Context: an optimization exercise on an open-source flow, tuned for small area, a short achievable clock period and few clock cycles. The choices shown serve that exercise and are no tape-out recipe.
At most, simulation tests tie the RTL to the original design; equivalence was not proved.
Not every run is shown, and edits may drop behaviour that the tests do not exercise.
The RTL of runs 2 to 5, 7 and 8 was laid out without a check of its function.

==> design.v <==
module booth (clk, rst, start, multiplicand, multiplier, product, total_add_ops, total_sub_ops, done);
    input clk;
    input rst;
    input start;
    input signed [31:0] multiplicand;
    input signed [31:0] multiplier;
    output reg signed [63:0] product;
    output reg [4:0] total_add_ops;
    output reg [4:0] total_sub_ops;
    output reg done;
    reg [4:0] i;
    reg prev_bit;
    reg busy;
    reg signed [31:0] mcand;
    reg signed [31:0] mplier;
    wire curr_bit = mplier[i];
    wire signed [31:0] early_checker = mplier >>> (i + 5'd1);
    always @(posedge clk) begin
        if (rst) begin
            product <= 0;
            done <= 0;
            busy <= 0;
            total_add_ops <= 0;
            total_sub_ops <= 0;
            prev_bit <= 0;
            i <= 0;
        end
        else if (start && !busy) begin
            mcand <= multiplicand;
            mplier <= multiplier;
            product <= 0;
            done <= 0;
            busy <= 1;
            total_add_ops <= 0;
            total_sub_ops <= 0;
            i <= 0;
            prev_bit <= 0;
        end
        else if (busy) begin
            if (curr_bit != prev_bit) begin
                if (curr_bit == 1) begin
                    product <= product - (mcand <<< i);
                    total_sub_ops <= total_sub_ops + 1;
                end
                else begin
                    product <= product + (mcand <<< i);
                    total_add_ops <= total_add_ops + 1;
                end
            end
            if ((curr_bit == 0 && early_checker == 0) ||
                (curr_bit == 1 && early_checker == -1) ||
                (i == 31)) begin
                done <= 1;
                busy <= 0;
            end
            prev_bit <= curr_bit;
            i <= i + 1;
        end
    end
endmodule
module booth_mul (clk, rst, start, multiplicand, multiplier, product, total_add_ops, total_sub_ops, done);
    input clk;
    input rst;
    input start;
    input [31:0] multiplicand;
    input [31:0] multiplier;
    output [63:0] product;
    output [4:0] total_add_ops;
    output [4:0] total_sub_ops;
    output done;
    booth B (clk, rst, start, multiplicand, multiplier, product, total_add_ops, total_sub_ops, done);
endmodule
==> run.sh <==
#!/bin/bash
# synth_recipe.tcl (not shown) runs the flow's synth.tcl, then flattens the netlist and writes it again
# the make line also repeats each setting of config.mk as NAME=value (left out here)
make -C /OpenROAD-flow-scripts/flow DESIGN_CONFIG=/design/flow/config.mk WORK_HOME=/design/flow/orfs CLKGATE_MAP_FILE= SYNTH_SCRIPT=/design/flow/synth_recipe.tcl finish
==> config.mk <==
export PLATFORM = sky130hd
export DESIGN_NAME = booth_mul
export DESIGN_NICKNAME = booth_mul
export VERILOG_FILES = /design/flow/design.v
export SDC_FILE = /design/flow/constraint.sdc
export NUM_CORES = 4
export LEC_CHECK = 0
export CAP_MARGIN = 20
export CORE_MARGIN = 2
export CORE_UTILIZATION = 40
export PLACE_DENSITY = 0.6
export SLEW_MARGIN = 20
==> constraint.sdc <==
create_clock -name core_clock -period 8.0 [get_ports {clk}]
set_input_delay 1.6000 -clock core_clock [delete_from_list [all_inputs] [get_ports {clk}]]
set_output_delay 1.6000 -clock core_clock [all_outputs]
set_load 0.01 [all_outputs]
**Run 1: signal wires on met1**

Supply wires on this layer in gray.
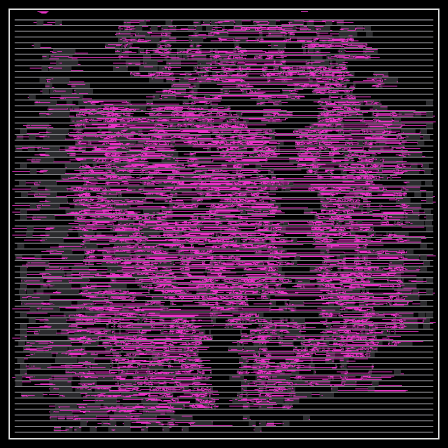
share of all routed wire: 48%
nets with wire on the layer: 1951

**Run 1: congestion heat map**

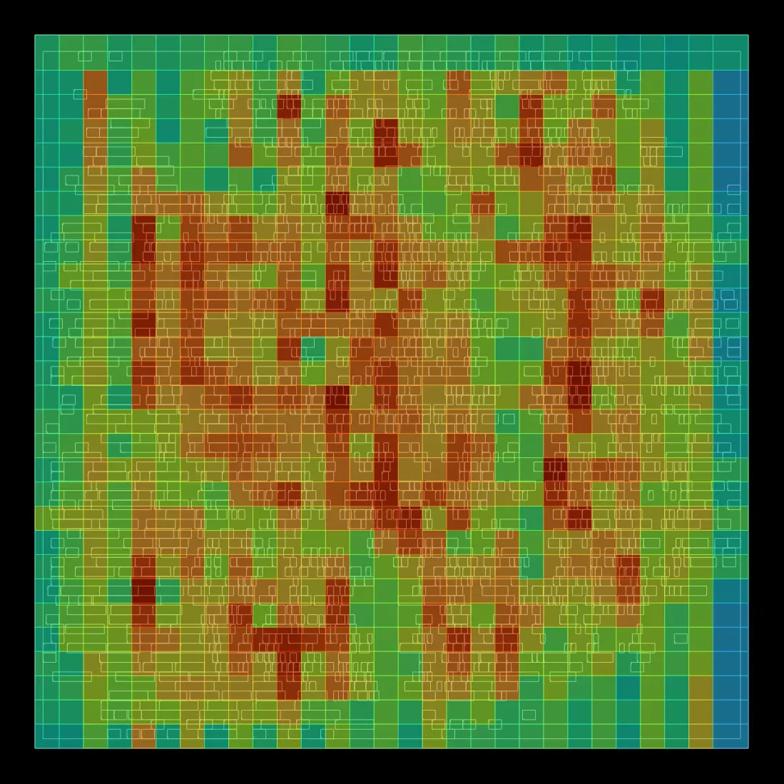
DR WL/cell: 20.3 um
M2 GR Usage: 35.2%
final cell utilization of the core: 46.6%
gr busiest metal: met1

==> impl_metrics.ini, run 1 <==
[worst_hold_path]
holdCritPathClass = reg2reg

[final_layout]
fin_area_um2 = 18100
fillerInstances = 3840
final_cells = 2476
antenna_cells = 0
area_delta_synth_final_pct = 14.1
nets = 2083
drive_gt1_share_pct = 10.9

[synthesis]
synth_seq_cells = 146
yosysTopAreaCellShare_pct = 12.1
synth_area_leaders = edfxtp_1 (12%), mux4_2 (11%), dfxtp_1 (10%)
yosysWarnings = 1
syn_avg_cell_area_um2 = 8.37
yosys_most_used_dff = dfxtp_1
synth-edff-count = 64
synth_cell_types = 95
synth_nets = 2035
synth-async-reset-ratio_pct = 0
netlist_instances = 1897
syn_area_um2 = 15900
synth_seq_area_share_pct = 22.4
yosys.area.top_type = edfxtp_1

[clocking]
post_cts.repair.setup_buffers = 0
numCtsBuffers = 17
htreeDepth = 4
clkTransAtPathRegs_ps = 70
clock-sinks = 146
cts-resized-gates = 0
clockBufferDepth = 2
hold_buffers = 0
tritoncts = done
clock_latency_ps = 490
ctsRootBufferMaster = clkbuf_16

[job]
max_cap_violations = 0

[global_route]
grt_pass1_wl_mm = 80.0
grt_max_degree = 75
grt_pass1_vias = 14200
overflow = 0
grt_util_all_layers_pct = 24.3
antenna_found_initial = 1

[routing]
vias = 15000
ant_nets = 0
drc_errors = 0
drt-pass1-iter-count = 6
routed_via_density = 6.06
drtIter0Drc = 1619
wirelength_mm = 50.2

[run_status]
status = complete, no violations

[setup_path]
crit_buf_inv = 0
r2r_setup_slack_ps = 790
arrival_ps = 7610
critPathTopFamily = compound AO/OA/AOI/OAI gates
critPathMaxStageDelay_ps = 1010
slowest_stage = dfxtp_4
worstPathMaxFanout = 74
cp-end-kind = flip-flop
worstSetupPathType = reg2reg
crit_required_ps = 8400
cp_common_cell = a21o_1
start_kind = flip-flop

[timing]
setup_tns_ps = 0
clock_skew_ps = 15.1
hold_viol_final = 0
setup_viol_count_final = 0
holdWs_ps = 473
slew_headroom_pct = 28.5
maxSlewViolCount = 0
timing.final.crit_share_pct = 90.1
rsz0062_at_grt = no
min_period_ps = 7210
max_slew.worst_pin.slew_ps = 1070
max_freq_mhz = 139

[die]
start_util_pct = 40.8
coreArea_um2 = 38900
row_count = 72
ios = 142
die-area_um2 = 41300

[placement]
dpl_cell_area_um2 = 17500
gp_routability_congestion = 0.939
dpl.hpwl_mm = 38.3
dp.cells = 2444
Testbench counts for the RTL of run 1, summed over its fixed seeds: cycles 45,967.
**Run 1: ports around the boundary**

Pins as bars across the die edge, other pins in gray.
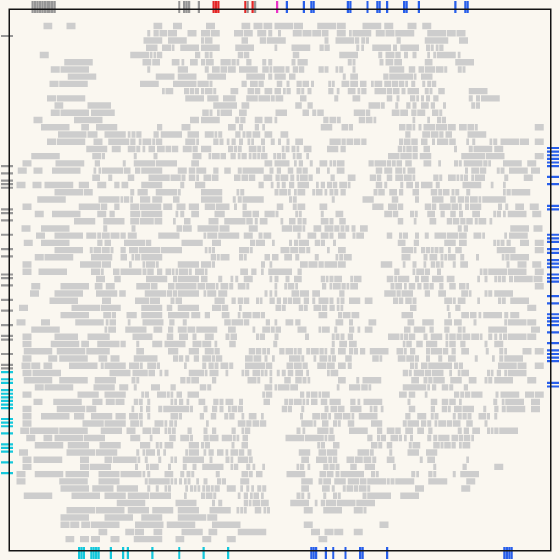
legend:
  product:
    color: blue
    pins: 64
    direction: output
    edge: 35 right, 16 top, 13 bottom
  total_sub_ops:
    color: red
    pins: 5
    direction: output
    edge: top
  done:
    color: magenta
    pins: 1
    direction: output
    edge: top
  multiplier:
    color: cyan
    pins: 32
    direction: input
    edge: 18 left, 14 bottom
Buffers on Ports: 141
Die X: 203 um
Die Height: 203 um

[run 1: placed cells by master, fill, tap and decap left out, types with 10 or more instances in the layout]
cell type and instances:
mux2_2 37, a311oi_1 11, a21o_1 51, a211oi_1 29, dfxtp_1 77, nand4_1 22
and2_1 18, buf_4 21, nor3_1 22, nor2_1 147, ha_1 69, o211ai_1 11
and3_1 30, o21a_1 15, nand2b_1 20, inv_1 30, mux2i_1 69, xor2_1 58
edfxtp_1 64, nand3_1 51, clkbuf_16 17, o21ai_0 91, nand2_1 276, nor2b_1 22
a21oi_1 182, o21bai_1 16, nor4_1 10, clkdlybuf4s50_1 141, xnor2_1 64, a31oi_1 29
mux4_2 77
[run 1: final timing paths]
path               start            end  depth (start not counted)
setup / recovery  B.i[1]  B.product[63]                         25
hold / removal    B.done         B.done                          1
setup reg to reg  B.i[1]  B.product[63]                         25
hold reg to reg   B.done         B.done                          1
[run 1: state kept, by name, summed over array words and instances, names as in the netlist]
name / cells
B.product: 64
B.total_sub_ops: 5
B.busy: 1
B.total_add_ops: 5
B.mplier: 32
B.prev_bit: 1
B.done: 1
B.i: 5
B.mcand: 32
[run 1: cells by family (layout without fill, tap and decap cells)]
family | after synthesis | after routing | share of synthesized area (%)
adders and majority gates | 71 | 71 | 5.64
AOI/OAI and AO/OA | 538 | 538 | 21.8
and+or+nand+nor | 657 | 657 | 19.1
buffers and inverters | 164 | 225 | 4.89
xor gates and xnor gates | 125 | 125 | 6.89
muxes | 196 | 196 | 19.3
DFF | 146 | 146 | 22.4
[run 1: synthesized netlist by cell type, types with 30 or more instances]
cell      instances
nand2_1         276
a21oi_1         182
nor2_1          148
o21ai_0          91
dfxtp_1          82
mux4_2           77
clkbuf_1         74
ha_1             70
mux2i_1          69
xnor2_1          66
edfxtp_1         64
xor2_1           59
a21o_1           51
nand3_1          51
mux2_2           37
and3_1           30
inv_1            30
[run 1: worst register-to-register path, cell delays in order (launching register included)]
cell and delay, ps:
dfxtp_4 1010, mux2i_1 510, o22ai_1 250, o311ai_0 570, o2111ai_1 290, nor3_1 420, and2_1 270, nand3_1 210
nor3_1 390, nand2b_1 200, nor2_1 170, a31oi_1 110, xor2_1 170, ha_1 390, a21o_1 210, a21o_1 180
a21o_1 180, a21oi_1 140, nor2_1 50, o211ai_1 250, nand4_1 150, a311oi_1 280, nor2b_1 100, xor2_1 170
or3_1 310, a21oi_1 130
[run 1: cell type report]
type,count,area [um2],share of cell area [%]
Clock buffer,17,425,2.35
Clock inverter,15,178,0.981
Inverter,31,116,0.642
Multi-Input combinational cell,1587,11600,64.1
Sequential cell,146,3570,19.7
Tap cell,518,648,3.58
Timing Repair Buffer,162,1570,8.66
[run 1: metrics by stage]
stage          setup slack [ps]  util [%]
2_1_floorplan              2070         -
3_3_place_gp                972      44.9
3_5_place_dp                945      44.9
4_1_cts                     933      46.5
5_1_grt                     220      46.6
6_report                    795      46.6
[run 1: layer usage]
layer  vias up  GRT usage (%)  routed length, um
met5         -              0                  0
met4         0           7.01               1020
met3        63           4.79               3620
met2       634           35.2              21500
met1      7128           36.4              24100
li1       7177              -                  -
**Run 1: placement by cell class**

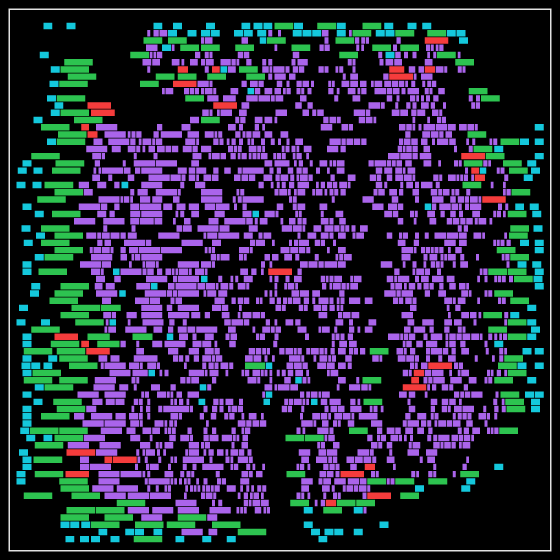

==> run 1 -> run 2 <==
==> design.v (replaced) <==
module booth (clk, rst, start, multiplicand, multiplier, product, total_add_ops, total_sub_ops, done);
    input clk;
    input rst;
    input start;
    input [31:0] multiplicand;
    input [31:0] multiplier;
    output [63:0] product;
    output [4:0] total_add_ops;
    output [4:0] total_sub_ops;
    output reg done;
    reg [31:0] a_r;
    reg [31:0] b_r;
    reg        swap;       
    reg [7:0]  sel;        
    reg        busy;
    reg [63:0] p;
    reg [5:0]  t;          
    function [7:0] groups_needed;
        input [31:0] v;
        reg [30:0] d;
        integer j;
        begin
            d = v[31:1] ^ v[30:0];    
            groups_needed[0] = 1'b1;
            for (j = 1; j < 8; j = j + 1)
                groups_needed[j] = |(d & ~((31'd1 << (4*j-1)) - 31'd1));
        end
    endfunction
    wire [7:0] need_a = groups_needed(multiplicand);
    wire [7:0] need_b = groups_needed(multiplier);
    wire [7:0] need   = need_a & need_b;
    wire       swap_in = |(need_b & ~need_a);
    wire [7:0] top    = need & ~{1'b0, need[7:1]};
    wire [31:0] x = swap ? b_r : a_r;
    wire [31:0] y = swap ? a_r : b_r;
    wire [32:0] yx = {y, 1'b0};
    reg  [4:0]  win;
    integer k;
    always @(*) begin
        win = 5'd0;
        for (k = 0; k < 8; k = k + 1)
            win = win | ({5{sel[k]}} & yx[4*k +: 5]);
    end
    wire one_l = win[1] ^ win[0];
    wire two_l = (win[2] & ~win[1] & ~win[0]) | (~win[2] & win[1] & win[0]);
    wire neg_l = win[2];
    wire one_h = win[3] ^ win[2];
    wire two_h = (win[4] & ~win[3] & ~win[2]) | (~win[4] & win[3] & win[2]);
    wire neg_h = win[4];
    wire [32:0] xs = {x[31], x};
    wire [32:0] xd = {x, 1'b0};
    wire [32:0] l = (({33{one_l}} & xs) | ({33{two_l}} & xd)) ^ {33{neg_l}};
    wire [32:0] h = (({33{one_h}} & xs) | ({33{two_h}} & xd)) ^ {33{neg_h}};
    wire [35:0] v1 = {p[31:0], 1'b0, neg_h, 1'b0, neg_l};
    wire [35:0] v2 = {1'b1, ~l[32], l[32], l[32], l[31:0]};
    wire [35:0] v3 = {1'b0, ~h[32], h[31:0], 2'b00};
    wire [37:0] lo = {2'b00, v1} + {2'b00, v2} + {2'b00, v3};
    wire        inc = lo[37];
    wire        dec = ~lo[37] & ~lo[36];
    wire [27:0] hp = p[59:32];
    reg  [27:0] hi;
    reg         ones, zeros;
    integer m;
    always @(*) begin
        ones = 1'b1;
        zeros = 1'b1;
        for (m = 0; m < 28; m = m + 1) begin
            hi[m] = hp[m] ^ ((inc & ones) | (dec & zeros));
            ones = ones & hp[m];
            zeros = zeros & ~hp[m];
        end
    end
    wire [31:0] tr = b_r ^ {b_r[30:0], 1'b0};
    reg  [5:0]  tcount;
    integer q;
    always @(*) begin
        tcount = 6'd0;
        for (q = 0; q < 32; q = q + 1)
            tcount = tcount + {5'd0, tr[q]};
    end
    always @(posedge clk) begin
        if (start) begin
            a_r <= multiplicand;
            b_r <= multiplier;
            swap <= swap_in;
            sel <= top;
        end else if (busy) begin
            sel <= {1'b0, sel[7:1]};
        end
        if (start)
            p <= 64'd0;
        else if (busy)
            p <= {hi, lo[35:0]};
        if (busy)
            t <= tcount;
        if (rst) begin
            busy <= 1'b0;
            done <= 1'b0;
        end else if (start) begin
            busy <= 1'b1;
            done <= 1'b0;
        end else if (busy && sel[0]) begin
            busy <= 1'b0;
            done <= 1'b1;
        end
    end
    assign product = p;
    assign total_add_ops = t[5:1];
    assign total_sub_ops = t[5:1] + {4'd0, t[0]};
endmodule
module booth_mul (clk, rst, start, multiplicand, multiplier, product, total_add_ops, total_sub_ops, done);
    input clk;
    input rst;
    input start;
    input [31:0] multiplicand;
    input [31:0] multiplier;
    output [63:0] product;
    output [4:0] total_add_ops;
    output [4:0] total_sub_ops;
    output done;
    booth B (clk, rst, start, multiplicand, multiplier, product, total_add_ops, total_sub_ops, done);
endmodule
**Run 2: placement by cell class**

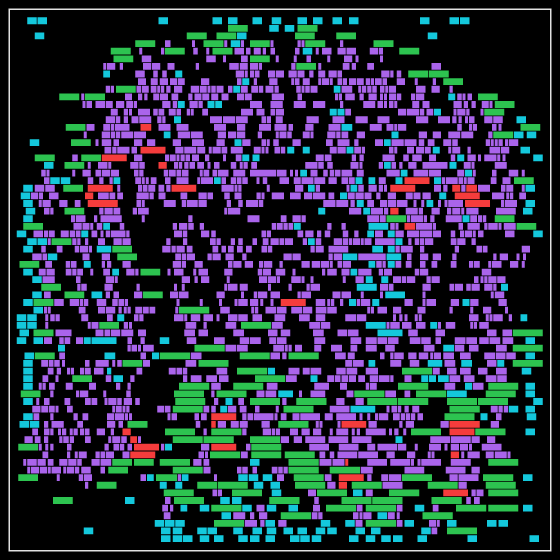
legend:
  sequential cells:
    color: green
    cells: 145
    share_of_their_area: 22%
  remaining buffers and delay cells:
    color: cyan
    cells: 247
    share_of_their_area: 14%
  remaining logic cells:
    color: purple
    cells: 1422
    share_of_their_area: 61%
  clock drivers and dummy loads:
    color: red
    cells: 32
    share_of_their_area: 3.5%
Core Area: 35300 um2
final cell utilization of the core: 49.9%

**Run 2: signal wires on met1**

Supply wires on this layer in gray.
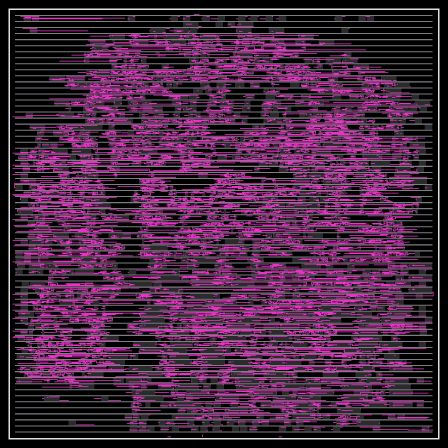
longest straight run: 75.9 um
share of all routed wire: 43%
main direction: horizontal
wire length on this layer: 21.9 mm
nets with wire on the layer: 1871
GR Util met1: 34.6%
Detailed Route WL: 50.5 mm
total number of vias: 14300

==> run 2 against run 1 <==
Compared with the run above: die area fell by 10%; first-iteration DRC count fell by 15%; cell count fell by 6.8%; still clean on timing, DRC and antenna.
==> impl_metrics.ini, run 2 <==
[setup_path]
slowest_stage = or4_4
cp_common_cell = buf_6
reg2reg_to = B.p[50]
critPathMaxStageDelay_ps = 460
startpoint = B.swap
ff2ff_path_depth = 38
cp-end-kind = flip-flop
r2r_setup_slack_ps = 180
worstPathMaxFanout = 8

[timing]
max_freq_mhz = 128
clock_skew_ps = 12.8
slew_headroom_pct = 32.9
setup_viol_count_final = 0
max_slew.worst_pin.slew_ps = 1010
timing.final.crit_share_pct = 97.8
hold_viol_final = 0
maxSlewViolCount = 0

[placement]
dpl_cell_area_um2 = 16500
port_buffers = 141
post-place-ws_ps = -109
dpl.hpwl_mm = 38.0
gp_routability_congestion = 0.947

[die]
row_count = 69
die_width_um = 193
ios = 142
chipHeight_um = 193
start_util_pct = 40.4
die-area_um2 = 37200

[routing]
wire_per_inst_um = 21.9
ant_nets = 0
routed_via_density = 6.20
drc_errors = 0

[clocking]
tritoncts = done
htreeDepth = 4
clock-sinks = 145
clock_latency_ps = 460
hold_buffers = 0
clkTransAtPathRegs_ps = 80
clockBufferDepth = 2
numCtsBuffers = 17

[run_status]
status = complete, no violations

[final_layout]
area_delta_synth_final_pct = 23.5
fin_area_um2 = 17600
fillerInstances = 3380
nets = 2003
final_common_cell = clkdlybuf4s50_1
final_cell_mix = clkdlybuf4s50_1 (140), nor2_1 (139), nand2_1 (114)

[synthesis]
synth-async-reset-ratio_pct = 0
yosys.area.top_type = edfxtp_1
yosys_most_used_dff = edfxtp_1
netlist_top_cells_count = nor2_1 (143), nand2_1 (115), a21oi_1 (109)
synth_cell_types = 87
synth_area_leaders = edfxtp_1 (17%), dfxtp_1 (9.3%), ha_1 (6.8%)
yosysTopAreaCellShare_pct = 16.6
synth_seq_area_share_pct = 25.9
yosysMostFrequentCell = nor2_1
synth_nets = 1844
syn_avg_cell_area_um2 = 8.52
netlist_instances = 1674

[global_route]
grt_pass1_vias = 13900
grt_pass1_wl_mm = 78.5
grt_max_degree = 71
overflow = 0
antenna_found_initial = 1
grt_util_all_layers_pct = 27.2

[worst_hold_path]
min_from = B.p[62]

[job]
max_cap_violations = 0
**Run 2: ports around the boundary**

Pins as bars across the die edge, other pins in gray.
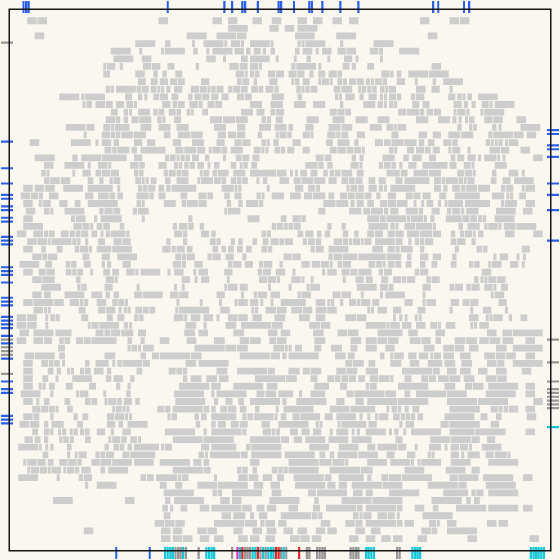
legend:
  product:
    color: blue
    pins: 64
    direction: output
    edge: 32 left, 21 top, 9 right, 2 bottom
  total_sub_ops:
    color: red
    pins: 5
    direction: output
    edge: bottom
  done:
    color: magenta
    pins: 1
    direction: output
    edge: bottom
  multiplier:
    color: cyan
    pins: 32
    direction: input
    edge: 31 bottom, 1 right
all pins by edge: 64 bottom, 38 left, 21 top, 19 right

**Run 2: sequential cells colored by netlist name**

Other sequential cells in the stronger gray, the rest of the logic in the fainter gray.
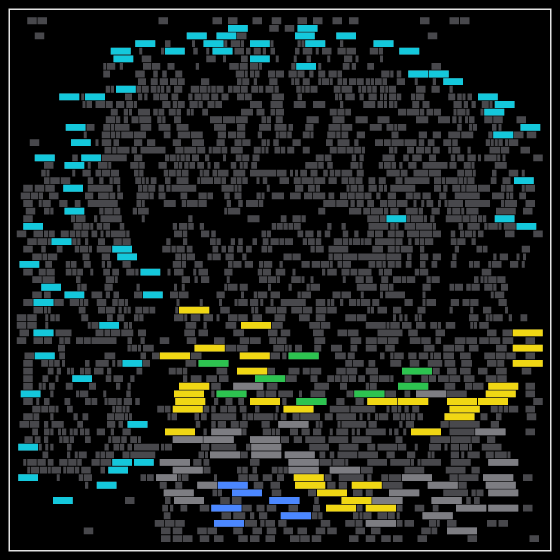
legend:
  B.t:
    color: blue
    flops: 6
    where: bottom center
  B.p:
    color: cyan
    flops: 64
    where: widely spread
  B.a_r:
    color: yellow
    flops: 32
  B.sel:
    color: green
    flops: 8
not colored: 35
Seq area share: 21.0%

## run 2: cell count changes in the layout (fill, tap and decap cells not counted), moves of 26 or more
cell / change
nand2_1: -162
a21oi_1: -82
mux4_2: -77
buf_4: +65
inv_1: +33
a222oi_1: +32
a221oi_1: +28
o221ai_1: +27
o22ai_1: +26
## run 2: how the worst min path moves through the flow
stage,endpoint,slack (ps),cells after the start
global route,B.p[62],520,2
floorplan,B.p[0],500,2
detailed placement,B.p[62],470,2
finish,B.p[62],480,2
global placement,B.p[62],470,2
CTS,B.p[62],490,2
## run 2: cells by family after synthesis
logic type / count (synthesis) / synth area share, %
AO/OA/AOI/OAI: 549 / 26.9
XOR/XNOR: 108 / 6.68
adder cells (fa/ha/maj): 103 / 10.3
buffers and inverters: 171 / 4.86
flip-flops: 145 / 25.9
multiplexers: 120 / 8.96
AND/OR/NAND/NOR: 478 / 16.4
## run 2: layout make-up
cell class                      instances  area [um2]  share of cell area [%]
Timing Repair Buffer                  247        2380                    13.5
Multi-Input combinational cell       1358       10100                    57.5
Tap cell                              461         577                    3.27
Clock buffer                           17         425                    2.41
Antenna cell                            1        2.50                  0.0142
Inverter                               64         240                    1.36
Sequential cell                       145        3690                    21.0
Clock inverter                         15         171                   0.973
## run 2: repair_timing
item | CTS | global route
gates cloned | 0 | 4
pin swaps | 0 | 39
setup buffers | 0 | 19
resized for setup | 6 | 79
setup endpoints to repair | 20 | 28
## run 2: per-layer routing
layer	up-vias	GRT usage (%)	share of wire (%)
met5	-	0	0
met4	0	8.37	2.7
met3	77	3.62	5.0
met2	484	47.6	49
met1	6982	34.6	43
li1	6760	-	-
## run 2: per-stage QoR
stage / hold WS [ps] / TNS [ps] / instances
2_1_floorplan: 498 / 0 / 1674
3_3_place_gp: 472 / -26.8 / 2252
3_5_place_dp: 475 / -608 / 2252
4_1_cts: 494 / 0 / 2284
5_1_grt: 522 / -2490 / 2307
6_report: 484 / 0 / 2308
## run 2: critical path, delay by kind of cell, from the launching register on
kind,cells,cell delay (ps)
AOI/OAI and AO/OA,16,2990
xor gates and xnor gates,2,200
adders and majority gates,2,670
buffers and inverters,8,1200
DFF,1,430
muxes,1,300
and+or+nand+nor,9,1950
**Run 2: congestion heat map**

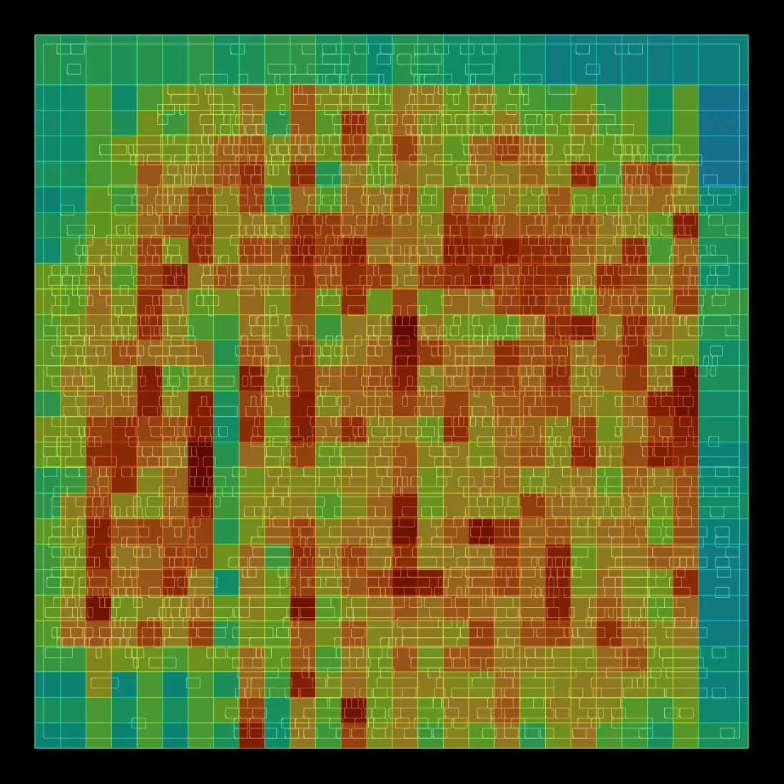

==> run 2 -> run 3 <==
--- a/config.mk
+++ b/config.mk
@@ -5,8 +5,10 @@
 export SDC_FILE = /design/flow/constraint.sdc
 export NUM_CORES = 4
 export LEC_CHECK = 0
+export ABC_CLOCK_PERIOD_IN_PS = 3000
 export CAP_MARGIN = 20
 export CORE_MARGIN = 2
 export CORE_UTILIZATION = 40
 export PLACE_DENSITY = 0.6
+export SETUP_SLACK_MARGIN = 5
 export SLEW_MARGIN = 20
**Run 3: congestion heat map**

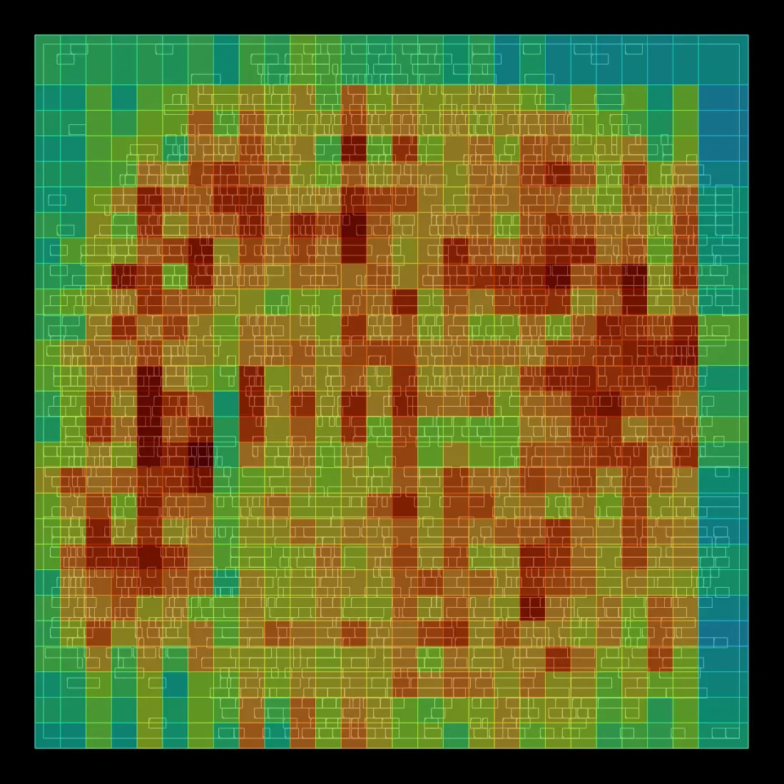
DR WL/cell: 22.6 um
GR Util met1: 35.2%
final cell utilization of the core: 55.8%

**Run 3: ports around the boundary**

Pins as bars across the die edge, other pins in gray.
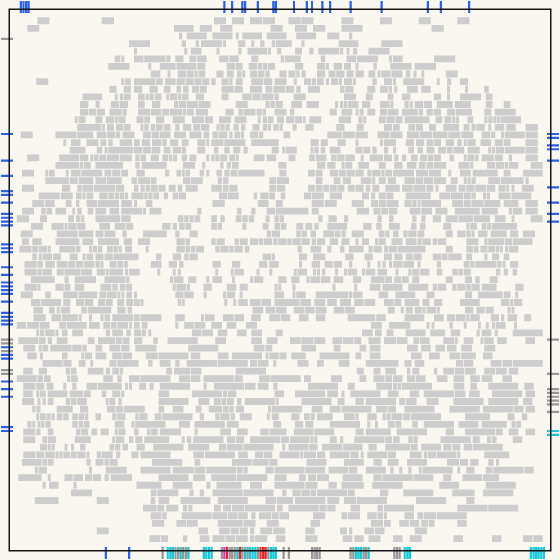
legend:
  multiplier:
    color: cyan
    pins: 32
    direction: input
    edge: 30 bottom, 2 right
  product:
    color: blue
    pins: 64
    direction: output
    edge: 32 left, 21 top, 9 right, 2 bottom
  total_sub_ops:
    color: red
    pins: 5
    direction: output
    edge: bottom
  done:
    color: magenta
    pins: 1
    direction: output
    edge: bottom
all pins by edge: 64 bottom, 38 left, 21 top, 19 right

**Run 3: placement by cell class**

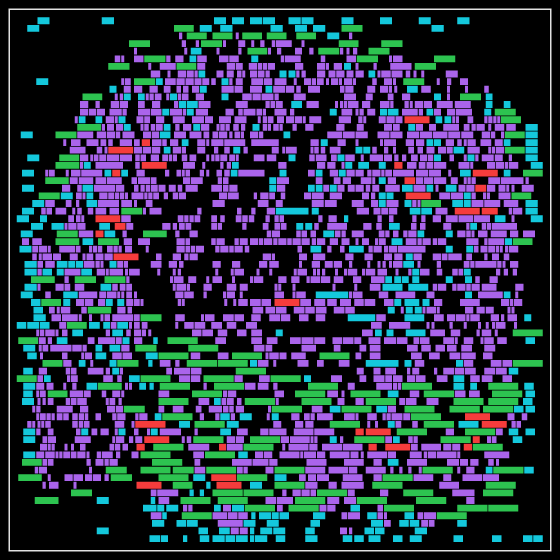
legend:
  remaining buffers and delay cells:
    color: cyan
    cells: 337
    share_of_their_area: 18%
  remaining logic cells:
    color: purple
    cells: 1426
    share_of_their_area: 60%
  sequential cells:
    color: green
    cells: 145
    share_of_their_area: 20%
  clock drivers and dummy loads:
    color: red
    cells: 32
    share_of_their_area: 3.1%

**Run 3: sequential cells colored by netlist name**

Other sequential cells in the stronger gray, the rest of the logic in the fainter gray.
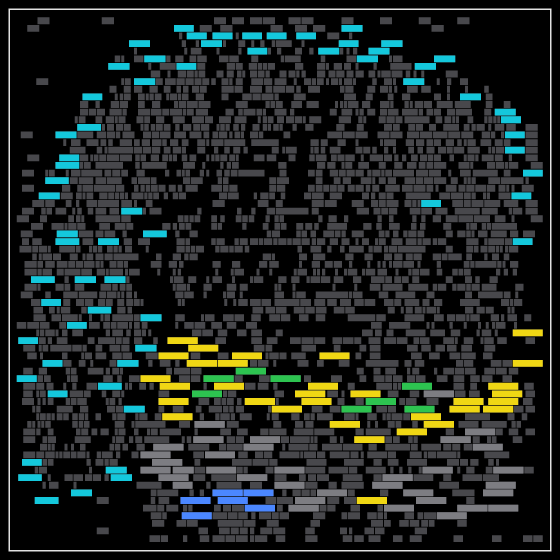
legend:
  B.sel:
    color: green
    flops: 8
  B.p:
    color: cyan
    flops: 64
    where: widely spread
  B.a_r:
    color: yellow
    flops: 32
  B.t:
    color: blue
    flops: 6
    where: bottom center
not colored: 35

==> run 3 against run 2 <==
Compared with the run above: sequential share of layout area decreased by 1.8 points; still clean on timing, DRC and antenna; critical path depth is 7 lower; die area unchanged; maximum frequency grew 3.6%.
==> impl_metrics.ini, run 3 <==
[run_status]
status = complete, no violations

[routing]
drt-pass1-iter-count = 6
drc_errors = 0
routed_via_density = 6.20
ant_nets = 0

[synthesis]
yosys_most_used_dff = edfxtp_1
synth_seq_cells = 145
synth-async-reset-ratio_pct = 0
yosysMostFrequentCell = nor2_1

[final_layout]
drive_gt1_share_pct = 28.7
final_common_cell = buf_4
final_cell_mix = buf_4 (140), nor2_1 (130), nand2_1 (107)
biggestRegsByFlops = B.p (64), B.a_r (32), B.b_r (32)
largest_reg_flops = 64

[timing]
max_slew.worst_pin.slew_ps = 992
clock_skew_ps = 18.7
timing.final.crit_share_pct = 94.4
maxSlewViolCount = 0
min_period_ps = 7550

[die]
row_count = 69
start_util_pct = 40.4
die_width_um = 193

[setup_path]
critPathMaxStageDelay_ps = 540
worstSetupPathType = reg2reg
ff2ff_path_depth = 31
start_kind = flip-flop
cp-end-kind = flip-flop
cp_common_cell = a21o_1

[placement]
gp_routability_congestion = 0.902

[worst_hold_path]
hold_depth = 2

[global_route]
grt_max_degree = 85
grt_util_all_layers_pct = 28.3

[clocking]
clockBufferDepth = 2
htreeDepth = 4

[job]
max_cap_violations = 0
==> run 3: worst paths after layout <==
path	slack, ps	startpoint	to
setup / recovery	450	B.swap	B.p[51]
hold / removal	470	B.p[62]	B.p[62]
setup reg to reg	450	B.swap	B.p[51]
hold reg to reg	470	B.p[62]	B.p[62]
==> run 3: per-layer routing <==
layer | up-vias | track usage [%] | share of wire (%)
li1 | 6947 | - | -
met1 | 7256 | 35.2 | 42
met2 | 575 | 49.2 | 49
met3 | 124 | 4.60 | 6.0
met4 | 2 | 10.4 | 3.6
met5 | - | 0 | 0.024
==> run 3: logic make-up after synthesis <==
family / count (synthesis) / share of synthesized area (%)
AOI/OAI and AO/OA: 549 / 26.9
buffers and inverters: 171 / 4.86
DFF: 145 / 25.9
adders and majority gates: 103 / 10.3
xor gates and xnor gates: 108 / 6.68
muxes: 120 / 8.96
and+or+nand+nor: 478 / 16.4
==> run 3: worst reg2reg max path: cells and delay by family, from the launching register on <==
family / cells / cell delay [ps]
and+or+nand+nor: 9 / 2630
AOI/OAI and AO/OA: 12 / 2390
DFF: 1 / 480
buffers and inverters: 7 / 1000
adders and majority gates: 2 / 610
muxes: 1 / 320
==> run 3: area by class of cell <==
class | count | area, um2
Fill cell | 3188 | 15600
Multi-Input combinational cell | 1362 | 11100
Sequential cell | 145 | 3770
Timing Repair Buffer | 337 | 3370
Tap cell | 461 | 577
Clock buffer | 17 | 425
Inverter | 64 | 244
Clock inverter | 15 | 165
Antenna cell | 2 | 5.00
==> run 3: metrics by stage <==
stage | hold slack [ps] | setup WS (ps) | instances | instance area [um2] | util, %
after floorplan | 498 | 660 | 1674 | 14600 | -
after global placement | 453 | 129 | 2220 | 16500 | 46.6
after detailed placement | 458 | 11.6 | 2220 | 16500 | 46.6
after CTS | 481 | 627 | 2351 | 18500 | 52.5
after global routing | 498 | 172 | 2402 | 19700 | 55.8
final | 467 | 449 | 2403 | 19700 | 55.8
==> run 3: timing repair <==
action,CTS,global route
buffers inserted,89,49
hold buffers,0,0
pin swaps,92,80
resized for setup,152,305
gates cloned,10,1
endpoints found under the setup margin,154,205
**Run 3: signal wires on met1**

Supply wires on this layer in gray.
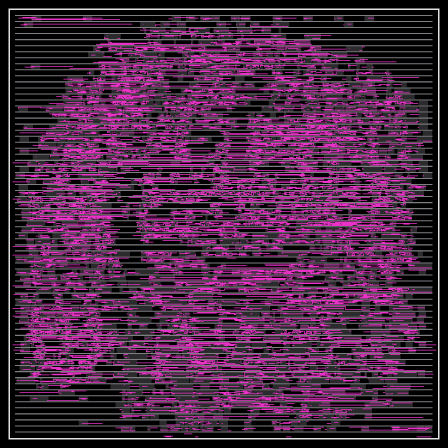

==> run 3 -> run 4 <==
--- a/design.v
+++ b/design.v
@@ -54,7 +54,9 @@
     wire [35:0] v1 = {p[31:0], 1'b0, neg_h, 1'b0, neg_l};
     wire [35:0] v2 = {1'b1, ~l[32], l[32], l[32], l[31:0]};
     wire [35:0] v3 = {1'b0, ~h[32], h[31:0], 2'b00};
-    wire [37:0] lo = {2'b00, v1} + {2'b00, v2} + {2'b00, v3};
+    wire [35:0] cs_s = v1 ^ v2 ^ v3;
+    wire [35:0] cs_c = (v1 & v2) | (v1 & v3) | (v2 & v3);
+    wire [37:0] lo = {2'b00, cs_s} + {1'b0, cs_c, 1'b0};
     wire        inc = lo[37];
     wire        dec = ~lo[37] & ~lo[36];
     wire [27:0] hp = p[59:32];
**Run 4: signal wires on met1**

Supply wires on this layer in gray.
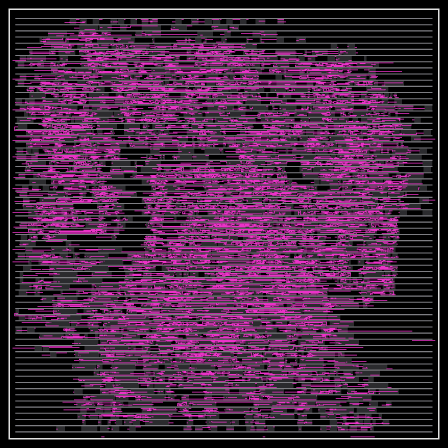
wire length on this layer: 21.8 mm
main direction: horizontal

**Run 4: sequential cells colored by netlist name**

Other sequential cells in the stronger gray, the rest of the logic in the fainter gray.
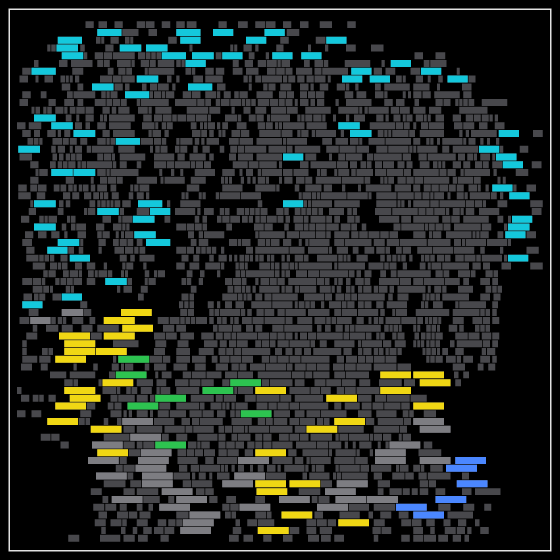
legend:
  B.t:
    color: blue
    flops: 6
    where: lower right
  B.p:
    color: cyan
    flops: 64
  B.sel:
    color: green
    flops: 8
  B.a_r:
    color: yellow
    flops: 32
sequential cell area: 3760 um2
Seq area share: 18.2%

**Run 4: ports around the boundary**

Pins as bars across the die edge, other pins in gray.
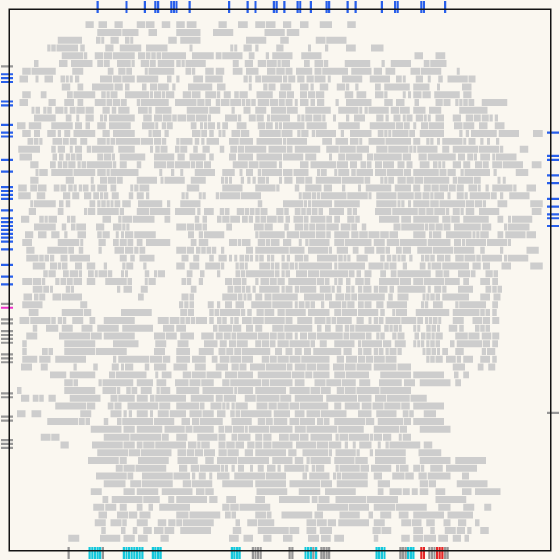
legend:
  product:
    color: blue
    pins: 64
    direction: output
    edge: 28 top, 26 left, 10 right
  done:
    color: magenta
    pins: 1
    direction: output
    edge: left
  total_sub_ops:
    color: red
    pins: 5
    direction: output
    edge: bottom
  multiplier:
    color: cyan
    pins: 32
    direction: input
    edge: bottom

**Run 4: congestion heat map**

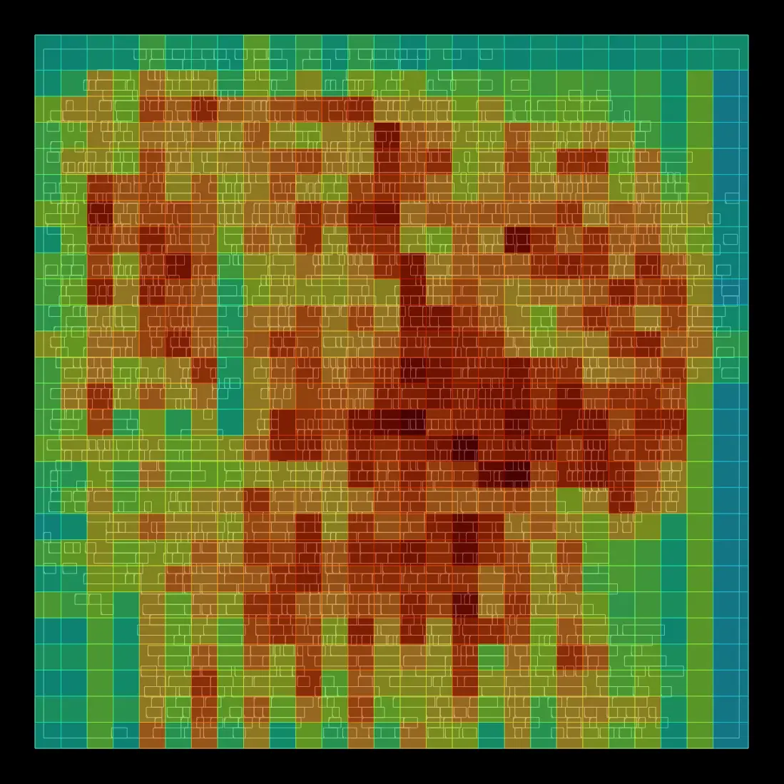
DR WL/cell: 23.1 um
met3 GRT Util: 6.02%
M2 GR Usage: 46.6%

==> run 4 against run 3 <==
Compared with the run above: highest routed layer is now met4; still clean on timing, DRC and antenna; wire length increased by 0.85%; maximum frequency increased by 30%.
==> impl_metrics.ini, run 4 <==
[setup_path]
critPathTopFamily = compound AO/OA/AOI/OAI gates
critPathMaxStageDelay_ps = 770
worstSetupPathType = reg2reg
slowest_stage = mux2i_1
path_depth = 24
cp_common_cell = buf_6
ff2ff_path_depth = 24
start_kind = flip-flop
cp-end-kind = flip-flop
worstPathMaxFanout = 37
crit_buf_inv = 8
crit_required_ps = 8330

[die]
coreArea_um2 = 33500
chipHeight_um = 189
die-area_um2 = 35600
row_count = 67
ios = 142
start_util_pct = 40.7
die_width_um = 189

[synthesis]
synth-async-reset-ratio_pct = 0
synth-simple-area-share_pct = 16.4
netlist_top_cells_count = nand2_1 (147), inv_1 (134), o21ai_0 (114)
synth_top_family_by_area = compound AO/OA/AOI/OAI gates
yosysTopAreaCellShare_pct = 17.4
synth-edff-count = 79
synth_nets = 1799
synth_cell_types = 77
synth-xor-area-share_pct = 5.46
netlist_instances = 1629
syn_avg_cell_area_um2 = 8.38
yosys_most_used_dff = edfxtp_1
synth_seq_area_share_pct = 27.1
synth_area_leaders = edfxtp_1 (17%), dfxtp_1 (9.7%), fa_1 (8.1%)
yosys.area.top_type = edfxtp_1
synth_compound_area_share_pct = 22.4
synthMuxAreaShare_pct = 7.16
synth_adder_area_share_pct = 14.1
synth_seq_cells = 145

[routing]
wirelength_mm = 54.7
drt-pass1-iter-count = 6
routed_via_density = 6.25
vias = 14800
drtIter0Drc = 1695
ant_nets = 0
drc_errors = 0

[job]
max_cap_violations = 0

[global_route]
antenna_found_initial = 0
grt_pass1_wl_mm = 79.8
grt_max_degree = 63
overflow = 0
grt_pass1_vias = 14200
grt_util_all_layers_pct = 28.7

[placement]
gp_routability_congestion = 0.896
dpl.hpwl_mm = 32.3
port_buffers = 141

[timing]
holdWs_ps = 490
max_freq_mhz = 172
max_slew.worst_pin.slew_ps = 913
maxSlewViolCount = 0
min_period_ps = 5820
hold_viol_final = 0
slew_headroom_pct = 37.9
setup_viol_count_final = 0
timing.final.crit_share_pct = 72.8
rsz0062_at_grt = yes
setup_tns_ps = 0

[final_layout]
largest_reg_flops = 64
drive_gt1_share_pct = 36.6
final_cell_mix = buf_4 (140), inv_1 (123), nand2_1 (123)
antenna_cells = 0
top_register = B.p
fillerInstances = 2703
area_delta_synth_final_pct = 51.1
nets = 2081
fin_area_um2 = 20600
final_common_cell = buf_4
biggestRegsByFlops = B.p (64), B.a_r (32), B.b_r (32)

[clocking]
clkTransAtPathRegs_ps = 60
clock_latency_ps = 470
numCtsBuffers = 17
htreeDepth = 4
clockBufferDepth = 2
tritoncts = done
ctsRootBufferMaster = clkbuf_16
hold_buffers = 0

[worst_hold_path]
holdCritPathClass = reg2reg
hold_depth = 2

[run_status]
status = complete, no violations
## run 4: metal layers
layer	wire, um	share of wire (%)	GRT usage [%]
met4	2260	4.1	12.2
met1	21800	40	37.0
met2	25700	47	46.6
met5	0	0	0
met3	4880	8.9	6.02
## run 4: final cells by class
class | instances | area share, %
timing repair buffer | 362 | 18.1
clock inverter | 15 | 0.449
clock buffer | 17 | 2.06
sequential | 145 | 18.2
inverter | 137 | 2.54
tap | 448 | 2.72
multi-input combinational | 1248 | 55.8
## run 4: final timing paths
check,to,from,slack (ps)
max,B.p[53],B.swap,2180
min,B.p[62],B.p[62],490
max reg2reg,B.p[53],B.swap,2180
min reg2reg,B.p[62],B.p[62],490
## run 4: cell families (layout without fill, tap and decap cells)
| family | after synthesis | after routing |
|---|---|---|
| compound gates | 477 | 479 |
| simple gates | 457 | 466 |
| mux | 93 | 93 |
| fa+ha+maj | 125 | 125 |
| xor+xnor | 85 | 85 |
| flops | 145 | 145 |
| buf+inv | 247 | 531 |
## run 4: worst min-delay path, delay by kind of cell (launching register included)
| family | cells | cell delay, ps |
|---|---|---|
| AOI/OAI and AO/OA | 1 | 50 |
| and+or+nand+nor | 1 | 70 |
| DFF | 1 | 330 |
## run 4: repair_timing
action,in CTS,in global routing
cloned,22,6
resized for setup,494,265
setup buffers,120,63
endpoints found under the setup margin,135,105
pin swaps,118,148
## run 4: through the flow
stage	utilization, %	worst slack (ps)	instances
5_1_grt	61.5	2050	2372
2_1_floorplan	-	2640	1629
4_1_cts	56.4	2440	2302
3_3_place_gp	46.7	1170	2128
6_report	61.5	2180	2372
3_5_place_dp	46.7	955	2128
**Run 4: placement by cell class**

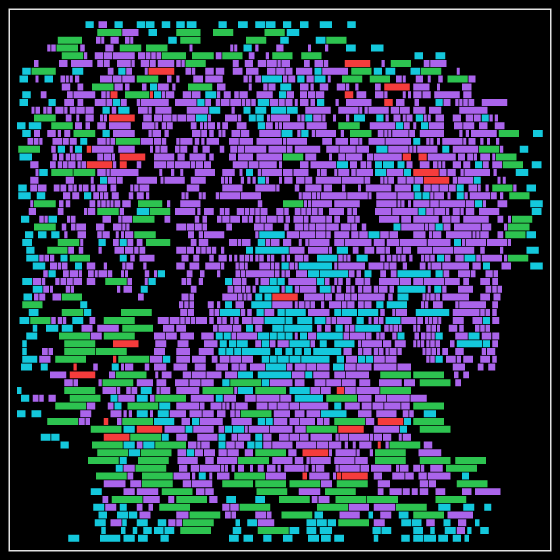

==> run 4 -> run 5 <==
--- a/design.v
+++ b/design.v
@@ -8,13 +8,14 @@
     output [4:0] total_add_ops;
     output [4:0] total_sub_ops;
     output reg done;
-    reg [31:0] a_r;
-    reg [31:0] b_r;
+    reg [31:0] x_r;        
+    reg [31:0] y_r;        
     reg        swap;       
     reg [7:0]  sel;        
     reg        busy;
     reg [63:0] p;
     reg [5:0]  t;          
+    reg        one_l, two_l, neg_l, one_h, two_h, neg_h;
     function [7:0] groups_needed;
         input [31:0] v;
         reg [30:0] d;
@@ -26,29 +27,28 @@
                 groups_needed[j] = |(d & ~((31'd1 << (4*j-1)) - 31'd1));
         end
     endfunction
-    wire [7:0] need_a = groups_needed(multiplicand);
-    wire [7:0] need_b = groups_needed(multiplier);
-    wire [7:0] need   = need_a & need_b;
+    function [4:0] window;
+        input [31:0] v;
+        input [7:0] s;
+        reg [32:0] vx;
+        integer j;
+        begin
+            vx = {v, 1'b0};
+            window = 5'd0;
+            for (j = 0; j < 8; j = j + 1)
+                window = window | ({5{s[j]}} & vx[4*j +: 5]);
+        end
+    endfunction
+    wire [7:0] need_a  = groups_needed(multiplicand);
+    wire [7:0] need_b  = groups_needed(multiplier);
+    wire [7:0] need    = need_a & need_b;
     wire       swap_in = |(need_b & ~need_a);
-    wire [7:0] top    = need & ~{1'b0, need[7:1]};
-    wire [31:0] x = swap ? b_r : a_r;
-    wire [31:0] y = swap ? a_r : b_r;
-    wire [32:0] yx = {y, 1'b0};
-    reg  [4:0]  win;
-    integer k;
-    always @(*) begin
-        win = 5'd0;
-        for (k = 0; k < 8; k = k + 1)
-            win = win | ({5{sel[k]}} & yx[4*k +: 5]);
-    end
-    wire one_l = win[1] ^ win[0];
-    wire two_l = (win[2] & ~win[1] & ~win[0]) | (~win[2] & win[1] & win[0]);
-    wire neg_l = win[2];
-    wire one_h = win[3] ^ win[2];
-    wire two_h = (win[4] & ~win[3] & ~win[2]) | (~win[4] & win[3] & win[2]);
-    wire neg_h = win[4];
-    wire [32:0] xs = {x[31], x};
-    wire [32:0] xd = {x, 1'b0};
+    wire [7:0] top     = need & ~{1'b0, need[7:1]};
+    wire [31:0] y_in   = swap_in ? multiplicand : multiplier;
+    wire [7:0] sel_nx  = {1'b0, sel[7:1]};
+    wire [4:0] win     = start ? window(y_in, top) : window(y_r, sel_nx);
+    wire [32:0] xs = {x_r[31], x_r};
+    wire [32:0] xd = {x_r, 1'b0};
     wire [32:0] l = (({33{one_l}} & xs) | ({33{two_l}} & xd)) ^ {33{neg_l}};
     wire [32:0] h = (({33{one_h}} & xs) | ({33{two_h}} & xd)) ^ {33{neg_h}};
     wire [35:0] v1 = {p[31:0], 1'b0, neg_h, 1'b0, neg_l};
@@ -72,7 +72,8 @@
             zeros = zeros & ~hp[m];
         end
     end
-    wire [31:0] tr = b_r ^ {b_r[30:0], 1'b0};
+    wire [31:0] b_v = swap ? x_r : y_r;
+    wire [31:0] tr = b_v ^ {b_v[30:0], 1'b0};
     reg  [5:0]  tcount;
     integer q;
     always @(*) begin
@@ -82,12 +83,20 @@
     end
     always @(posedge clk) begin
         if (start) begin
-            a_r <= multiplicand;
-            b_r <= multiplier;
+            x_r <= swap_in ? multiplier : multiplicand;
+            y_r <= y_in;
             swap <= swap_in;
             sel <= top;
         end else if (busy) begin
-            sel <= {1'b0, sel[7:1]};
+            sel <= sel_nx;
+        end
+        if (start || busy) begin
+            one_l <= win[1] ^ win[0];
+            two_l <= (win[2] & ~win[1] & ~win[0]) | (~win[2] & win[1] & win[0]);
+            neg_l <= win[2];
+            one_h <= win[3] ^ win[2];
+            two_h <= (win[4] & ~win[3] & ~win[2]) | (~win[4] & win[3] & win[2]);
+            neg_h <= win[4];
         end
         if (start)
             p <= 64'd0;
**Run 5: placement by cell class**

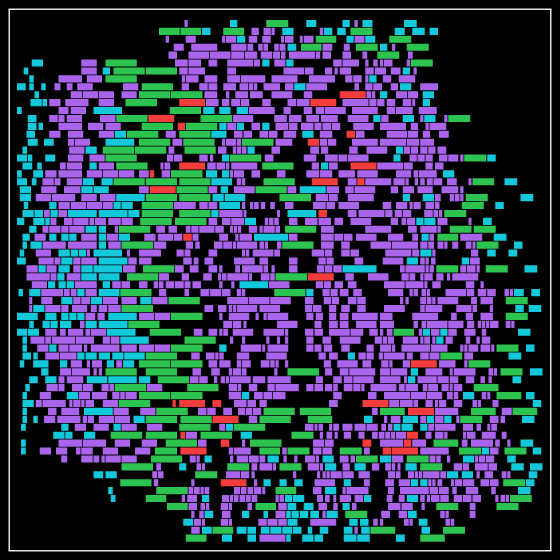
legend:
  remaining buffers and delay cells:
    color: cyan
    cells: 324
    share_of_their_area: 18%
  remaining logic cells:
    color: purple
    cells: 1132
    share_of_their_area: 58%
  clock drivers and dummy loads:
    color: red
    cells: 32
    share_of_their_area: 2.9%
  sequential cells:
    color: green
    cells: 151
    share_of_their_area: 21%

**Run 5: sequential cells colored by netlist name**

Other sequential cells in the stronger gray, the rest of the logic in the fainter gray.
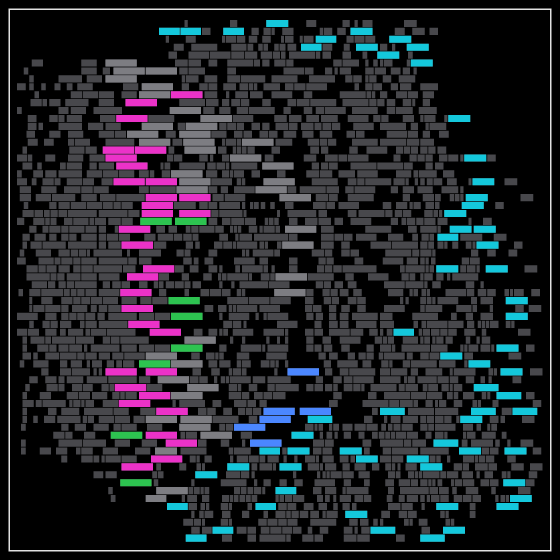
legend:
  B.sel:
    color: green
    flops: 8
  B.y_r:
    color: magenta
    flops: 32
  B.p:
    color: cyan
    flops: 64
  B.t:
    color: blue
    flops: 6
    where: bottom center
not colored: 41

==> run 5 against run 4 <==
Compared with the run above: still clean on timing, DRC and antenna; die area fell by 3.4%; sequential share of layout area up 2.3 points; non-clock buffer count down 38; synthesized cell count is 15% lower; clock skew is 9.1 ps lower; count of clock-buffer cells in the layout is 1 higher; hold slack got worse by 36 ps; first-iteration DRC count down 43%; maximum frequency is 6.5% higher; largest cell class unchanged.
==> impl_metrics.ini, run 5 <==
[run_status]
status = complete, no violations

[timing]
max_freq_mhz = 183
slew_headroom_pct = 34.7
timing.final.crit_share_pct = 68.3
fin_ws_ps = 2530
setup_viol_count_final = 0
maxSlewViolCount = 0
hold_viol_final = 0
rsz0062_at_grt = yes
min_period_ps = 5470
holdWs_ps = 453
setup_tns_ps = 0
clock_skew_ps = 8.48
max_slew.worst_pin.slew_ps = 979

[setup_path]
worstPathMaxFanout = 5
critPathMaxStageDelay_ps = 530
ff2ff_path_depth = 15
start_kind = flip-flop
crit_required_ps = 8190
worstSetupPathType = reg2reg
path_cells = buf_6, mux2i_4, ha_4, fa_1, fa_1, fa_1, fa_1, fa_1, fa_1, inv_2, fa_2, fa_2, a21o_1, a21oi_2, xnor2_1
cp_common_cell = fa_1
slowest_stage = edfxtp_1
cp-end-kind = flip-flop
arrival_ps = 5650

[clocking]
hold_buffers = 0
clock_latency_ps = 440
clockBufferDepth = 2
numCtsBuffers = 17
tritoncts = done
ctsRootBufferMaster = clkbuf_16
clock-sinks = 151
htreeDepth = 4
clkTransAtPathRegs_ps = 70

[placement]
post-place-ws_ps = 2150
dpl.hpwl_mm = 29.5
gp_routability_congestion = 0.870
dp.cells = 1879
port_buffers = 141

[die]
die-area_um2 = 34400
row_count = 66
die_width_um = 185
coreArea_um2 = 32500
chipHeight_um = 185
ios = 142
start_util_pct = 40.6

[final_layout]
drive_gt1_share_pct = 40.0
area_delta_synth_final_pct = 46.0
top_register = B.p
final_cell_mix = xnor2_1 (105), buf_4 (88), edfxtp_1 (85)
fillerInstances = 2638
final_common_cell = xnor2_1
biggestRegsByFlops = B.p (64), B.x_r (32), B.y_r (32)
final_cells = 2081
antenna_cells = 0
largest_reg_flops = 64
nets = 1796

[global_route]
grt_max_degree = 72
antenna_found_initial = 0
grt_pass1_wl_mm = 66.7
overflow = 0
grt_pass1_vias = 11500

[routing]
ant_nets = 0
drtIter0Drc = 960
wirelength_mm = 44.0
drc_errors = 0
drt-pass1-iter-count = 6
routed_via_density = 5.71
vias = 11900

[synthesis]
syn_avg_cell_area_um2 = 9.57
synth-edff-count = 85
yosys_most_used_dff = edfxtp_1
synth_nets = 1547
netlist_top_cells_count = xnor2_1 (117), nand2_1 (97), edfxtp_1 (85)
netlist_instances = 1377
yosysWarnings = 1
synth_seq_area_share_pct = 29.4
yosysMostFrequentCell = xnor2_1
yosysTopAreaCellShare_pct = 19.4
synth_area_leaders = edfxtp_1 (19%), dfxtp_1 (10%), fa_1 (8.4%)
synth-async-reset-ratio_pct = 0
syn_area_um2 = 13200
synth_cell_types = 84
yosys.area.top_type = edfxtp_1
synth_seq_cells = 151

[job]
max_cap_violations = 0

[worst_hold_path]
hold_depth = 2
holdCritPathClass = reg2reg
**Run 5: signal wires on met1**

Supply wires on this layer in gray.
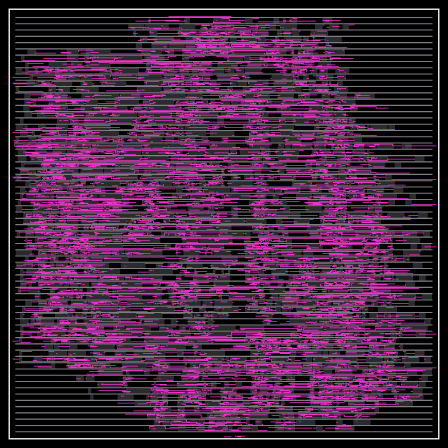
wire length on this layer: 19700 um
share of all routed wire: 45%
nets with wire on the layer: 1657
main direction: horizontal

**Run 5: congestion heat map**

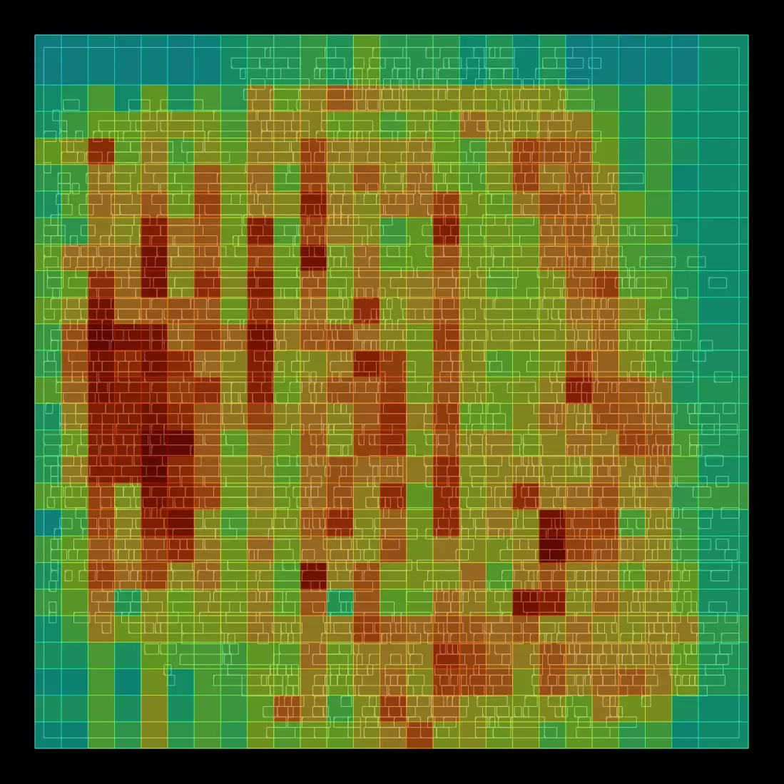
met3 GRT Util: 2.95%
DR WL/cell: 21.1 um
GR Util met1: 34.2%
Total GRT Usage: 25.3%

run 5: cell count changes after synthesis, moves of 28 or more:
| cell | change |
|---|---|
| nand2_1 | -50 |
| a21oi_1 | -28 |
| nand3_1 | -41 |
| mux2_2 | +35 |
| o221ai_1 | -28 |
| o22ai_1 | -51 |
| xnor2_1 | +68 |
| nor3_1 | -32 |
| inv_1 | -85 |
| a22oi_1 | +32 |
| o21ai_0 | -55 |
run 5: layout make-up:
class                   count  area, um2  area share, %
multi-input cells        1083      10600           55.3
flip-flops and latches    151       3960           20.6
repair buffers            324       3350           17.4
well taps                 442        553           2.87
clock buffers              18        429           2.23
inverters                  49        184          0.956
clock inverters            14        116          0.605
run 5: logic make-up after synthesis:
family / count (synthesis) / synth area share, %
multiplexers: 122 / 10.3
XOR/XNOR: 176 / 11.8
AO/OA/AOI/OAI: 341 / 17.8
adder cells (fa/ha/maj): 103 / 12.9
AND/OR/NAND/NOR: 341 / 13.4
buffers and inverters: 143 / 4.43
flip-flops: 151 / 29.4
run 5: timing repair:
item	4_1_cts	5_1_grt
resized for setup	472	156
endpoints found under the hold margin	0	0
setup buffers	107	45
cloned	17	1
endpoints found under the setup margin	213	163
pin swaps	93	92
run 5: stage by stage:
step	instance area (um2)	util (%)
global route	19200	59.3
floorplan	14500	-
global placement	15900	49.0
detailed placement	15900	49.0
finish	19200	59.3
CTS	18400	56.7
run 5: final timing paths:
path            from      end  slack (ps)
max           B.swap   B.t[4]        2530
min          B.p[60]  B.p[60]         450
max reg2reg   B.swap   B.t[4]        2530
min reg2reg  B.p[60]  B.p[60]         450
run 5: worst max-delay path, delay by kind of cell, from the launching register on:
| kind | cells | cell delay, ps |
|---|---|---|
| AO/OA/AOI/OAI | 2 | 330 |
| XOR/XNOR | 1 | 70 |
| adder cells (fa/ha/maj) | 9 | 3810 |
| buffers and inverters | 2 | 200 |
| flip-flops | 1 | 530 |
| multiplexers | 1 | 270 |
run 5: routing by layer:
| metal | up-vias | wire length (um) | part of all wire, % | GRT usage (%) |
|---|---|---|---|---|
| met5 | - | 0 | 0 | 0 |
| met4 | 0 | 1440 | 3.3 | 9.11 |
| met3 | 96 | 2080 | 4.7 | 2.95 |
| met2 | 414 | 20700 | 47 | 41.7 |
| met1 | 5838 | 19700 | 45 | 34.2 |
| li1 | 5536 | - | - | - |
**Run 5: ports around the boundary**

Pins as bars across the die edge, other pins in gray.
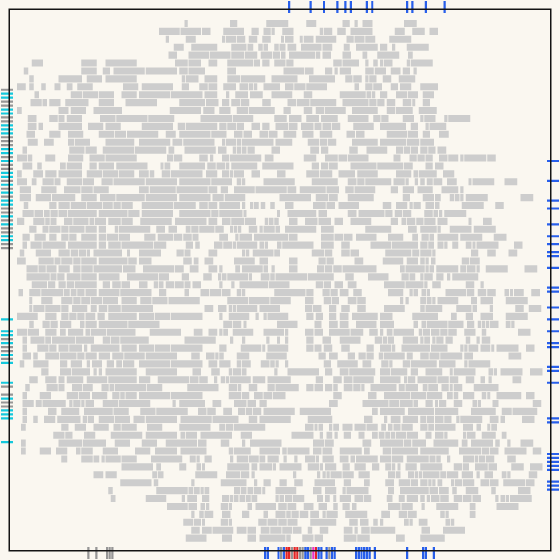

--- run 6: outline of the changes from run 5 ---
design.v: 133 -> 576 lines; modules unchanged: 0
  booth_step: new, 473 lines
  booth_mul: edited, 12 -> 103 lines
  removed: booth
==> module booth_mul as of run 6 <==
module booth_mul (clk, rst, start, multiplicand, multiplier, product, total_add_ops, total_sub_ops, done);
    input clk;
    input rst;
    input start;
    input [31:0] multiplicand;
    input [31:0] multiplier;
    output [63:0] product;
    output [4:0] total_add_ops;
    output [4:0] total_sub_ops;
    output reg done;
    localparam K = 10;               
    localparam R = K / 2;            
    localparam G = (32 + K - 1) / K;  
    reg [31:0]  x_r;        
    reg [31:0]  y_r;        
    reg [G-1:0] sel;        
    reg         busy;
    reg [63:0]  p;
    reg [5:0]   t;          
    reg [R-1:0] one, two, neg;
    function [G-1:0] groups_needed;
        input [31:0] v;
        reg [30:0] d;
        integer g;
        begin
            d = v[31:1] ^ v[30:0];    
            groups_needed[0] = 1'b1;
            for (g = 1; g < G; g = g + 1)
                groups_needed[g] = |(d & ~((31'd1 << (K*g-1)) - 31'd1));
        end
    endfunction
    function [K:0] window;
        input [31:0] v;
        input [G-1:0] s;
        reg [K*G:0] vx;
        integer g;
        begin
            vx = {{(K*G-32){v[31]}}, v, 1'b0};
            window = {(K+1){1'b0}};
            for (g = 0; g < G; g = g + 1)
                window = window | ({(K+1){s[g]}} & vx[K*g +: K+1]);
        end
    endfunction
    wire [G-1:0] need_a  = groups_needed(multiplicand);
    wire [G-1:0] need_b  = groups_needed(multiplier);
    wire [G-1:0] need    = need_a & need_b;
    wire         swap_in = |(need_b & ~need_a);
    wire [G-1:0] top     = need & ~{1'b0, need[G-1:1]};
    wire [31:0]  y_in    = swap_in ? multiplicand : multiplier;
    wire [G-1:0] sel_nx  = {1'b0, sel[G-1:1]};
    wire [K:0]   win     = start ? window(y_in, top) : window(y_r, sel_nx);
    wire [63:0] s;
    booth_step S (.p(p), .x(x_r), .one(one), .two(two), .neg(neg), .s(s));
    wire [31:0] tr = multiplier ^ {multiplier[30:0], 1'b0};
    reg  [1:0]  c1 [0:15];
    reg  [2:0]  c2 [0:7];
    reg  [3:0]  c3 [0:3];
    reg  [4:0]  c4 [0:1];
    reg  [5:0]  tcount;
    integer q;
    always @(*) begin
        for (q = 0; q < 16; q = q + 1) c1[q] = {1'b0, tr[2*q]} + {1'b0, tr[2*q+1]};
        for (q = 0; q < 8; q = q + 1)  c2[q] = {1'b0, c1[2*q]} + {1'b0, c1[2*q+1]};
        for (q = 0; q < 4; q = q + 1)  c3[q] = {1'b0, c2[2*q]} + {1'b0, c2[2*q+1]};
        for (q = 0; q < 2; q = q + 1)  c4[q] = {1'b0, c3[2*q]} + {1'b0, c3[2*q+1]};
        tcount = {1'b0, c4[0]} + {1'b0, c4[1]};
    end
    integer i;
    always @(posedge clk) begin
        if (start) begin
            x_r <= swap_in ? multiplier : multiplicand;
            y_r <= y_in;
            sel <= top;
            t <= tcount;
        end else if (busy) begin
            sel <= sel_nx;
        end
        if (start || busy) begin
            for (i = 0; i < R; i = i + 1) begin
                one[i] <= win[2*i+1] ^ win[2*i];
                two[i] <= (win[2*i+2] & ~win[2*i+1] & ~win[2*i]) | (~win[2*i+2] & win[2*i+1] & win[2*i]);
                neg[i] <= win[2*i+2];
            end
        end
        if (start)
            p <= 64'd0;
        else if (busy)
            p <= s;
        if (rst) begin
            busy <= 1'b0;
            done <= 1'b0;
        end else if (start) begin
            busy <= ~top[0];
            done <= top[0];
        end else if (busy && sel_nx[0]) begin
            busy <= 1'b0;
            done <= 1'b1;
        end
    end
    assign product = s;
    assign total_add_ops = t[5:1];
    assign total_sub_ops = t[5:1] + {4'd0, t[0]};
endmodule
--- a/config.mk
+++ b/config.mk
@@ -6,9 +6,7 @@
 export NUM_CORES = 4
 export LEC_CHECK = 0
-export ABC_CLOCK_PERIOD_IN_PS = 3000
 export CAP_MARGIN = 20
 export CORE_MARGIN = 2
 export CORE_UTILIZATION = 40
 export PLACE_DENSITY = 0.6
-export SETUP_SLACK_MARGIN = 5
 export SLEW_MARGIN = 20
**Run 6: ports around the boundary**

Pins as bars across the die edge, other pins in gray.
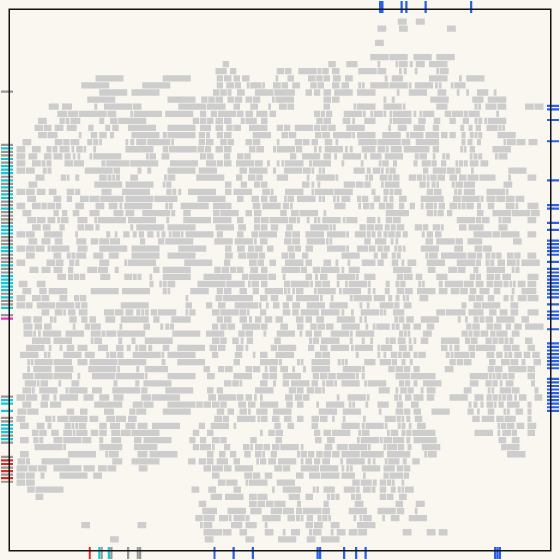
legend:
  product:
    color: blue
    pins: 64
    direction: output
    edge: 47 right, 11 bottom, 6 top
  done:
    color: magenta
    pins: 1
    direction: output
    edge: left
  multiplier:
    color: cyan
    pins: 32
    direction: input
    edge: 30 left, 2 bottom
  total_sub_ops:
    color: red
    pins: 5
    direction: output
    edge: 4 left, 1 bottom
Die Height: 207 um
Die X: 207 um

**Run 6: placement by cell class**

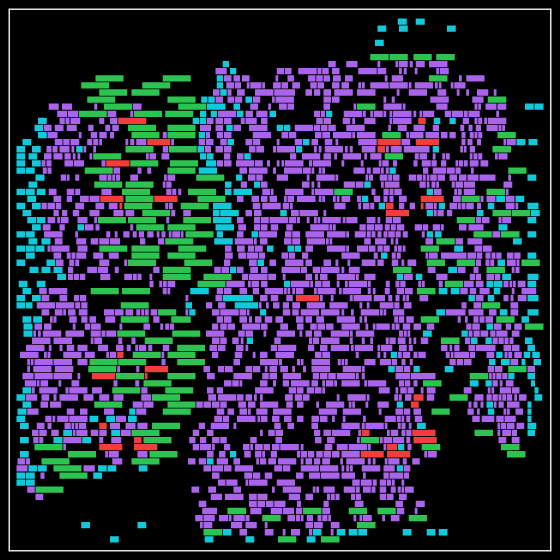
legend:
  remaining buffers and delay cells:
    color: cyan
    cells: 241
    share_of_their_area: 12%
  clock drivers and dummy loads:
    color: red
    cells: 31
    share_of_their_area: 2.9%
  remaining logic cells:
    color: purple
    cells: 1482
    share_of_their_area: 66%
  sequential cells:
    color: green
    cells: 142
    share_of_their_area: 20%

==> run 6 against run 5 <==
Compared with the run above: still clean; hold slack better by 43 ps; maximum frequency is 31% lower; register-to-register slack worse by 510 ps; die area is 25% higher; non-clock buffer count is 83 lower; largest cell class unchanged; highest routed layer unchanged.
==> impl_metrics.ini, run 6 <==
[routing]
vias = 13200
routed_via_density = 5.44
ant_nets = 0
wire_per_inst_um = 19.7
drt-pass1-iter-count = 5
drc_errors = 0
drtIter0Drc = 1046
wirelength_mm = 47.7

[setup_path]
ff2ff_path_depth = 22
crit_required_ps = 6400
cp-endpoint = product[37]
r2r_setup_slack_ps = 2020
reg2reg_to = p[52]
startpoint = one[0]
start_kind = flip-flop
cp-end-kind = output port
arrival_ps = 6330
worstPathMaxFanout = 7
reg2reg_from = one[0]
worstSetupPathType = reg2out

[synthesis]
synth-async-reset-ratio_pct = 0
yosysMostFrequentCell = inv_1
synth_seq_cells = 142
synth-simple-area-share_pct = 8.20
synth-edff-count = 86
syn_avg_cell_area_um2 = 9.34
synth-xor-area-share_pct = 14.4
synth_seq_area_share_pct = 22.4
netlist_instances = 1767
synth_adder_area_share_pct = 22.4
synth_top_family_by_area = adder cells
syn_area_um2 = 16500
yosys.area.top_type = fa_1
synth_area_leaders = fa_1 (17%), edfxtp_1 (16%), a22oi_1 (7.6%)
yosys_most_used_dff = edfxtp_1
synth_compound_area_share_pct = 16.8
synth_cell_types = 74
yosysWarnings = 6
synth_nets = 2044
netlist_top_cells_count = inv_1 (240), a22oi_1 (166), fa_1 (142)
synthMuxAreaShare_pct = 6.72
yosysTopAreaCellShare_pct = 17.2

[placement]
dpl.hpwl_mm = 36.7
port_buffers = 141
dp.cells = 2350
dpl_cell_area_um2 = 18500
gp_routability_congestion = 0.934

[global_route]
grt_util_all_layers_pct = 21.8
grt_pass1_wl_mm = 74.5
grt_max_degree = 74
overflow = 0
grt_pass1_vias = 13200
antenna_found_initial = 0

[timing]
min_period_ps = 7930
timing.final.crit_share_pct = 99.1
max_freq_mhz = 126
rsz0062_at_grt = yes
slew_headroom_pct = 36.1
clock_skew_ps = 19.2
setup_viol_count_final = 0
hold_viol_final = 0
max_slew.worst_pin.slew_ps = 958
maxSlewViolCount = 0

[clocking]
clockBufferDepth = 2
clock_latency_ps = 460
ctsRootBufferMaster = clkbuf_16
htreeDepth = 4
clock-sinks = 142
clkTransAtPathRegs_ps = 70
tritoncts = done
numCtsBuffers = 17

[final_layout]
biggestRegsByFlops = p (54), x_r (32), y_r (30)
fin_area_um2 = 19700
top_register = p
nets = 2161
final_common_cell = inv_1
drive_gt1_share_pct = 13.6
final_cells = 2428
area_delta_synth_final_pct = 19.2
largest_reg_flops = 54
final_cell_mix = inv_1 (240), a22oi_1 (160), fa_1 (141)
antenna_cells = 0

[run_status]
status = complete, no violations

[job]
max_cap_violations = 0

[die]
start_util_pct = 40.5
ios = 142
die-area_um2 = 42900
coreArea_um2 = 40700
row_count = 74

[worst_hold_path]
holdCritPathClass = reg2reg
Testbench counts for the RTL of run 6, summed over its fixed seeds: cycles 4,130.
**Run 6: signal wires on met1**

Supply wires on this layer in gray.
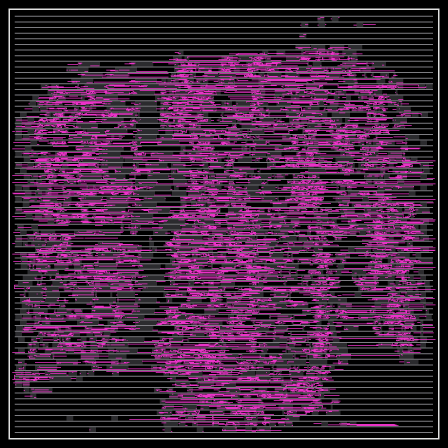
main direction: horizontal
wire length on this layer: 22.0 mm
longest straight run: 49.2 um
nets with wire on the layer: 2020
share of all routed wire: 46%

**Run 6: sequential cells colored by netlist name**

Other sequential cells in the stronger gray, the rest of the logic in the fainter gray.
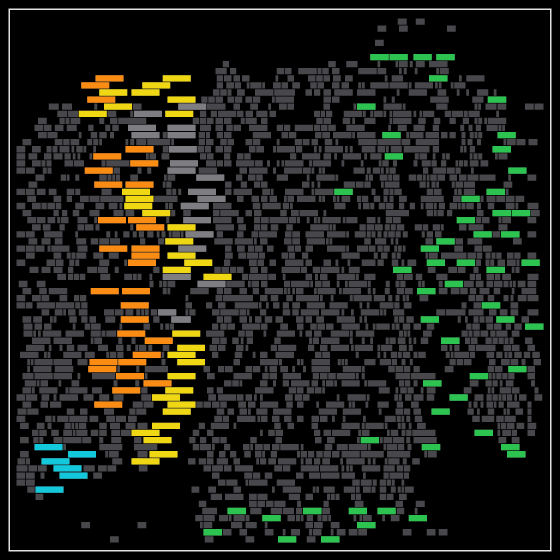
legend:
  t:
    color: cyan
    flops: 6
    where: lower left
  y_r:
    color: orange
    flops: 30
  x_r:
    color: yellow
    flops: 32
  p:
    color: green
    flops: 54
Seq area share: 18.8%

run 6: changes by cell type after synthesis, moves of 17 or more:
cell      delta
a22o_1      +17
a22oi_1     +90
and3_1      -24
clkbuf_1    +32
fa_1        +87
ha_1        +20
inv_1      +191
nand2_1     -27
o21ai_0     -21
xnor2_1     +22
xor2_1      +70
run 6: layout make-up:
class	instances	area (um2)
inverters	241	905
fillers	3915	21100
well taps	532	666
multi-input cells	1241	11500
clock inverters	14	133
flip-flops and latches	142	3700
repair buffers	241	2290
clock buffers	17	425
run 6: worst min-delay path by stage:
| stage | start | to | slack (ps) | cells past startpoint |
|---|---|---|---|---|
| final | p[22] | p[22] | 500 | 2 |
| after global routing | p[49] | p[49] | 530 | 1 |
| after CTS | p[22] | p[22] | 500 | 2 |
| after detailed placement | p[22] | p[22] | 480 | 2 |
| after global placement | p[22] | p[22] | 480 | 2 |
| after floorplan | p[22] | p[22] | 460 | 2 |
run 6: stage by stage:
| step | util (%) | hold WS (ps) | setup TNS [ps] | setup slack, ps |
|---|---|---|---|---|
| 2_1_floorplan | - | 460 | 0 | 655 |
| 3_3_place_gp | 45.4 | 477 | 0 | 184 |
| 3_5_place_dp | 45.4 | 485 | 0 | 76.3 |
| 4_1_cts | 47.4 | 502 | 0 | 3.53 |
| 5_1_grt | 48.3 | 525 | -1240 | -160 |
| 6_report | 48.3 | 497 | 0 | 74.9 |
run 6: cell families after synthesis:
logic type                 after synthesis
DFF                                    142
adders and majority gates              210
AOI/OAI and AO/OA                      387
muxes                                  104
xor gates and xnor gates               269
buffers and inverters                  384
and+or+nand+nor                        271
run 6: repair_timing:
item / in CTS / in global routing
setup endpoints to repair: 27 / 28
cloned: 1 / 1
setup buffers: 25 / 20
resized for setup: 36 / 60
pin swaps: 6 / 16
hold buffers: 0 / 0
run 6: critical path, cell delays in order (launching register included):
cell and delay (ps):
edfxtp_1 490, buf_4 200, clkbuf_16 160, a22oi_1 220
xnor2_1 130, fa_1 570, fa_1 440, fa_1 520
ha_2 310, a21o_1 190, a21o_1 200, a21oi_1 160
o21ai_0 90, a41oi_1 370, o41ai_2 130, buf_4 170
a211oi_1 230, o21bai_1 160, a41oi_1 290, xnor2_1 200
clkdlybuf4s50_1 610
run 6: layer usage:
metal / up-vias / part of all wire (%) / global-route usage (%)
met5: - / 0 / 0
met4: 0 / 1.6 / 5.27
met3: 45 / 4.3 / 3.05
met2: 386 / 48 / 36.5
met1: 6533 / 46 / 29.8
li1: 6251 / - / -
**Run 6: congestion heat map**

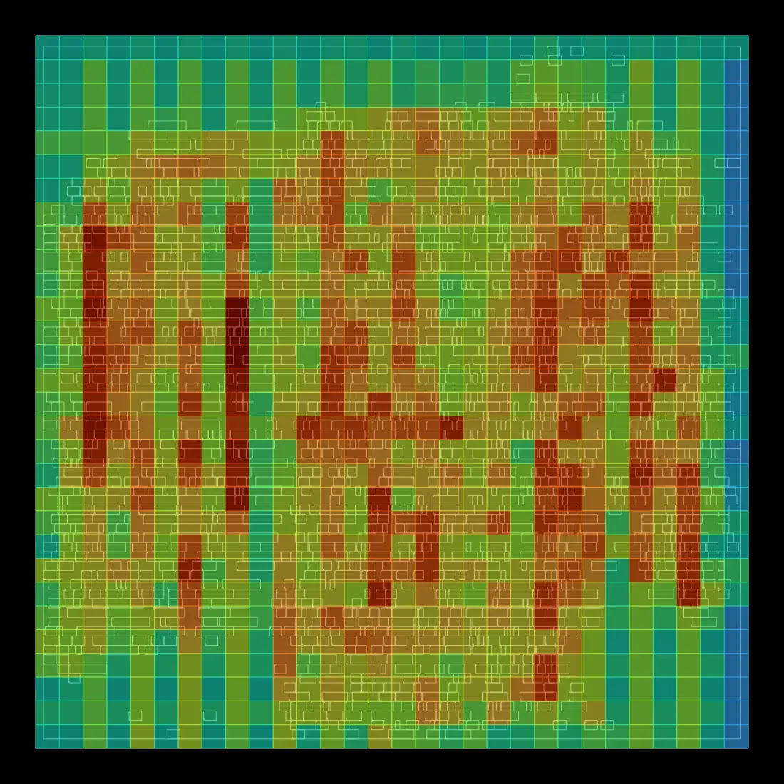

## Run 7: large edit since run 6, in outline
design.v: 576 -> 882 lines; modules unchanged: 0
  booth_step: edited, 473 -> 779 lines
  booth_mul: edited, 103 -> 103 lines
==> module booth_mul as of run 7 <==
module booth_mul (clk, rst, start, multiplicand, multiplier, product, total_add_ops, total_sub_ops, done);
    input clk;
    input rst;
    input start;
    input [31:0] multiplicand;
    input [31:0] multiplier;
    output [63:0] product;
    output [4:0] total_add_ops;
    output [4:0] total_sub_ops;
    output reg done;
    localparam K = 16;               
    localparam R = K / 2;            
    localparam G = (32 + K - 1) / K;  
    reg [31:0]  x_r;        
    reg [31:0]  y_r;        
    reg [G-1:0] sel;        
    reg         busy;
    reg [63:0]  p;
    reg [5:0]   t;          
    reg [R-1:0] one, two, neg;
    function [G-1:0] groups_needed;
        input [31:0] v;
        reg [30:0] d;
        integer g;
        begin
            d = v[31:1] ^ v[30:0];    
            groups_needed[0] = 1'b1;
            for (g = 1; g < G; g = g + 1)
                groups_needed[g] = |(d & ~((31'd1 << (K*g-1)) - 31'd1));
        end
    endfunction
    function [K:0] window;
        input [31:0] v;
        input [G-1:0] s;
        reg [K*G:0] vx;
        integer g;
        begin
            vx = {{(K*G-32){v[31]}}, v, 1'b0};
            window = {(K+1){1'b0}};
            for (g = 0; g < G; g = g + 1)
                window = window | ({(K+1){s[g]}} & vx[K*g +: K+1]);
        end
    endfunction
    wire [G-1:0] need_a  = groups_needed(multiplicand);
    wire [G-1:0] need_b  = groups_needed(multiplier);
    wire [G-1:0] need    = need_a & need_b;
    wire         swap_in = |(need_b & ~need_a);
    wire [G-1:0] top     = need & ~{1'b0, need[G-1:1]};
    wire [31:0]  y_in    = swap_in ? multiplicand : multiplier;
    wire [G-1:0] sel_nx  = {1'b0, sel[G-1:1]};
    wire [K:0]   win     = start ? window(y_in, top) : window(y_r, sel_nx);
    wire [63:0] s;
    booth_step S (.p(p), .x(x_r), .one(one), .two(two), .neg(neg), .s(s));
    wire [31:0] tr = multiplier ^ {multiplier[30:0], 1'b0};
    reg  [1:0]  c1 [0:15];
    reg  [2:0]  c2 [0:7];
    reg  [3:0]  c3 [0:3];
    reg  [4:0]  c4 [0:1];
    reg  [5:0]  tcount;
    integer q;
    always @(*) begin
        for (q = 0; q < 16; q = q + 1) c1[q] = {1'b0, tr[2*q]} + {1'b0, tr[2*q+1]};
        for (q = 0; q < 8; q = q + 1)  c2[q] = {1'b0, c1[2*q]} + {1'b0, c1[2*q+1]};
        for (q = 0; q < 4; q = q + 1)  c3[q] = {1'b0, c2[2*q]} + {1'b0, c2[2*q+1]};
        for (q = 0; q < 2; q = q + 1)  c4[q] = {1'b0, c3[2*q]} + {1'b0, c3[2*q+1]};
        tcount = {1'b0, c4[0]} + {1'b0, c4[1]};
    end
    integer i;
    always @(posedge clk) begin
        if (start) begin
            x_r <= swap_in ? multiplier : multiplicand;
            y_r <= y_in;
            sel <= top;
            t <= tcount;
        end else if (busy) begin
            sel <= sel_nx;
        end
        if (start || busy) begin
            for (i = 0; i < R; i = i + 1) begin
                one[i] <= win[2*i+1] ^ win[2*i];
                two[i] <= (win[2*i+2] & ~win[2*i+1] & ~win[2*i]) | (~win[2*i+2] & win[2*i+1] & win[2*i]);
                neg[i] <= win[2*i+2];
            end
        end
        if (start)
            p <= 64'd0;
        else if (busy)
            p <= s;
        if (rst) begin
            busy <= 1'b0;
            done <= 1'b0;
        end else if (start) begin
            busy <= ~top[0];
            done <= top[0];
        end else if (busy && sel_nx[0]) begin
            busy <= 1'b0;
            done <= 1'b1;
        end
    end
    assign product = s;
    assign total_add_ops = t[5:1];
    assign total_sub_ops = t[5:1] + {4'd0, t[0]};
endmodule
**Run 7: congestion heat map**

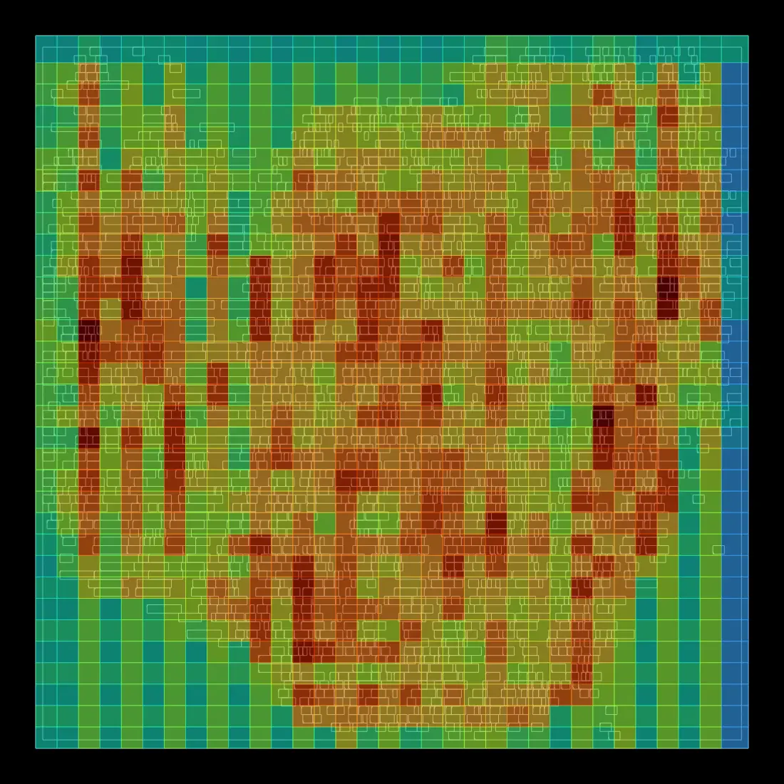
final cell utilization of the core: 50.1%
GR Util met1: 34.5%

**Run 7: sequential cells colored by netlist name**

Other sequential cells in the stronger gray, the rest of the logic in the fainter gray.
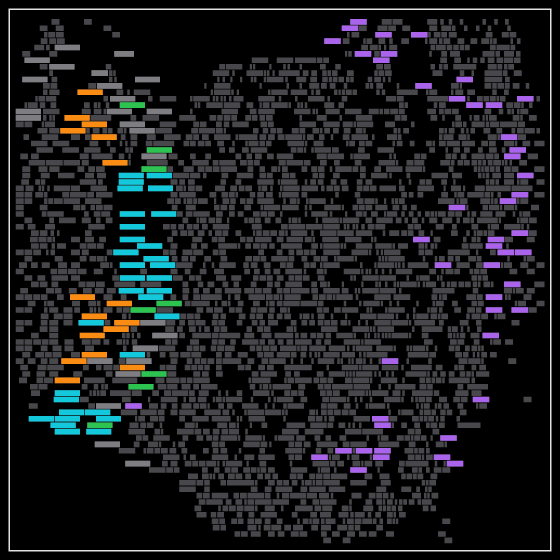
legend:
  y_r:
    color: orange
    flops: 16
  one:
    color: green
    flops: 8
  x_r:
    color: cyan
    flops: 32
    where: middle left
  p:
    color: purple
    flops: 48

==> run 7 against run 6 <==
Compared with the run above: now fails the layout checks on setup timing; hold slack improved by 2.6 ps; maximum frequency is 1.6% lower; global-route usage rose by 2.9 points; first-iteration DRC count increased by 33%; design area up 28%; clock skew up 8.6 ps; synthesized cell count is 26% higher; critical path type unchanged; critical endpoint is now product[59].
==> impl_metrics.ini, run 7 <==
[routing]
drt-pass1-iter-count = 8
routed_via_density = 5.47
drtIter0Drc = 1394
wirelength_mm = 65.8
vias = 17000

[synthesis]
syn_area_um2 = 20300
yosysMostFrequentCell = inv_1
synth_nets = 2615
synth-edff-count = 79
yosys_most_used_dff = edfxtp_1
yosysWarnings = 6
netlist_top_cells_count = inv_1 (357), xnor2_1 (269), a22oi_1 (261)
yosys.area.top_type = fa_1
synth_seq_area_share_pct = 16.6
synth_area_leaders = fa_1 (23%), edfxtp_1 (12%), xnor2_1 (12%)

[run_status]
violations = setup timing
status = finished with violations

[clocking]
htreeDepth = 4
clock_latency_ps = 480
numCtsBuffers = 17
hold_buffers = 0
clock-sinks = 129
clockBufferDepth = 2

[timing]
setup_viol_count_final = 4
max_freq_mhz = 124
fin_ws_ps = -50.9
min_period_ps = 8050
timing.final.crit_share_pct = 101
holdWs_ps = 499

[setup_path]
cp-end-kind = output port
worstPathMaxFanout = 6
slowest_stage = fa_2
cp_common_cell = fa_1

[die]
die-area_um2 = 52700
row_count = 82

[placement]
dpl.hpwl_mm = 52.0
port_buffers = 141
post-place-ws_ps = -128

[final_layout]
area_delta_synth_final_pct = 23.7
final_cell_mix = inv_1 (341), xnor2_1 (266), a22oi_1 (229)
biggestRegsByFlops = p (48), x_r (32), y_r (16)

[global_route]
grt_util_all_layers_pct = 24.7
antenna_found_initial = 1
grt_pass1_vias = 16900
**Run 7: ports around the boundary**

Pins as bars across the die edge, other pins in gray.
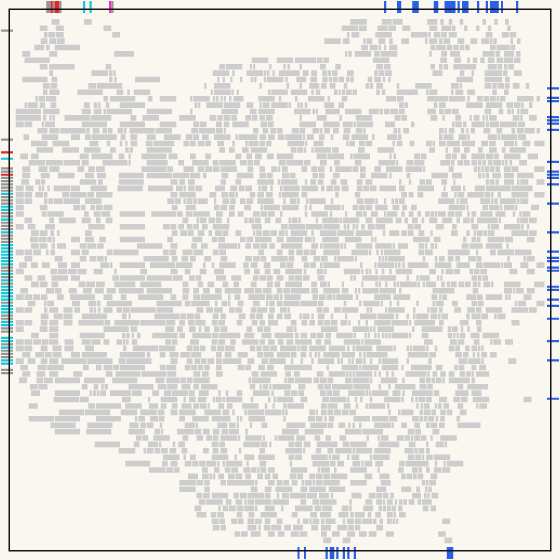
legend:
  done:
    color: magenta
    pins: 1
    direction: output
    edge: top
  multiplier:
    color: cyan
    pins: 32
    direction: input
    edge: 30 left, 2 top
  total_sub_ops:
    color: red
    pins: 5
    direction: output
    edge: 3 top, 2 left
  product:
    color: blue
    pins: 64
    direction: output
    edge: 27 right, 25 top, 12 bottom
all pins by edge: 67 left, 36 top, 27 right, 12 bottom
Die Height: 229 um
Die X: 229 um

**Run 7: signal wires on met1**

Supply wires on this layer in gray.
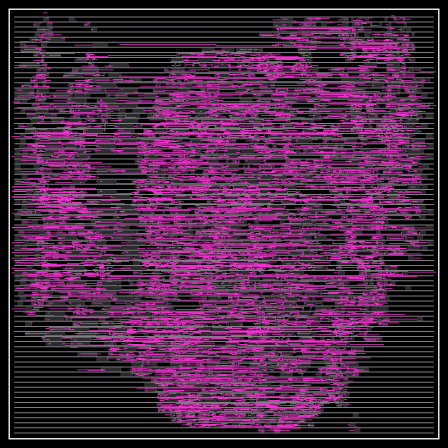
share of all routed wire: 45%
longest straight run: 84.6 um
nets with wire on the layer: 2605
wire length on this layer: 29.5 mm
main direction: horizontal

run 7: cell types whose count changed after synthesis, moves of 28 or more:
| cell | previous run | this run |
|---|---|---|
| xor2_1 | 128 | 100 |
| fa_1 | 142 | 231 |
| xnor2_1 | 139 | 269 |
| a22oi_1 | 166 | 261 |
| inv_1 | 240 | 357 |
| clkbuf_1 | 99 | 154 |
run 7: repair_timing:
| item | 4_1_cts | 5_1_grt |
|---|---|---|
| setup buffers | 25 | 19 |
| gates resized for setup | 137 | 141 |
| cloned | 4 | 2 |
| endpoints found under the setup margin | 29 | 37 |
| pin swaps | 35 | 71 |
| endpoints found under the hold margin | 0 | 0 |
run 7: final timing paths:
path,to,cells past startpoint,start,slack [ps]
max,product[59],23,one[1],-50
min,p[30],2,p[30],500
max reg2reg,p[35],22,one[1],2140
min reg2reg,p[30],2,p[30],500
run 7: layout make-up:
class | instances | area, um2
Clock buffer | 17 | 425
Clock inverter | 15 | 195
Fill cell | 4637 | 25000
Inverter | 358 | 1340
Multi-Input combinational cell | 1548 | 15600
Sequential cell | 129 | 3380
Tap cell | 672 | 841
Timing Repair Buffer | 359 | 3370
run 7: routing by layer:
| metal | up-vias | track usage [%] | routed length, um |
|---|---|---|---|
| met1 | 8381 | 34.5 | 29500 |
| met2 | 693 | 39.5 | 30200 |
| met3 | 103 | 3.76 | 4290 |
| met4 | 0 | 7.51 | 1830 |
| li1 | 7781 | - | - |
| met5 | - | 0 | 0 |
run 7: through the flow:
step | setup TNS (ps) | cell area [um2] | std cells
after floorplan | 0 | 20300 | 2233
after global placement | -349 | 23300 | 3017
after detailed placement | -834 | 23300 | 3017
after CTS | -37.3 | 24600 | 3078
after global routing | -2440 | 25200 | 3098
final | -147 | 25200 | 3098
run 7: cell families after synthesis:
family | after synthesis | synth area share (%)
buffers and inverters | 556 | 10.5
AO/OA/AOI/OAI | 469 | 16.5
XOR/XNOR | 369 | 15.9
adder cells (fa/ha/maj) | 315 | 27.9
AND/OR/NAND/NOR | 279 | 6.55
flip-flops | 129 | 16.6
multiplexers | 116 | 6.12
run 7: worst max-delay path, delay by kind of cell, from the launching register on:
kind | cells | cell delay (ps)
fa+ha+maj | 5 | 2430
xor+xnor | 2 | 310
buf+inv | 6 | 760
simple gates | 3 | 600
flops | 1 | 480
compound gates | 7 | 1420
**Run 7: placement by cell class**

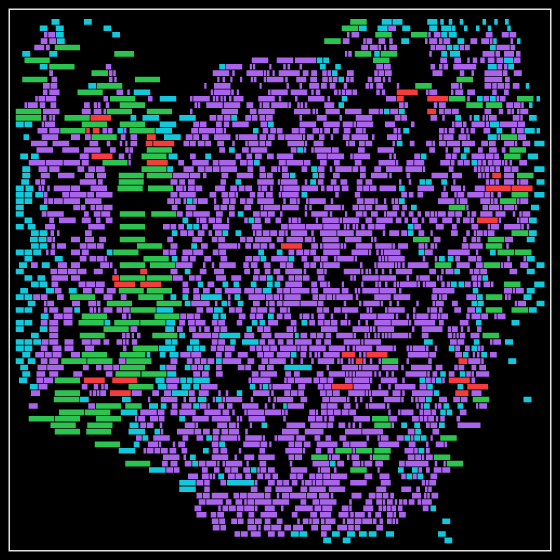

## Run 8: large edit since run 7, in outline
design.v: 882 -> 1594 lines; modules unchanged: 0
  booth_core: new, 1560 lines
  booth_mul: edited, 103 -> 34 lines
  removed: booth_step
==> module booth_mul as of run 8 <==
module booth_mul (clk, rst, start, multiplicand, multiplier, product, total_add_ops, total_sub_ops, done);
    input clk;
    input rst;
    input start;
    input [31:0] multiplicand;
    input [31:0] multiplier;
    output [63:0] product;
    output [4:0] total_add_ops;
    output [4:0] total_sub_ops;
    output reg done;
    reg [31:0] a_r;
    reg [31:0] b_r;
    always @(posedge clk) begin
        if (rst)
            done <= 1'b0;
        else if (start)
            done <= 1'b1;
        if (start && !rst) begin
            a_r <= multiplicand;
            b_r <= multiplier;
        end
    end
    booth_core M (.a(a_r), .b(b_r), .p(product));
    wire [31:0] tr = b_r ^ {b_r[30:0], 1'b0};
    reg [5:0] t;
    integer k;
    always @(*) begin
        t = 6'd0;
        for (k = 0; k < 32; k = k + 1)
            t = t + {5'd0, tr[k]};
    end
    assign total_add_ops = t[5:1];
    assign total_sub_ops = t[5:1] + {4'd0, t[0]};
endmodule
**Run 8: placement by cell class**

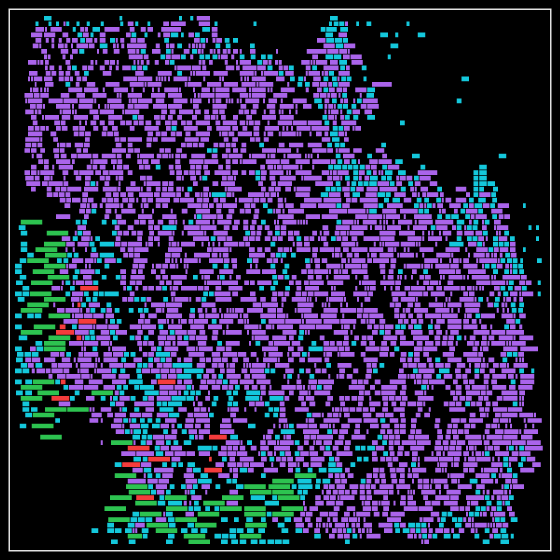
legend:
  sequential cells:
    color: green
    cells: 65
    share_of_their_area: 5.5%
  clock drivers and dummy loads:
    color: red
    cells: 16
    share_of_their_area: 0.90%
  remaining logic cells:
    color: purple
    cells: 2684
    share_of_their_area: 76%
  remaining buffers and delay cells:
    color: cyan
    cells: 728
    share_of_their_area: 18%

**Run 8: congestion heat map**

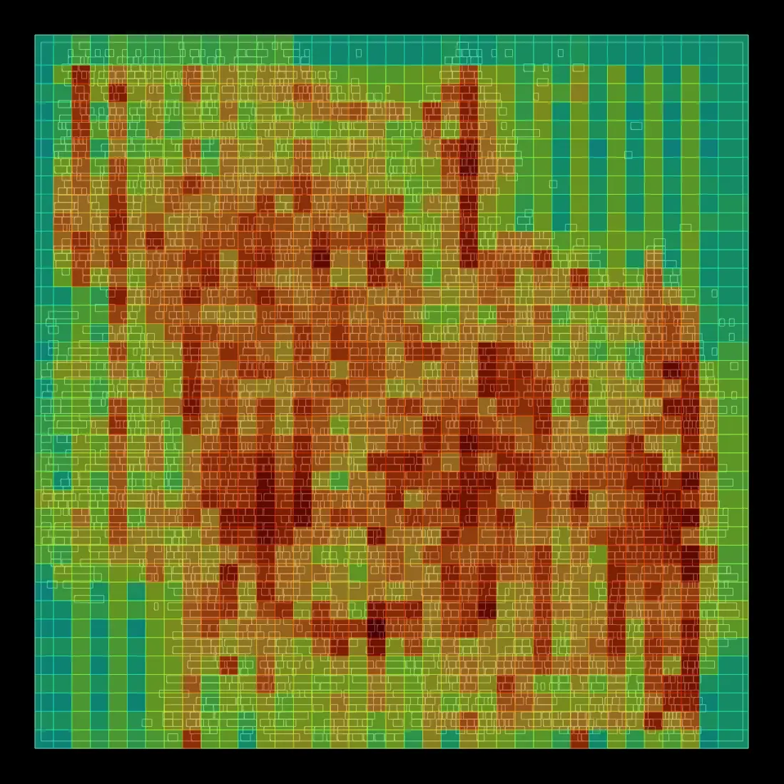
final cell utilization of the core: 53.4%
M2 GR Usage: 48.8%
gr busiest metal: met2
Total GRT Usage: 28.9%

**Run 8: signal wires on met1**

Supply wires on this layer in gray.
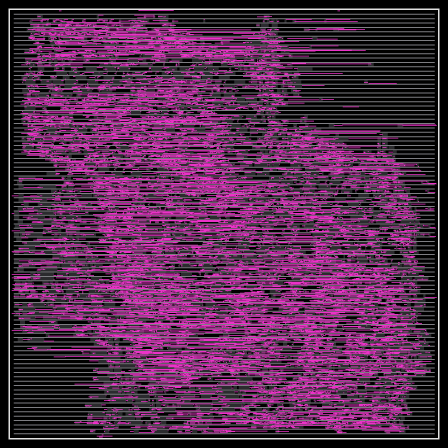
longest straight run: 65.3 um
wire length on this layer: 41.4 mm
nets with wire on the layer: 3848
share of all routed wire: 40%
GR Util met1: 37.4%
total number of vias: 25000
Detailed Route WL: 103 mm

**Run 8: wiring by layer**

Bar = 100 um. Two of the layers only.
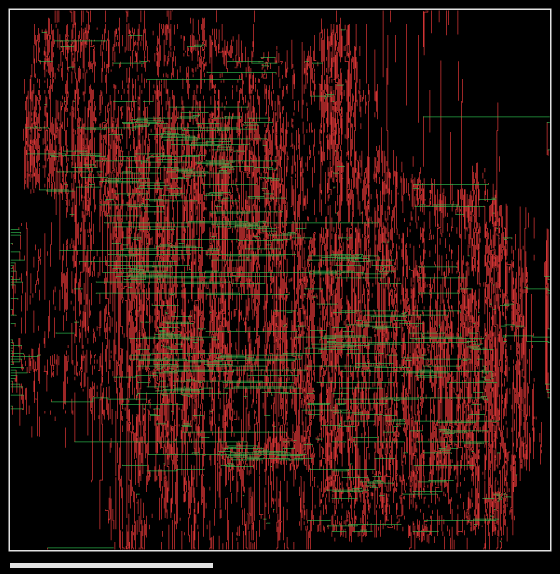
legend:
  M3:
    color: green
    wire_length: 7540 um
  M2:
    color: red
    wire_length: 49.4 mm

==> run 8 against run 7 <==
Compared with the run above: the layout still fails its checks (setup timing); maximum frequency decreased by 10%; critical path depth increased by 5; non-clock buffer count increased by 369; cell count increased by 41%; worst setup slack got worse by 930 ps; count of clock-buffer cells in the layout decreased by 8; die area increased by 35%; wire length increased by 57%; global-route usage increased by 4.2 points.
==> impl_metrics.ini, run 8 <==
[placement]
gp_routability_congestion = 0.965
port_buffers = 141

[timing]
timing.final.crit_share_pct = 112
setup_viol_count_final = 39
slew_headroom_pct = 45.8
rsz0062_at_grt = yes
hold_viol_final = 0
setup_tns_ps = -22150
holdWs_ps = 476
fin_ws_ps = -978

[synthesis]
yosys.area.top_type = fa_1
synth_compound_area_share_pct = 19.6
synth-xor-area-share_pct = 19.4
synth_cell_types = 80
synthMuxAreaShare_pct = 0.917
synth_area_leaders = fa_1 (32%), xnor2_1 (18%), a22oi_1 (14%)
yosysTopAreaCellShare_pct = 31.7
synth-simple-area-share_pct = 3.29
synth_nets = 3682
syn_avg_cell_area_um2 = 9.13
synth_seq_cells = 65
syn_area_um2 = 27600
yosysMostFrequentCell = xnor2_1
synth_top_family_by_area = adder cells

[clocking]
clock_latency_ps = 340
tritoncts = done
hold_buffers = 0
clockBufferDepth = 2
clock-sinks = 65
clkTransAtPathRegs_ps = 60
numCtsBuffers = 9

[routing]
wire_per_inst_um = 23.6

[setup_path]
worstPathMaxFanout = 6
crit_buf_inv = 8
reg2reg_from = done
r2r_setup_slack_ps = 7450
worstSetupPathType = reg2out
slowest_stage = fa_2

[worst_hold_path]
hold_depth = 2
min_from = done

[run_status]
status = finished with violations
violations = setup timing

[final_layout]
biggestRegsByFlops = a_r (32), b_r (32), done (1)
fillerInstances = 6167
area_delta_synth_final_pct = 32.5

[job]
max_cap_violations = 0

[global_route]
grt_pass1_wl_mm = 158
overflow = 0

[die]
die-area_um2 = 71100
chipHeight_um = 267
## run 8: cell count changes after synthesis, sizes merged, moves of 49 or more
cell,previous run,this run
a22oi,262,497
nor2,83,34
clkbuf,155,236
fa,231,436
ha,84,160
inv,358,514
dfxtp,50,1
xnor2,269,557
## run 8: cell families (layout without fill, tap and decap cells)
kind of cell             after synthesis  count (layout)
buffers and inverters                788            1261
AO/OA/AOI/OAI                        746             746
XOR/XNOR                             610             610
adder cells (fa/ha/maj)              596             596
AND/OR/NAND/NOR                      191             191
flip-flops                            65              65
multiplexers                          23              24
## run 8: how the worst max path moves through the flow
stage | from | endpoint | slack [ps] | cells past startpoint
4_1_cts | b_r[3] | product[62] | -980 | 25
3_5_place_dp | b_r[9] | product[60] | -1320 | 27
2_1_floorplan | b_r[5] | product[62] | -250 | 26
3_3_place_gp | b_r[1] | product[55] | -1290 | 27
5_1_grt | b_r[3] | product[62] | -1150 | 25
6_report | b_r[9] | product[60] | -980 | 28
## run 8: what timing repair did
action,in CTS,in global routing
gates resized for setup,512,154
cloned,4,0
pin swaps,166,113
setup endpoints to repair,47,49
setup buffers,52,43
## run 8: area by class of cell
cell class,count,area (um2),share of cell area (%)
clock buffers,9,225,0.616
clock inverters,7,93.8,0.257
inverters,517,1980,5.42
multi-input cells,2167,24900,68.2
flip-flops and latches,65,1940,5.31
well taps,882,1100,3.02
repair buffers,728,6280,17.2
## run 8: tightest hold or removal path, delay by kind of cell, from the launching register on
| kind | cells | cell delay [ps] |
|---|---|---|
| flops | 1 | 330 |
| simple gates | 2 | 120 |
## run 8: layer usage
layer / global-route usage (%) / vias to the layer above / routed length [um]
met5: 0 / - / 0
met4: 11.9 / 0 / 4770
met3: 3.84 / 234 / 7540
met2: 48.8 / 1152 / 49400
met1: 37.4 / 12700 / 41400
li1: - / 10900 / -
## run 8: stage by stage
step | area [um2] | std cells | utilization [%]
global placement | 33600 | 4269 | 49.1
detailed placement | 33600 | 4269 | 49.1
CTS | 35600 | 4338 | 52.1
global route | 36500 | 4375 | 53.4
finish | 36500 | 4375 | 53.4
floorplan | 28500 | 3019 | -

static timing again, ports no longer ideal:
In the flow no input, the clock included, has a driving cell. The finished layouts below were timed again as built, in two steps.
Step 1 sets driving cells, clkbuf_16 on the clock port and buf_2 on the other inputs (assumed; they add their load-dependent delay and slew).
Step 2 also shifts input and output timing later by t, the mid clock arrival at the registers, as if the neighbouring blocks saw the same clock.
a / b / c = no drivers / after step 1 / after step 2; a / b = the first two.
| run | t, ns | slack for setup (ns) | clock arrival spread, ns | worst data-port slew with drivers (ns) |
|---|---|---|---|---|
| run 1 | 0.530 | 0.795 / 0.795 / 0.795 | 0.015 / 0.015 | 0.06 |
| run 2 | 0.506 | 0.180 / 0.180 / 0.180 | 0.013 / 0.012 | 0.07 |
| run 3 | 0.514 | 0.449 / 0.449 / 0.449 | 0.019 / 0.018 | 0.08 |
| run 4 | 0.516 | 2.179 / 2.179 / 2.179 | 0.018 / 0.017 | 0.06 |
| run 5 | 0.482 | 2.534 / 2.534 / 2.534 | 0.009 / 0.009 | 0.06 |
| run 6 | 0.502 | 0.075 / 0.019 / 0.521 | 0.020 / 0.020 | 0.05 |
| run 7 | 0.528 | -0.051 / -0.111 / 0.417 | 0.028 / 0.027 | 0.04 |
| run 8 | 0.390 | -0.978 / -1.023 / -0.634 | 0.008 / 0.007 | 0.05 |
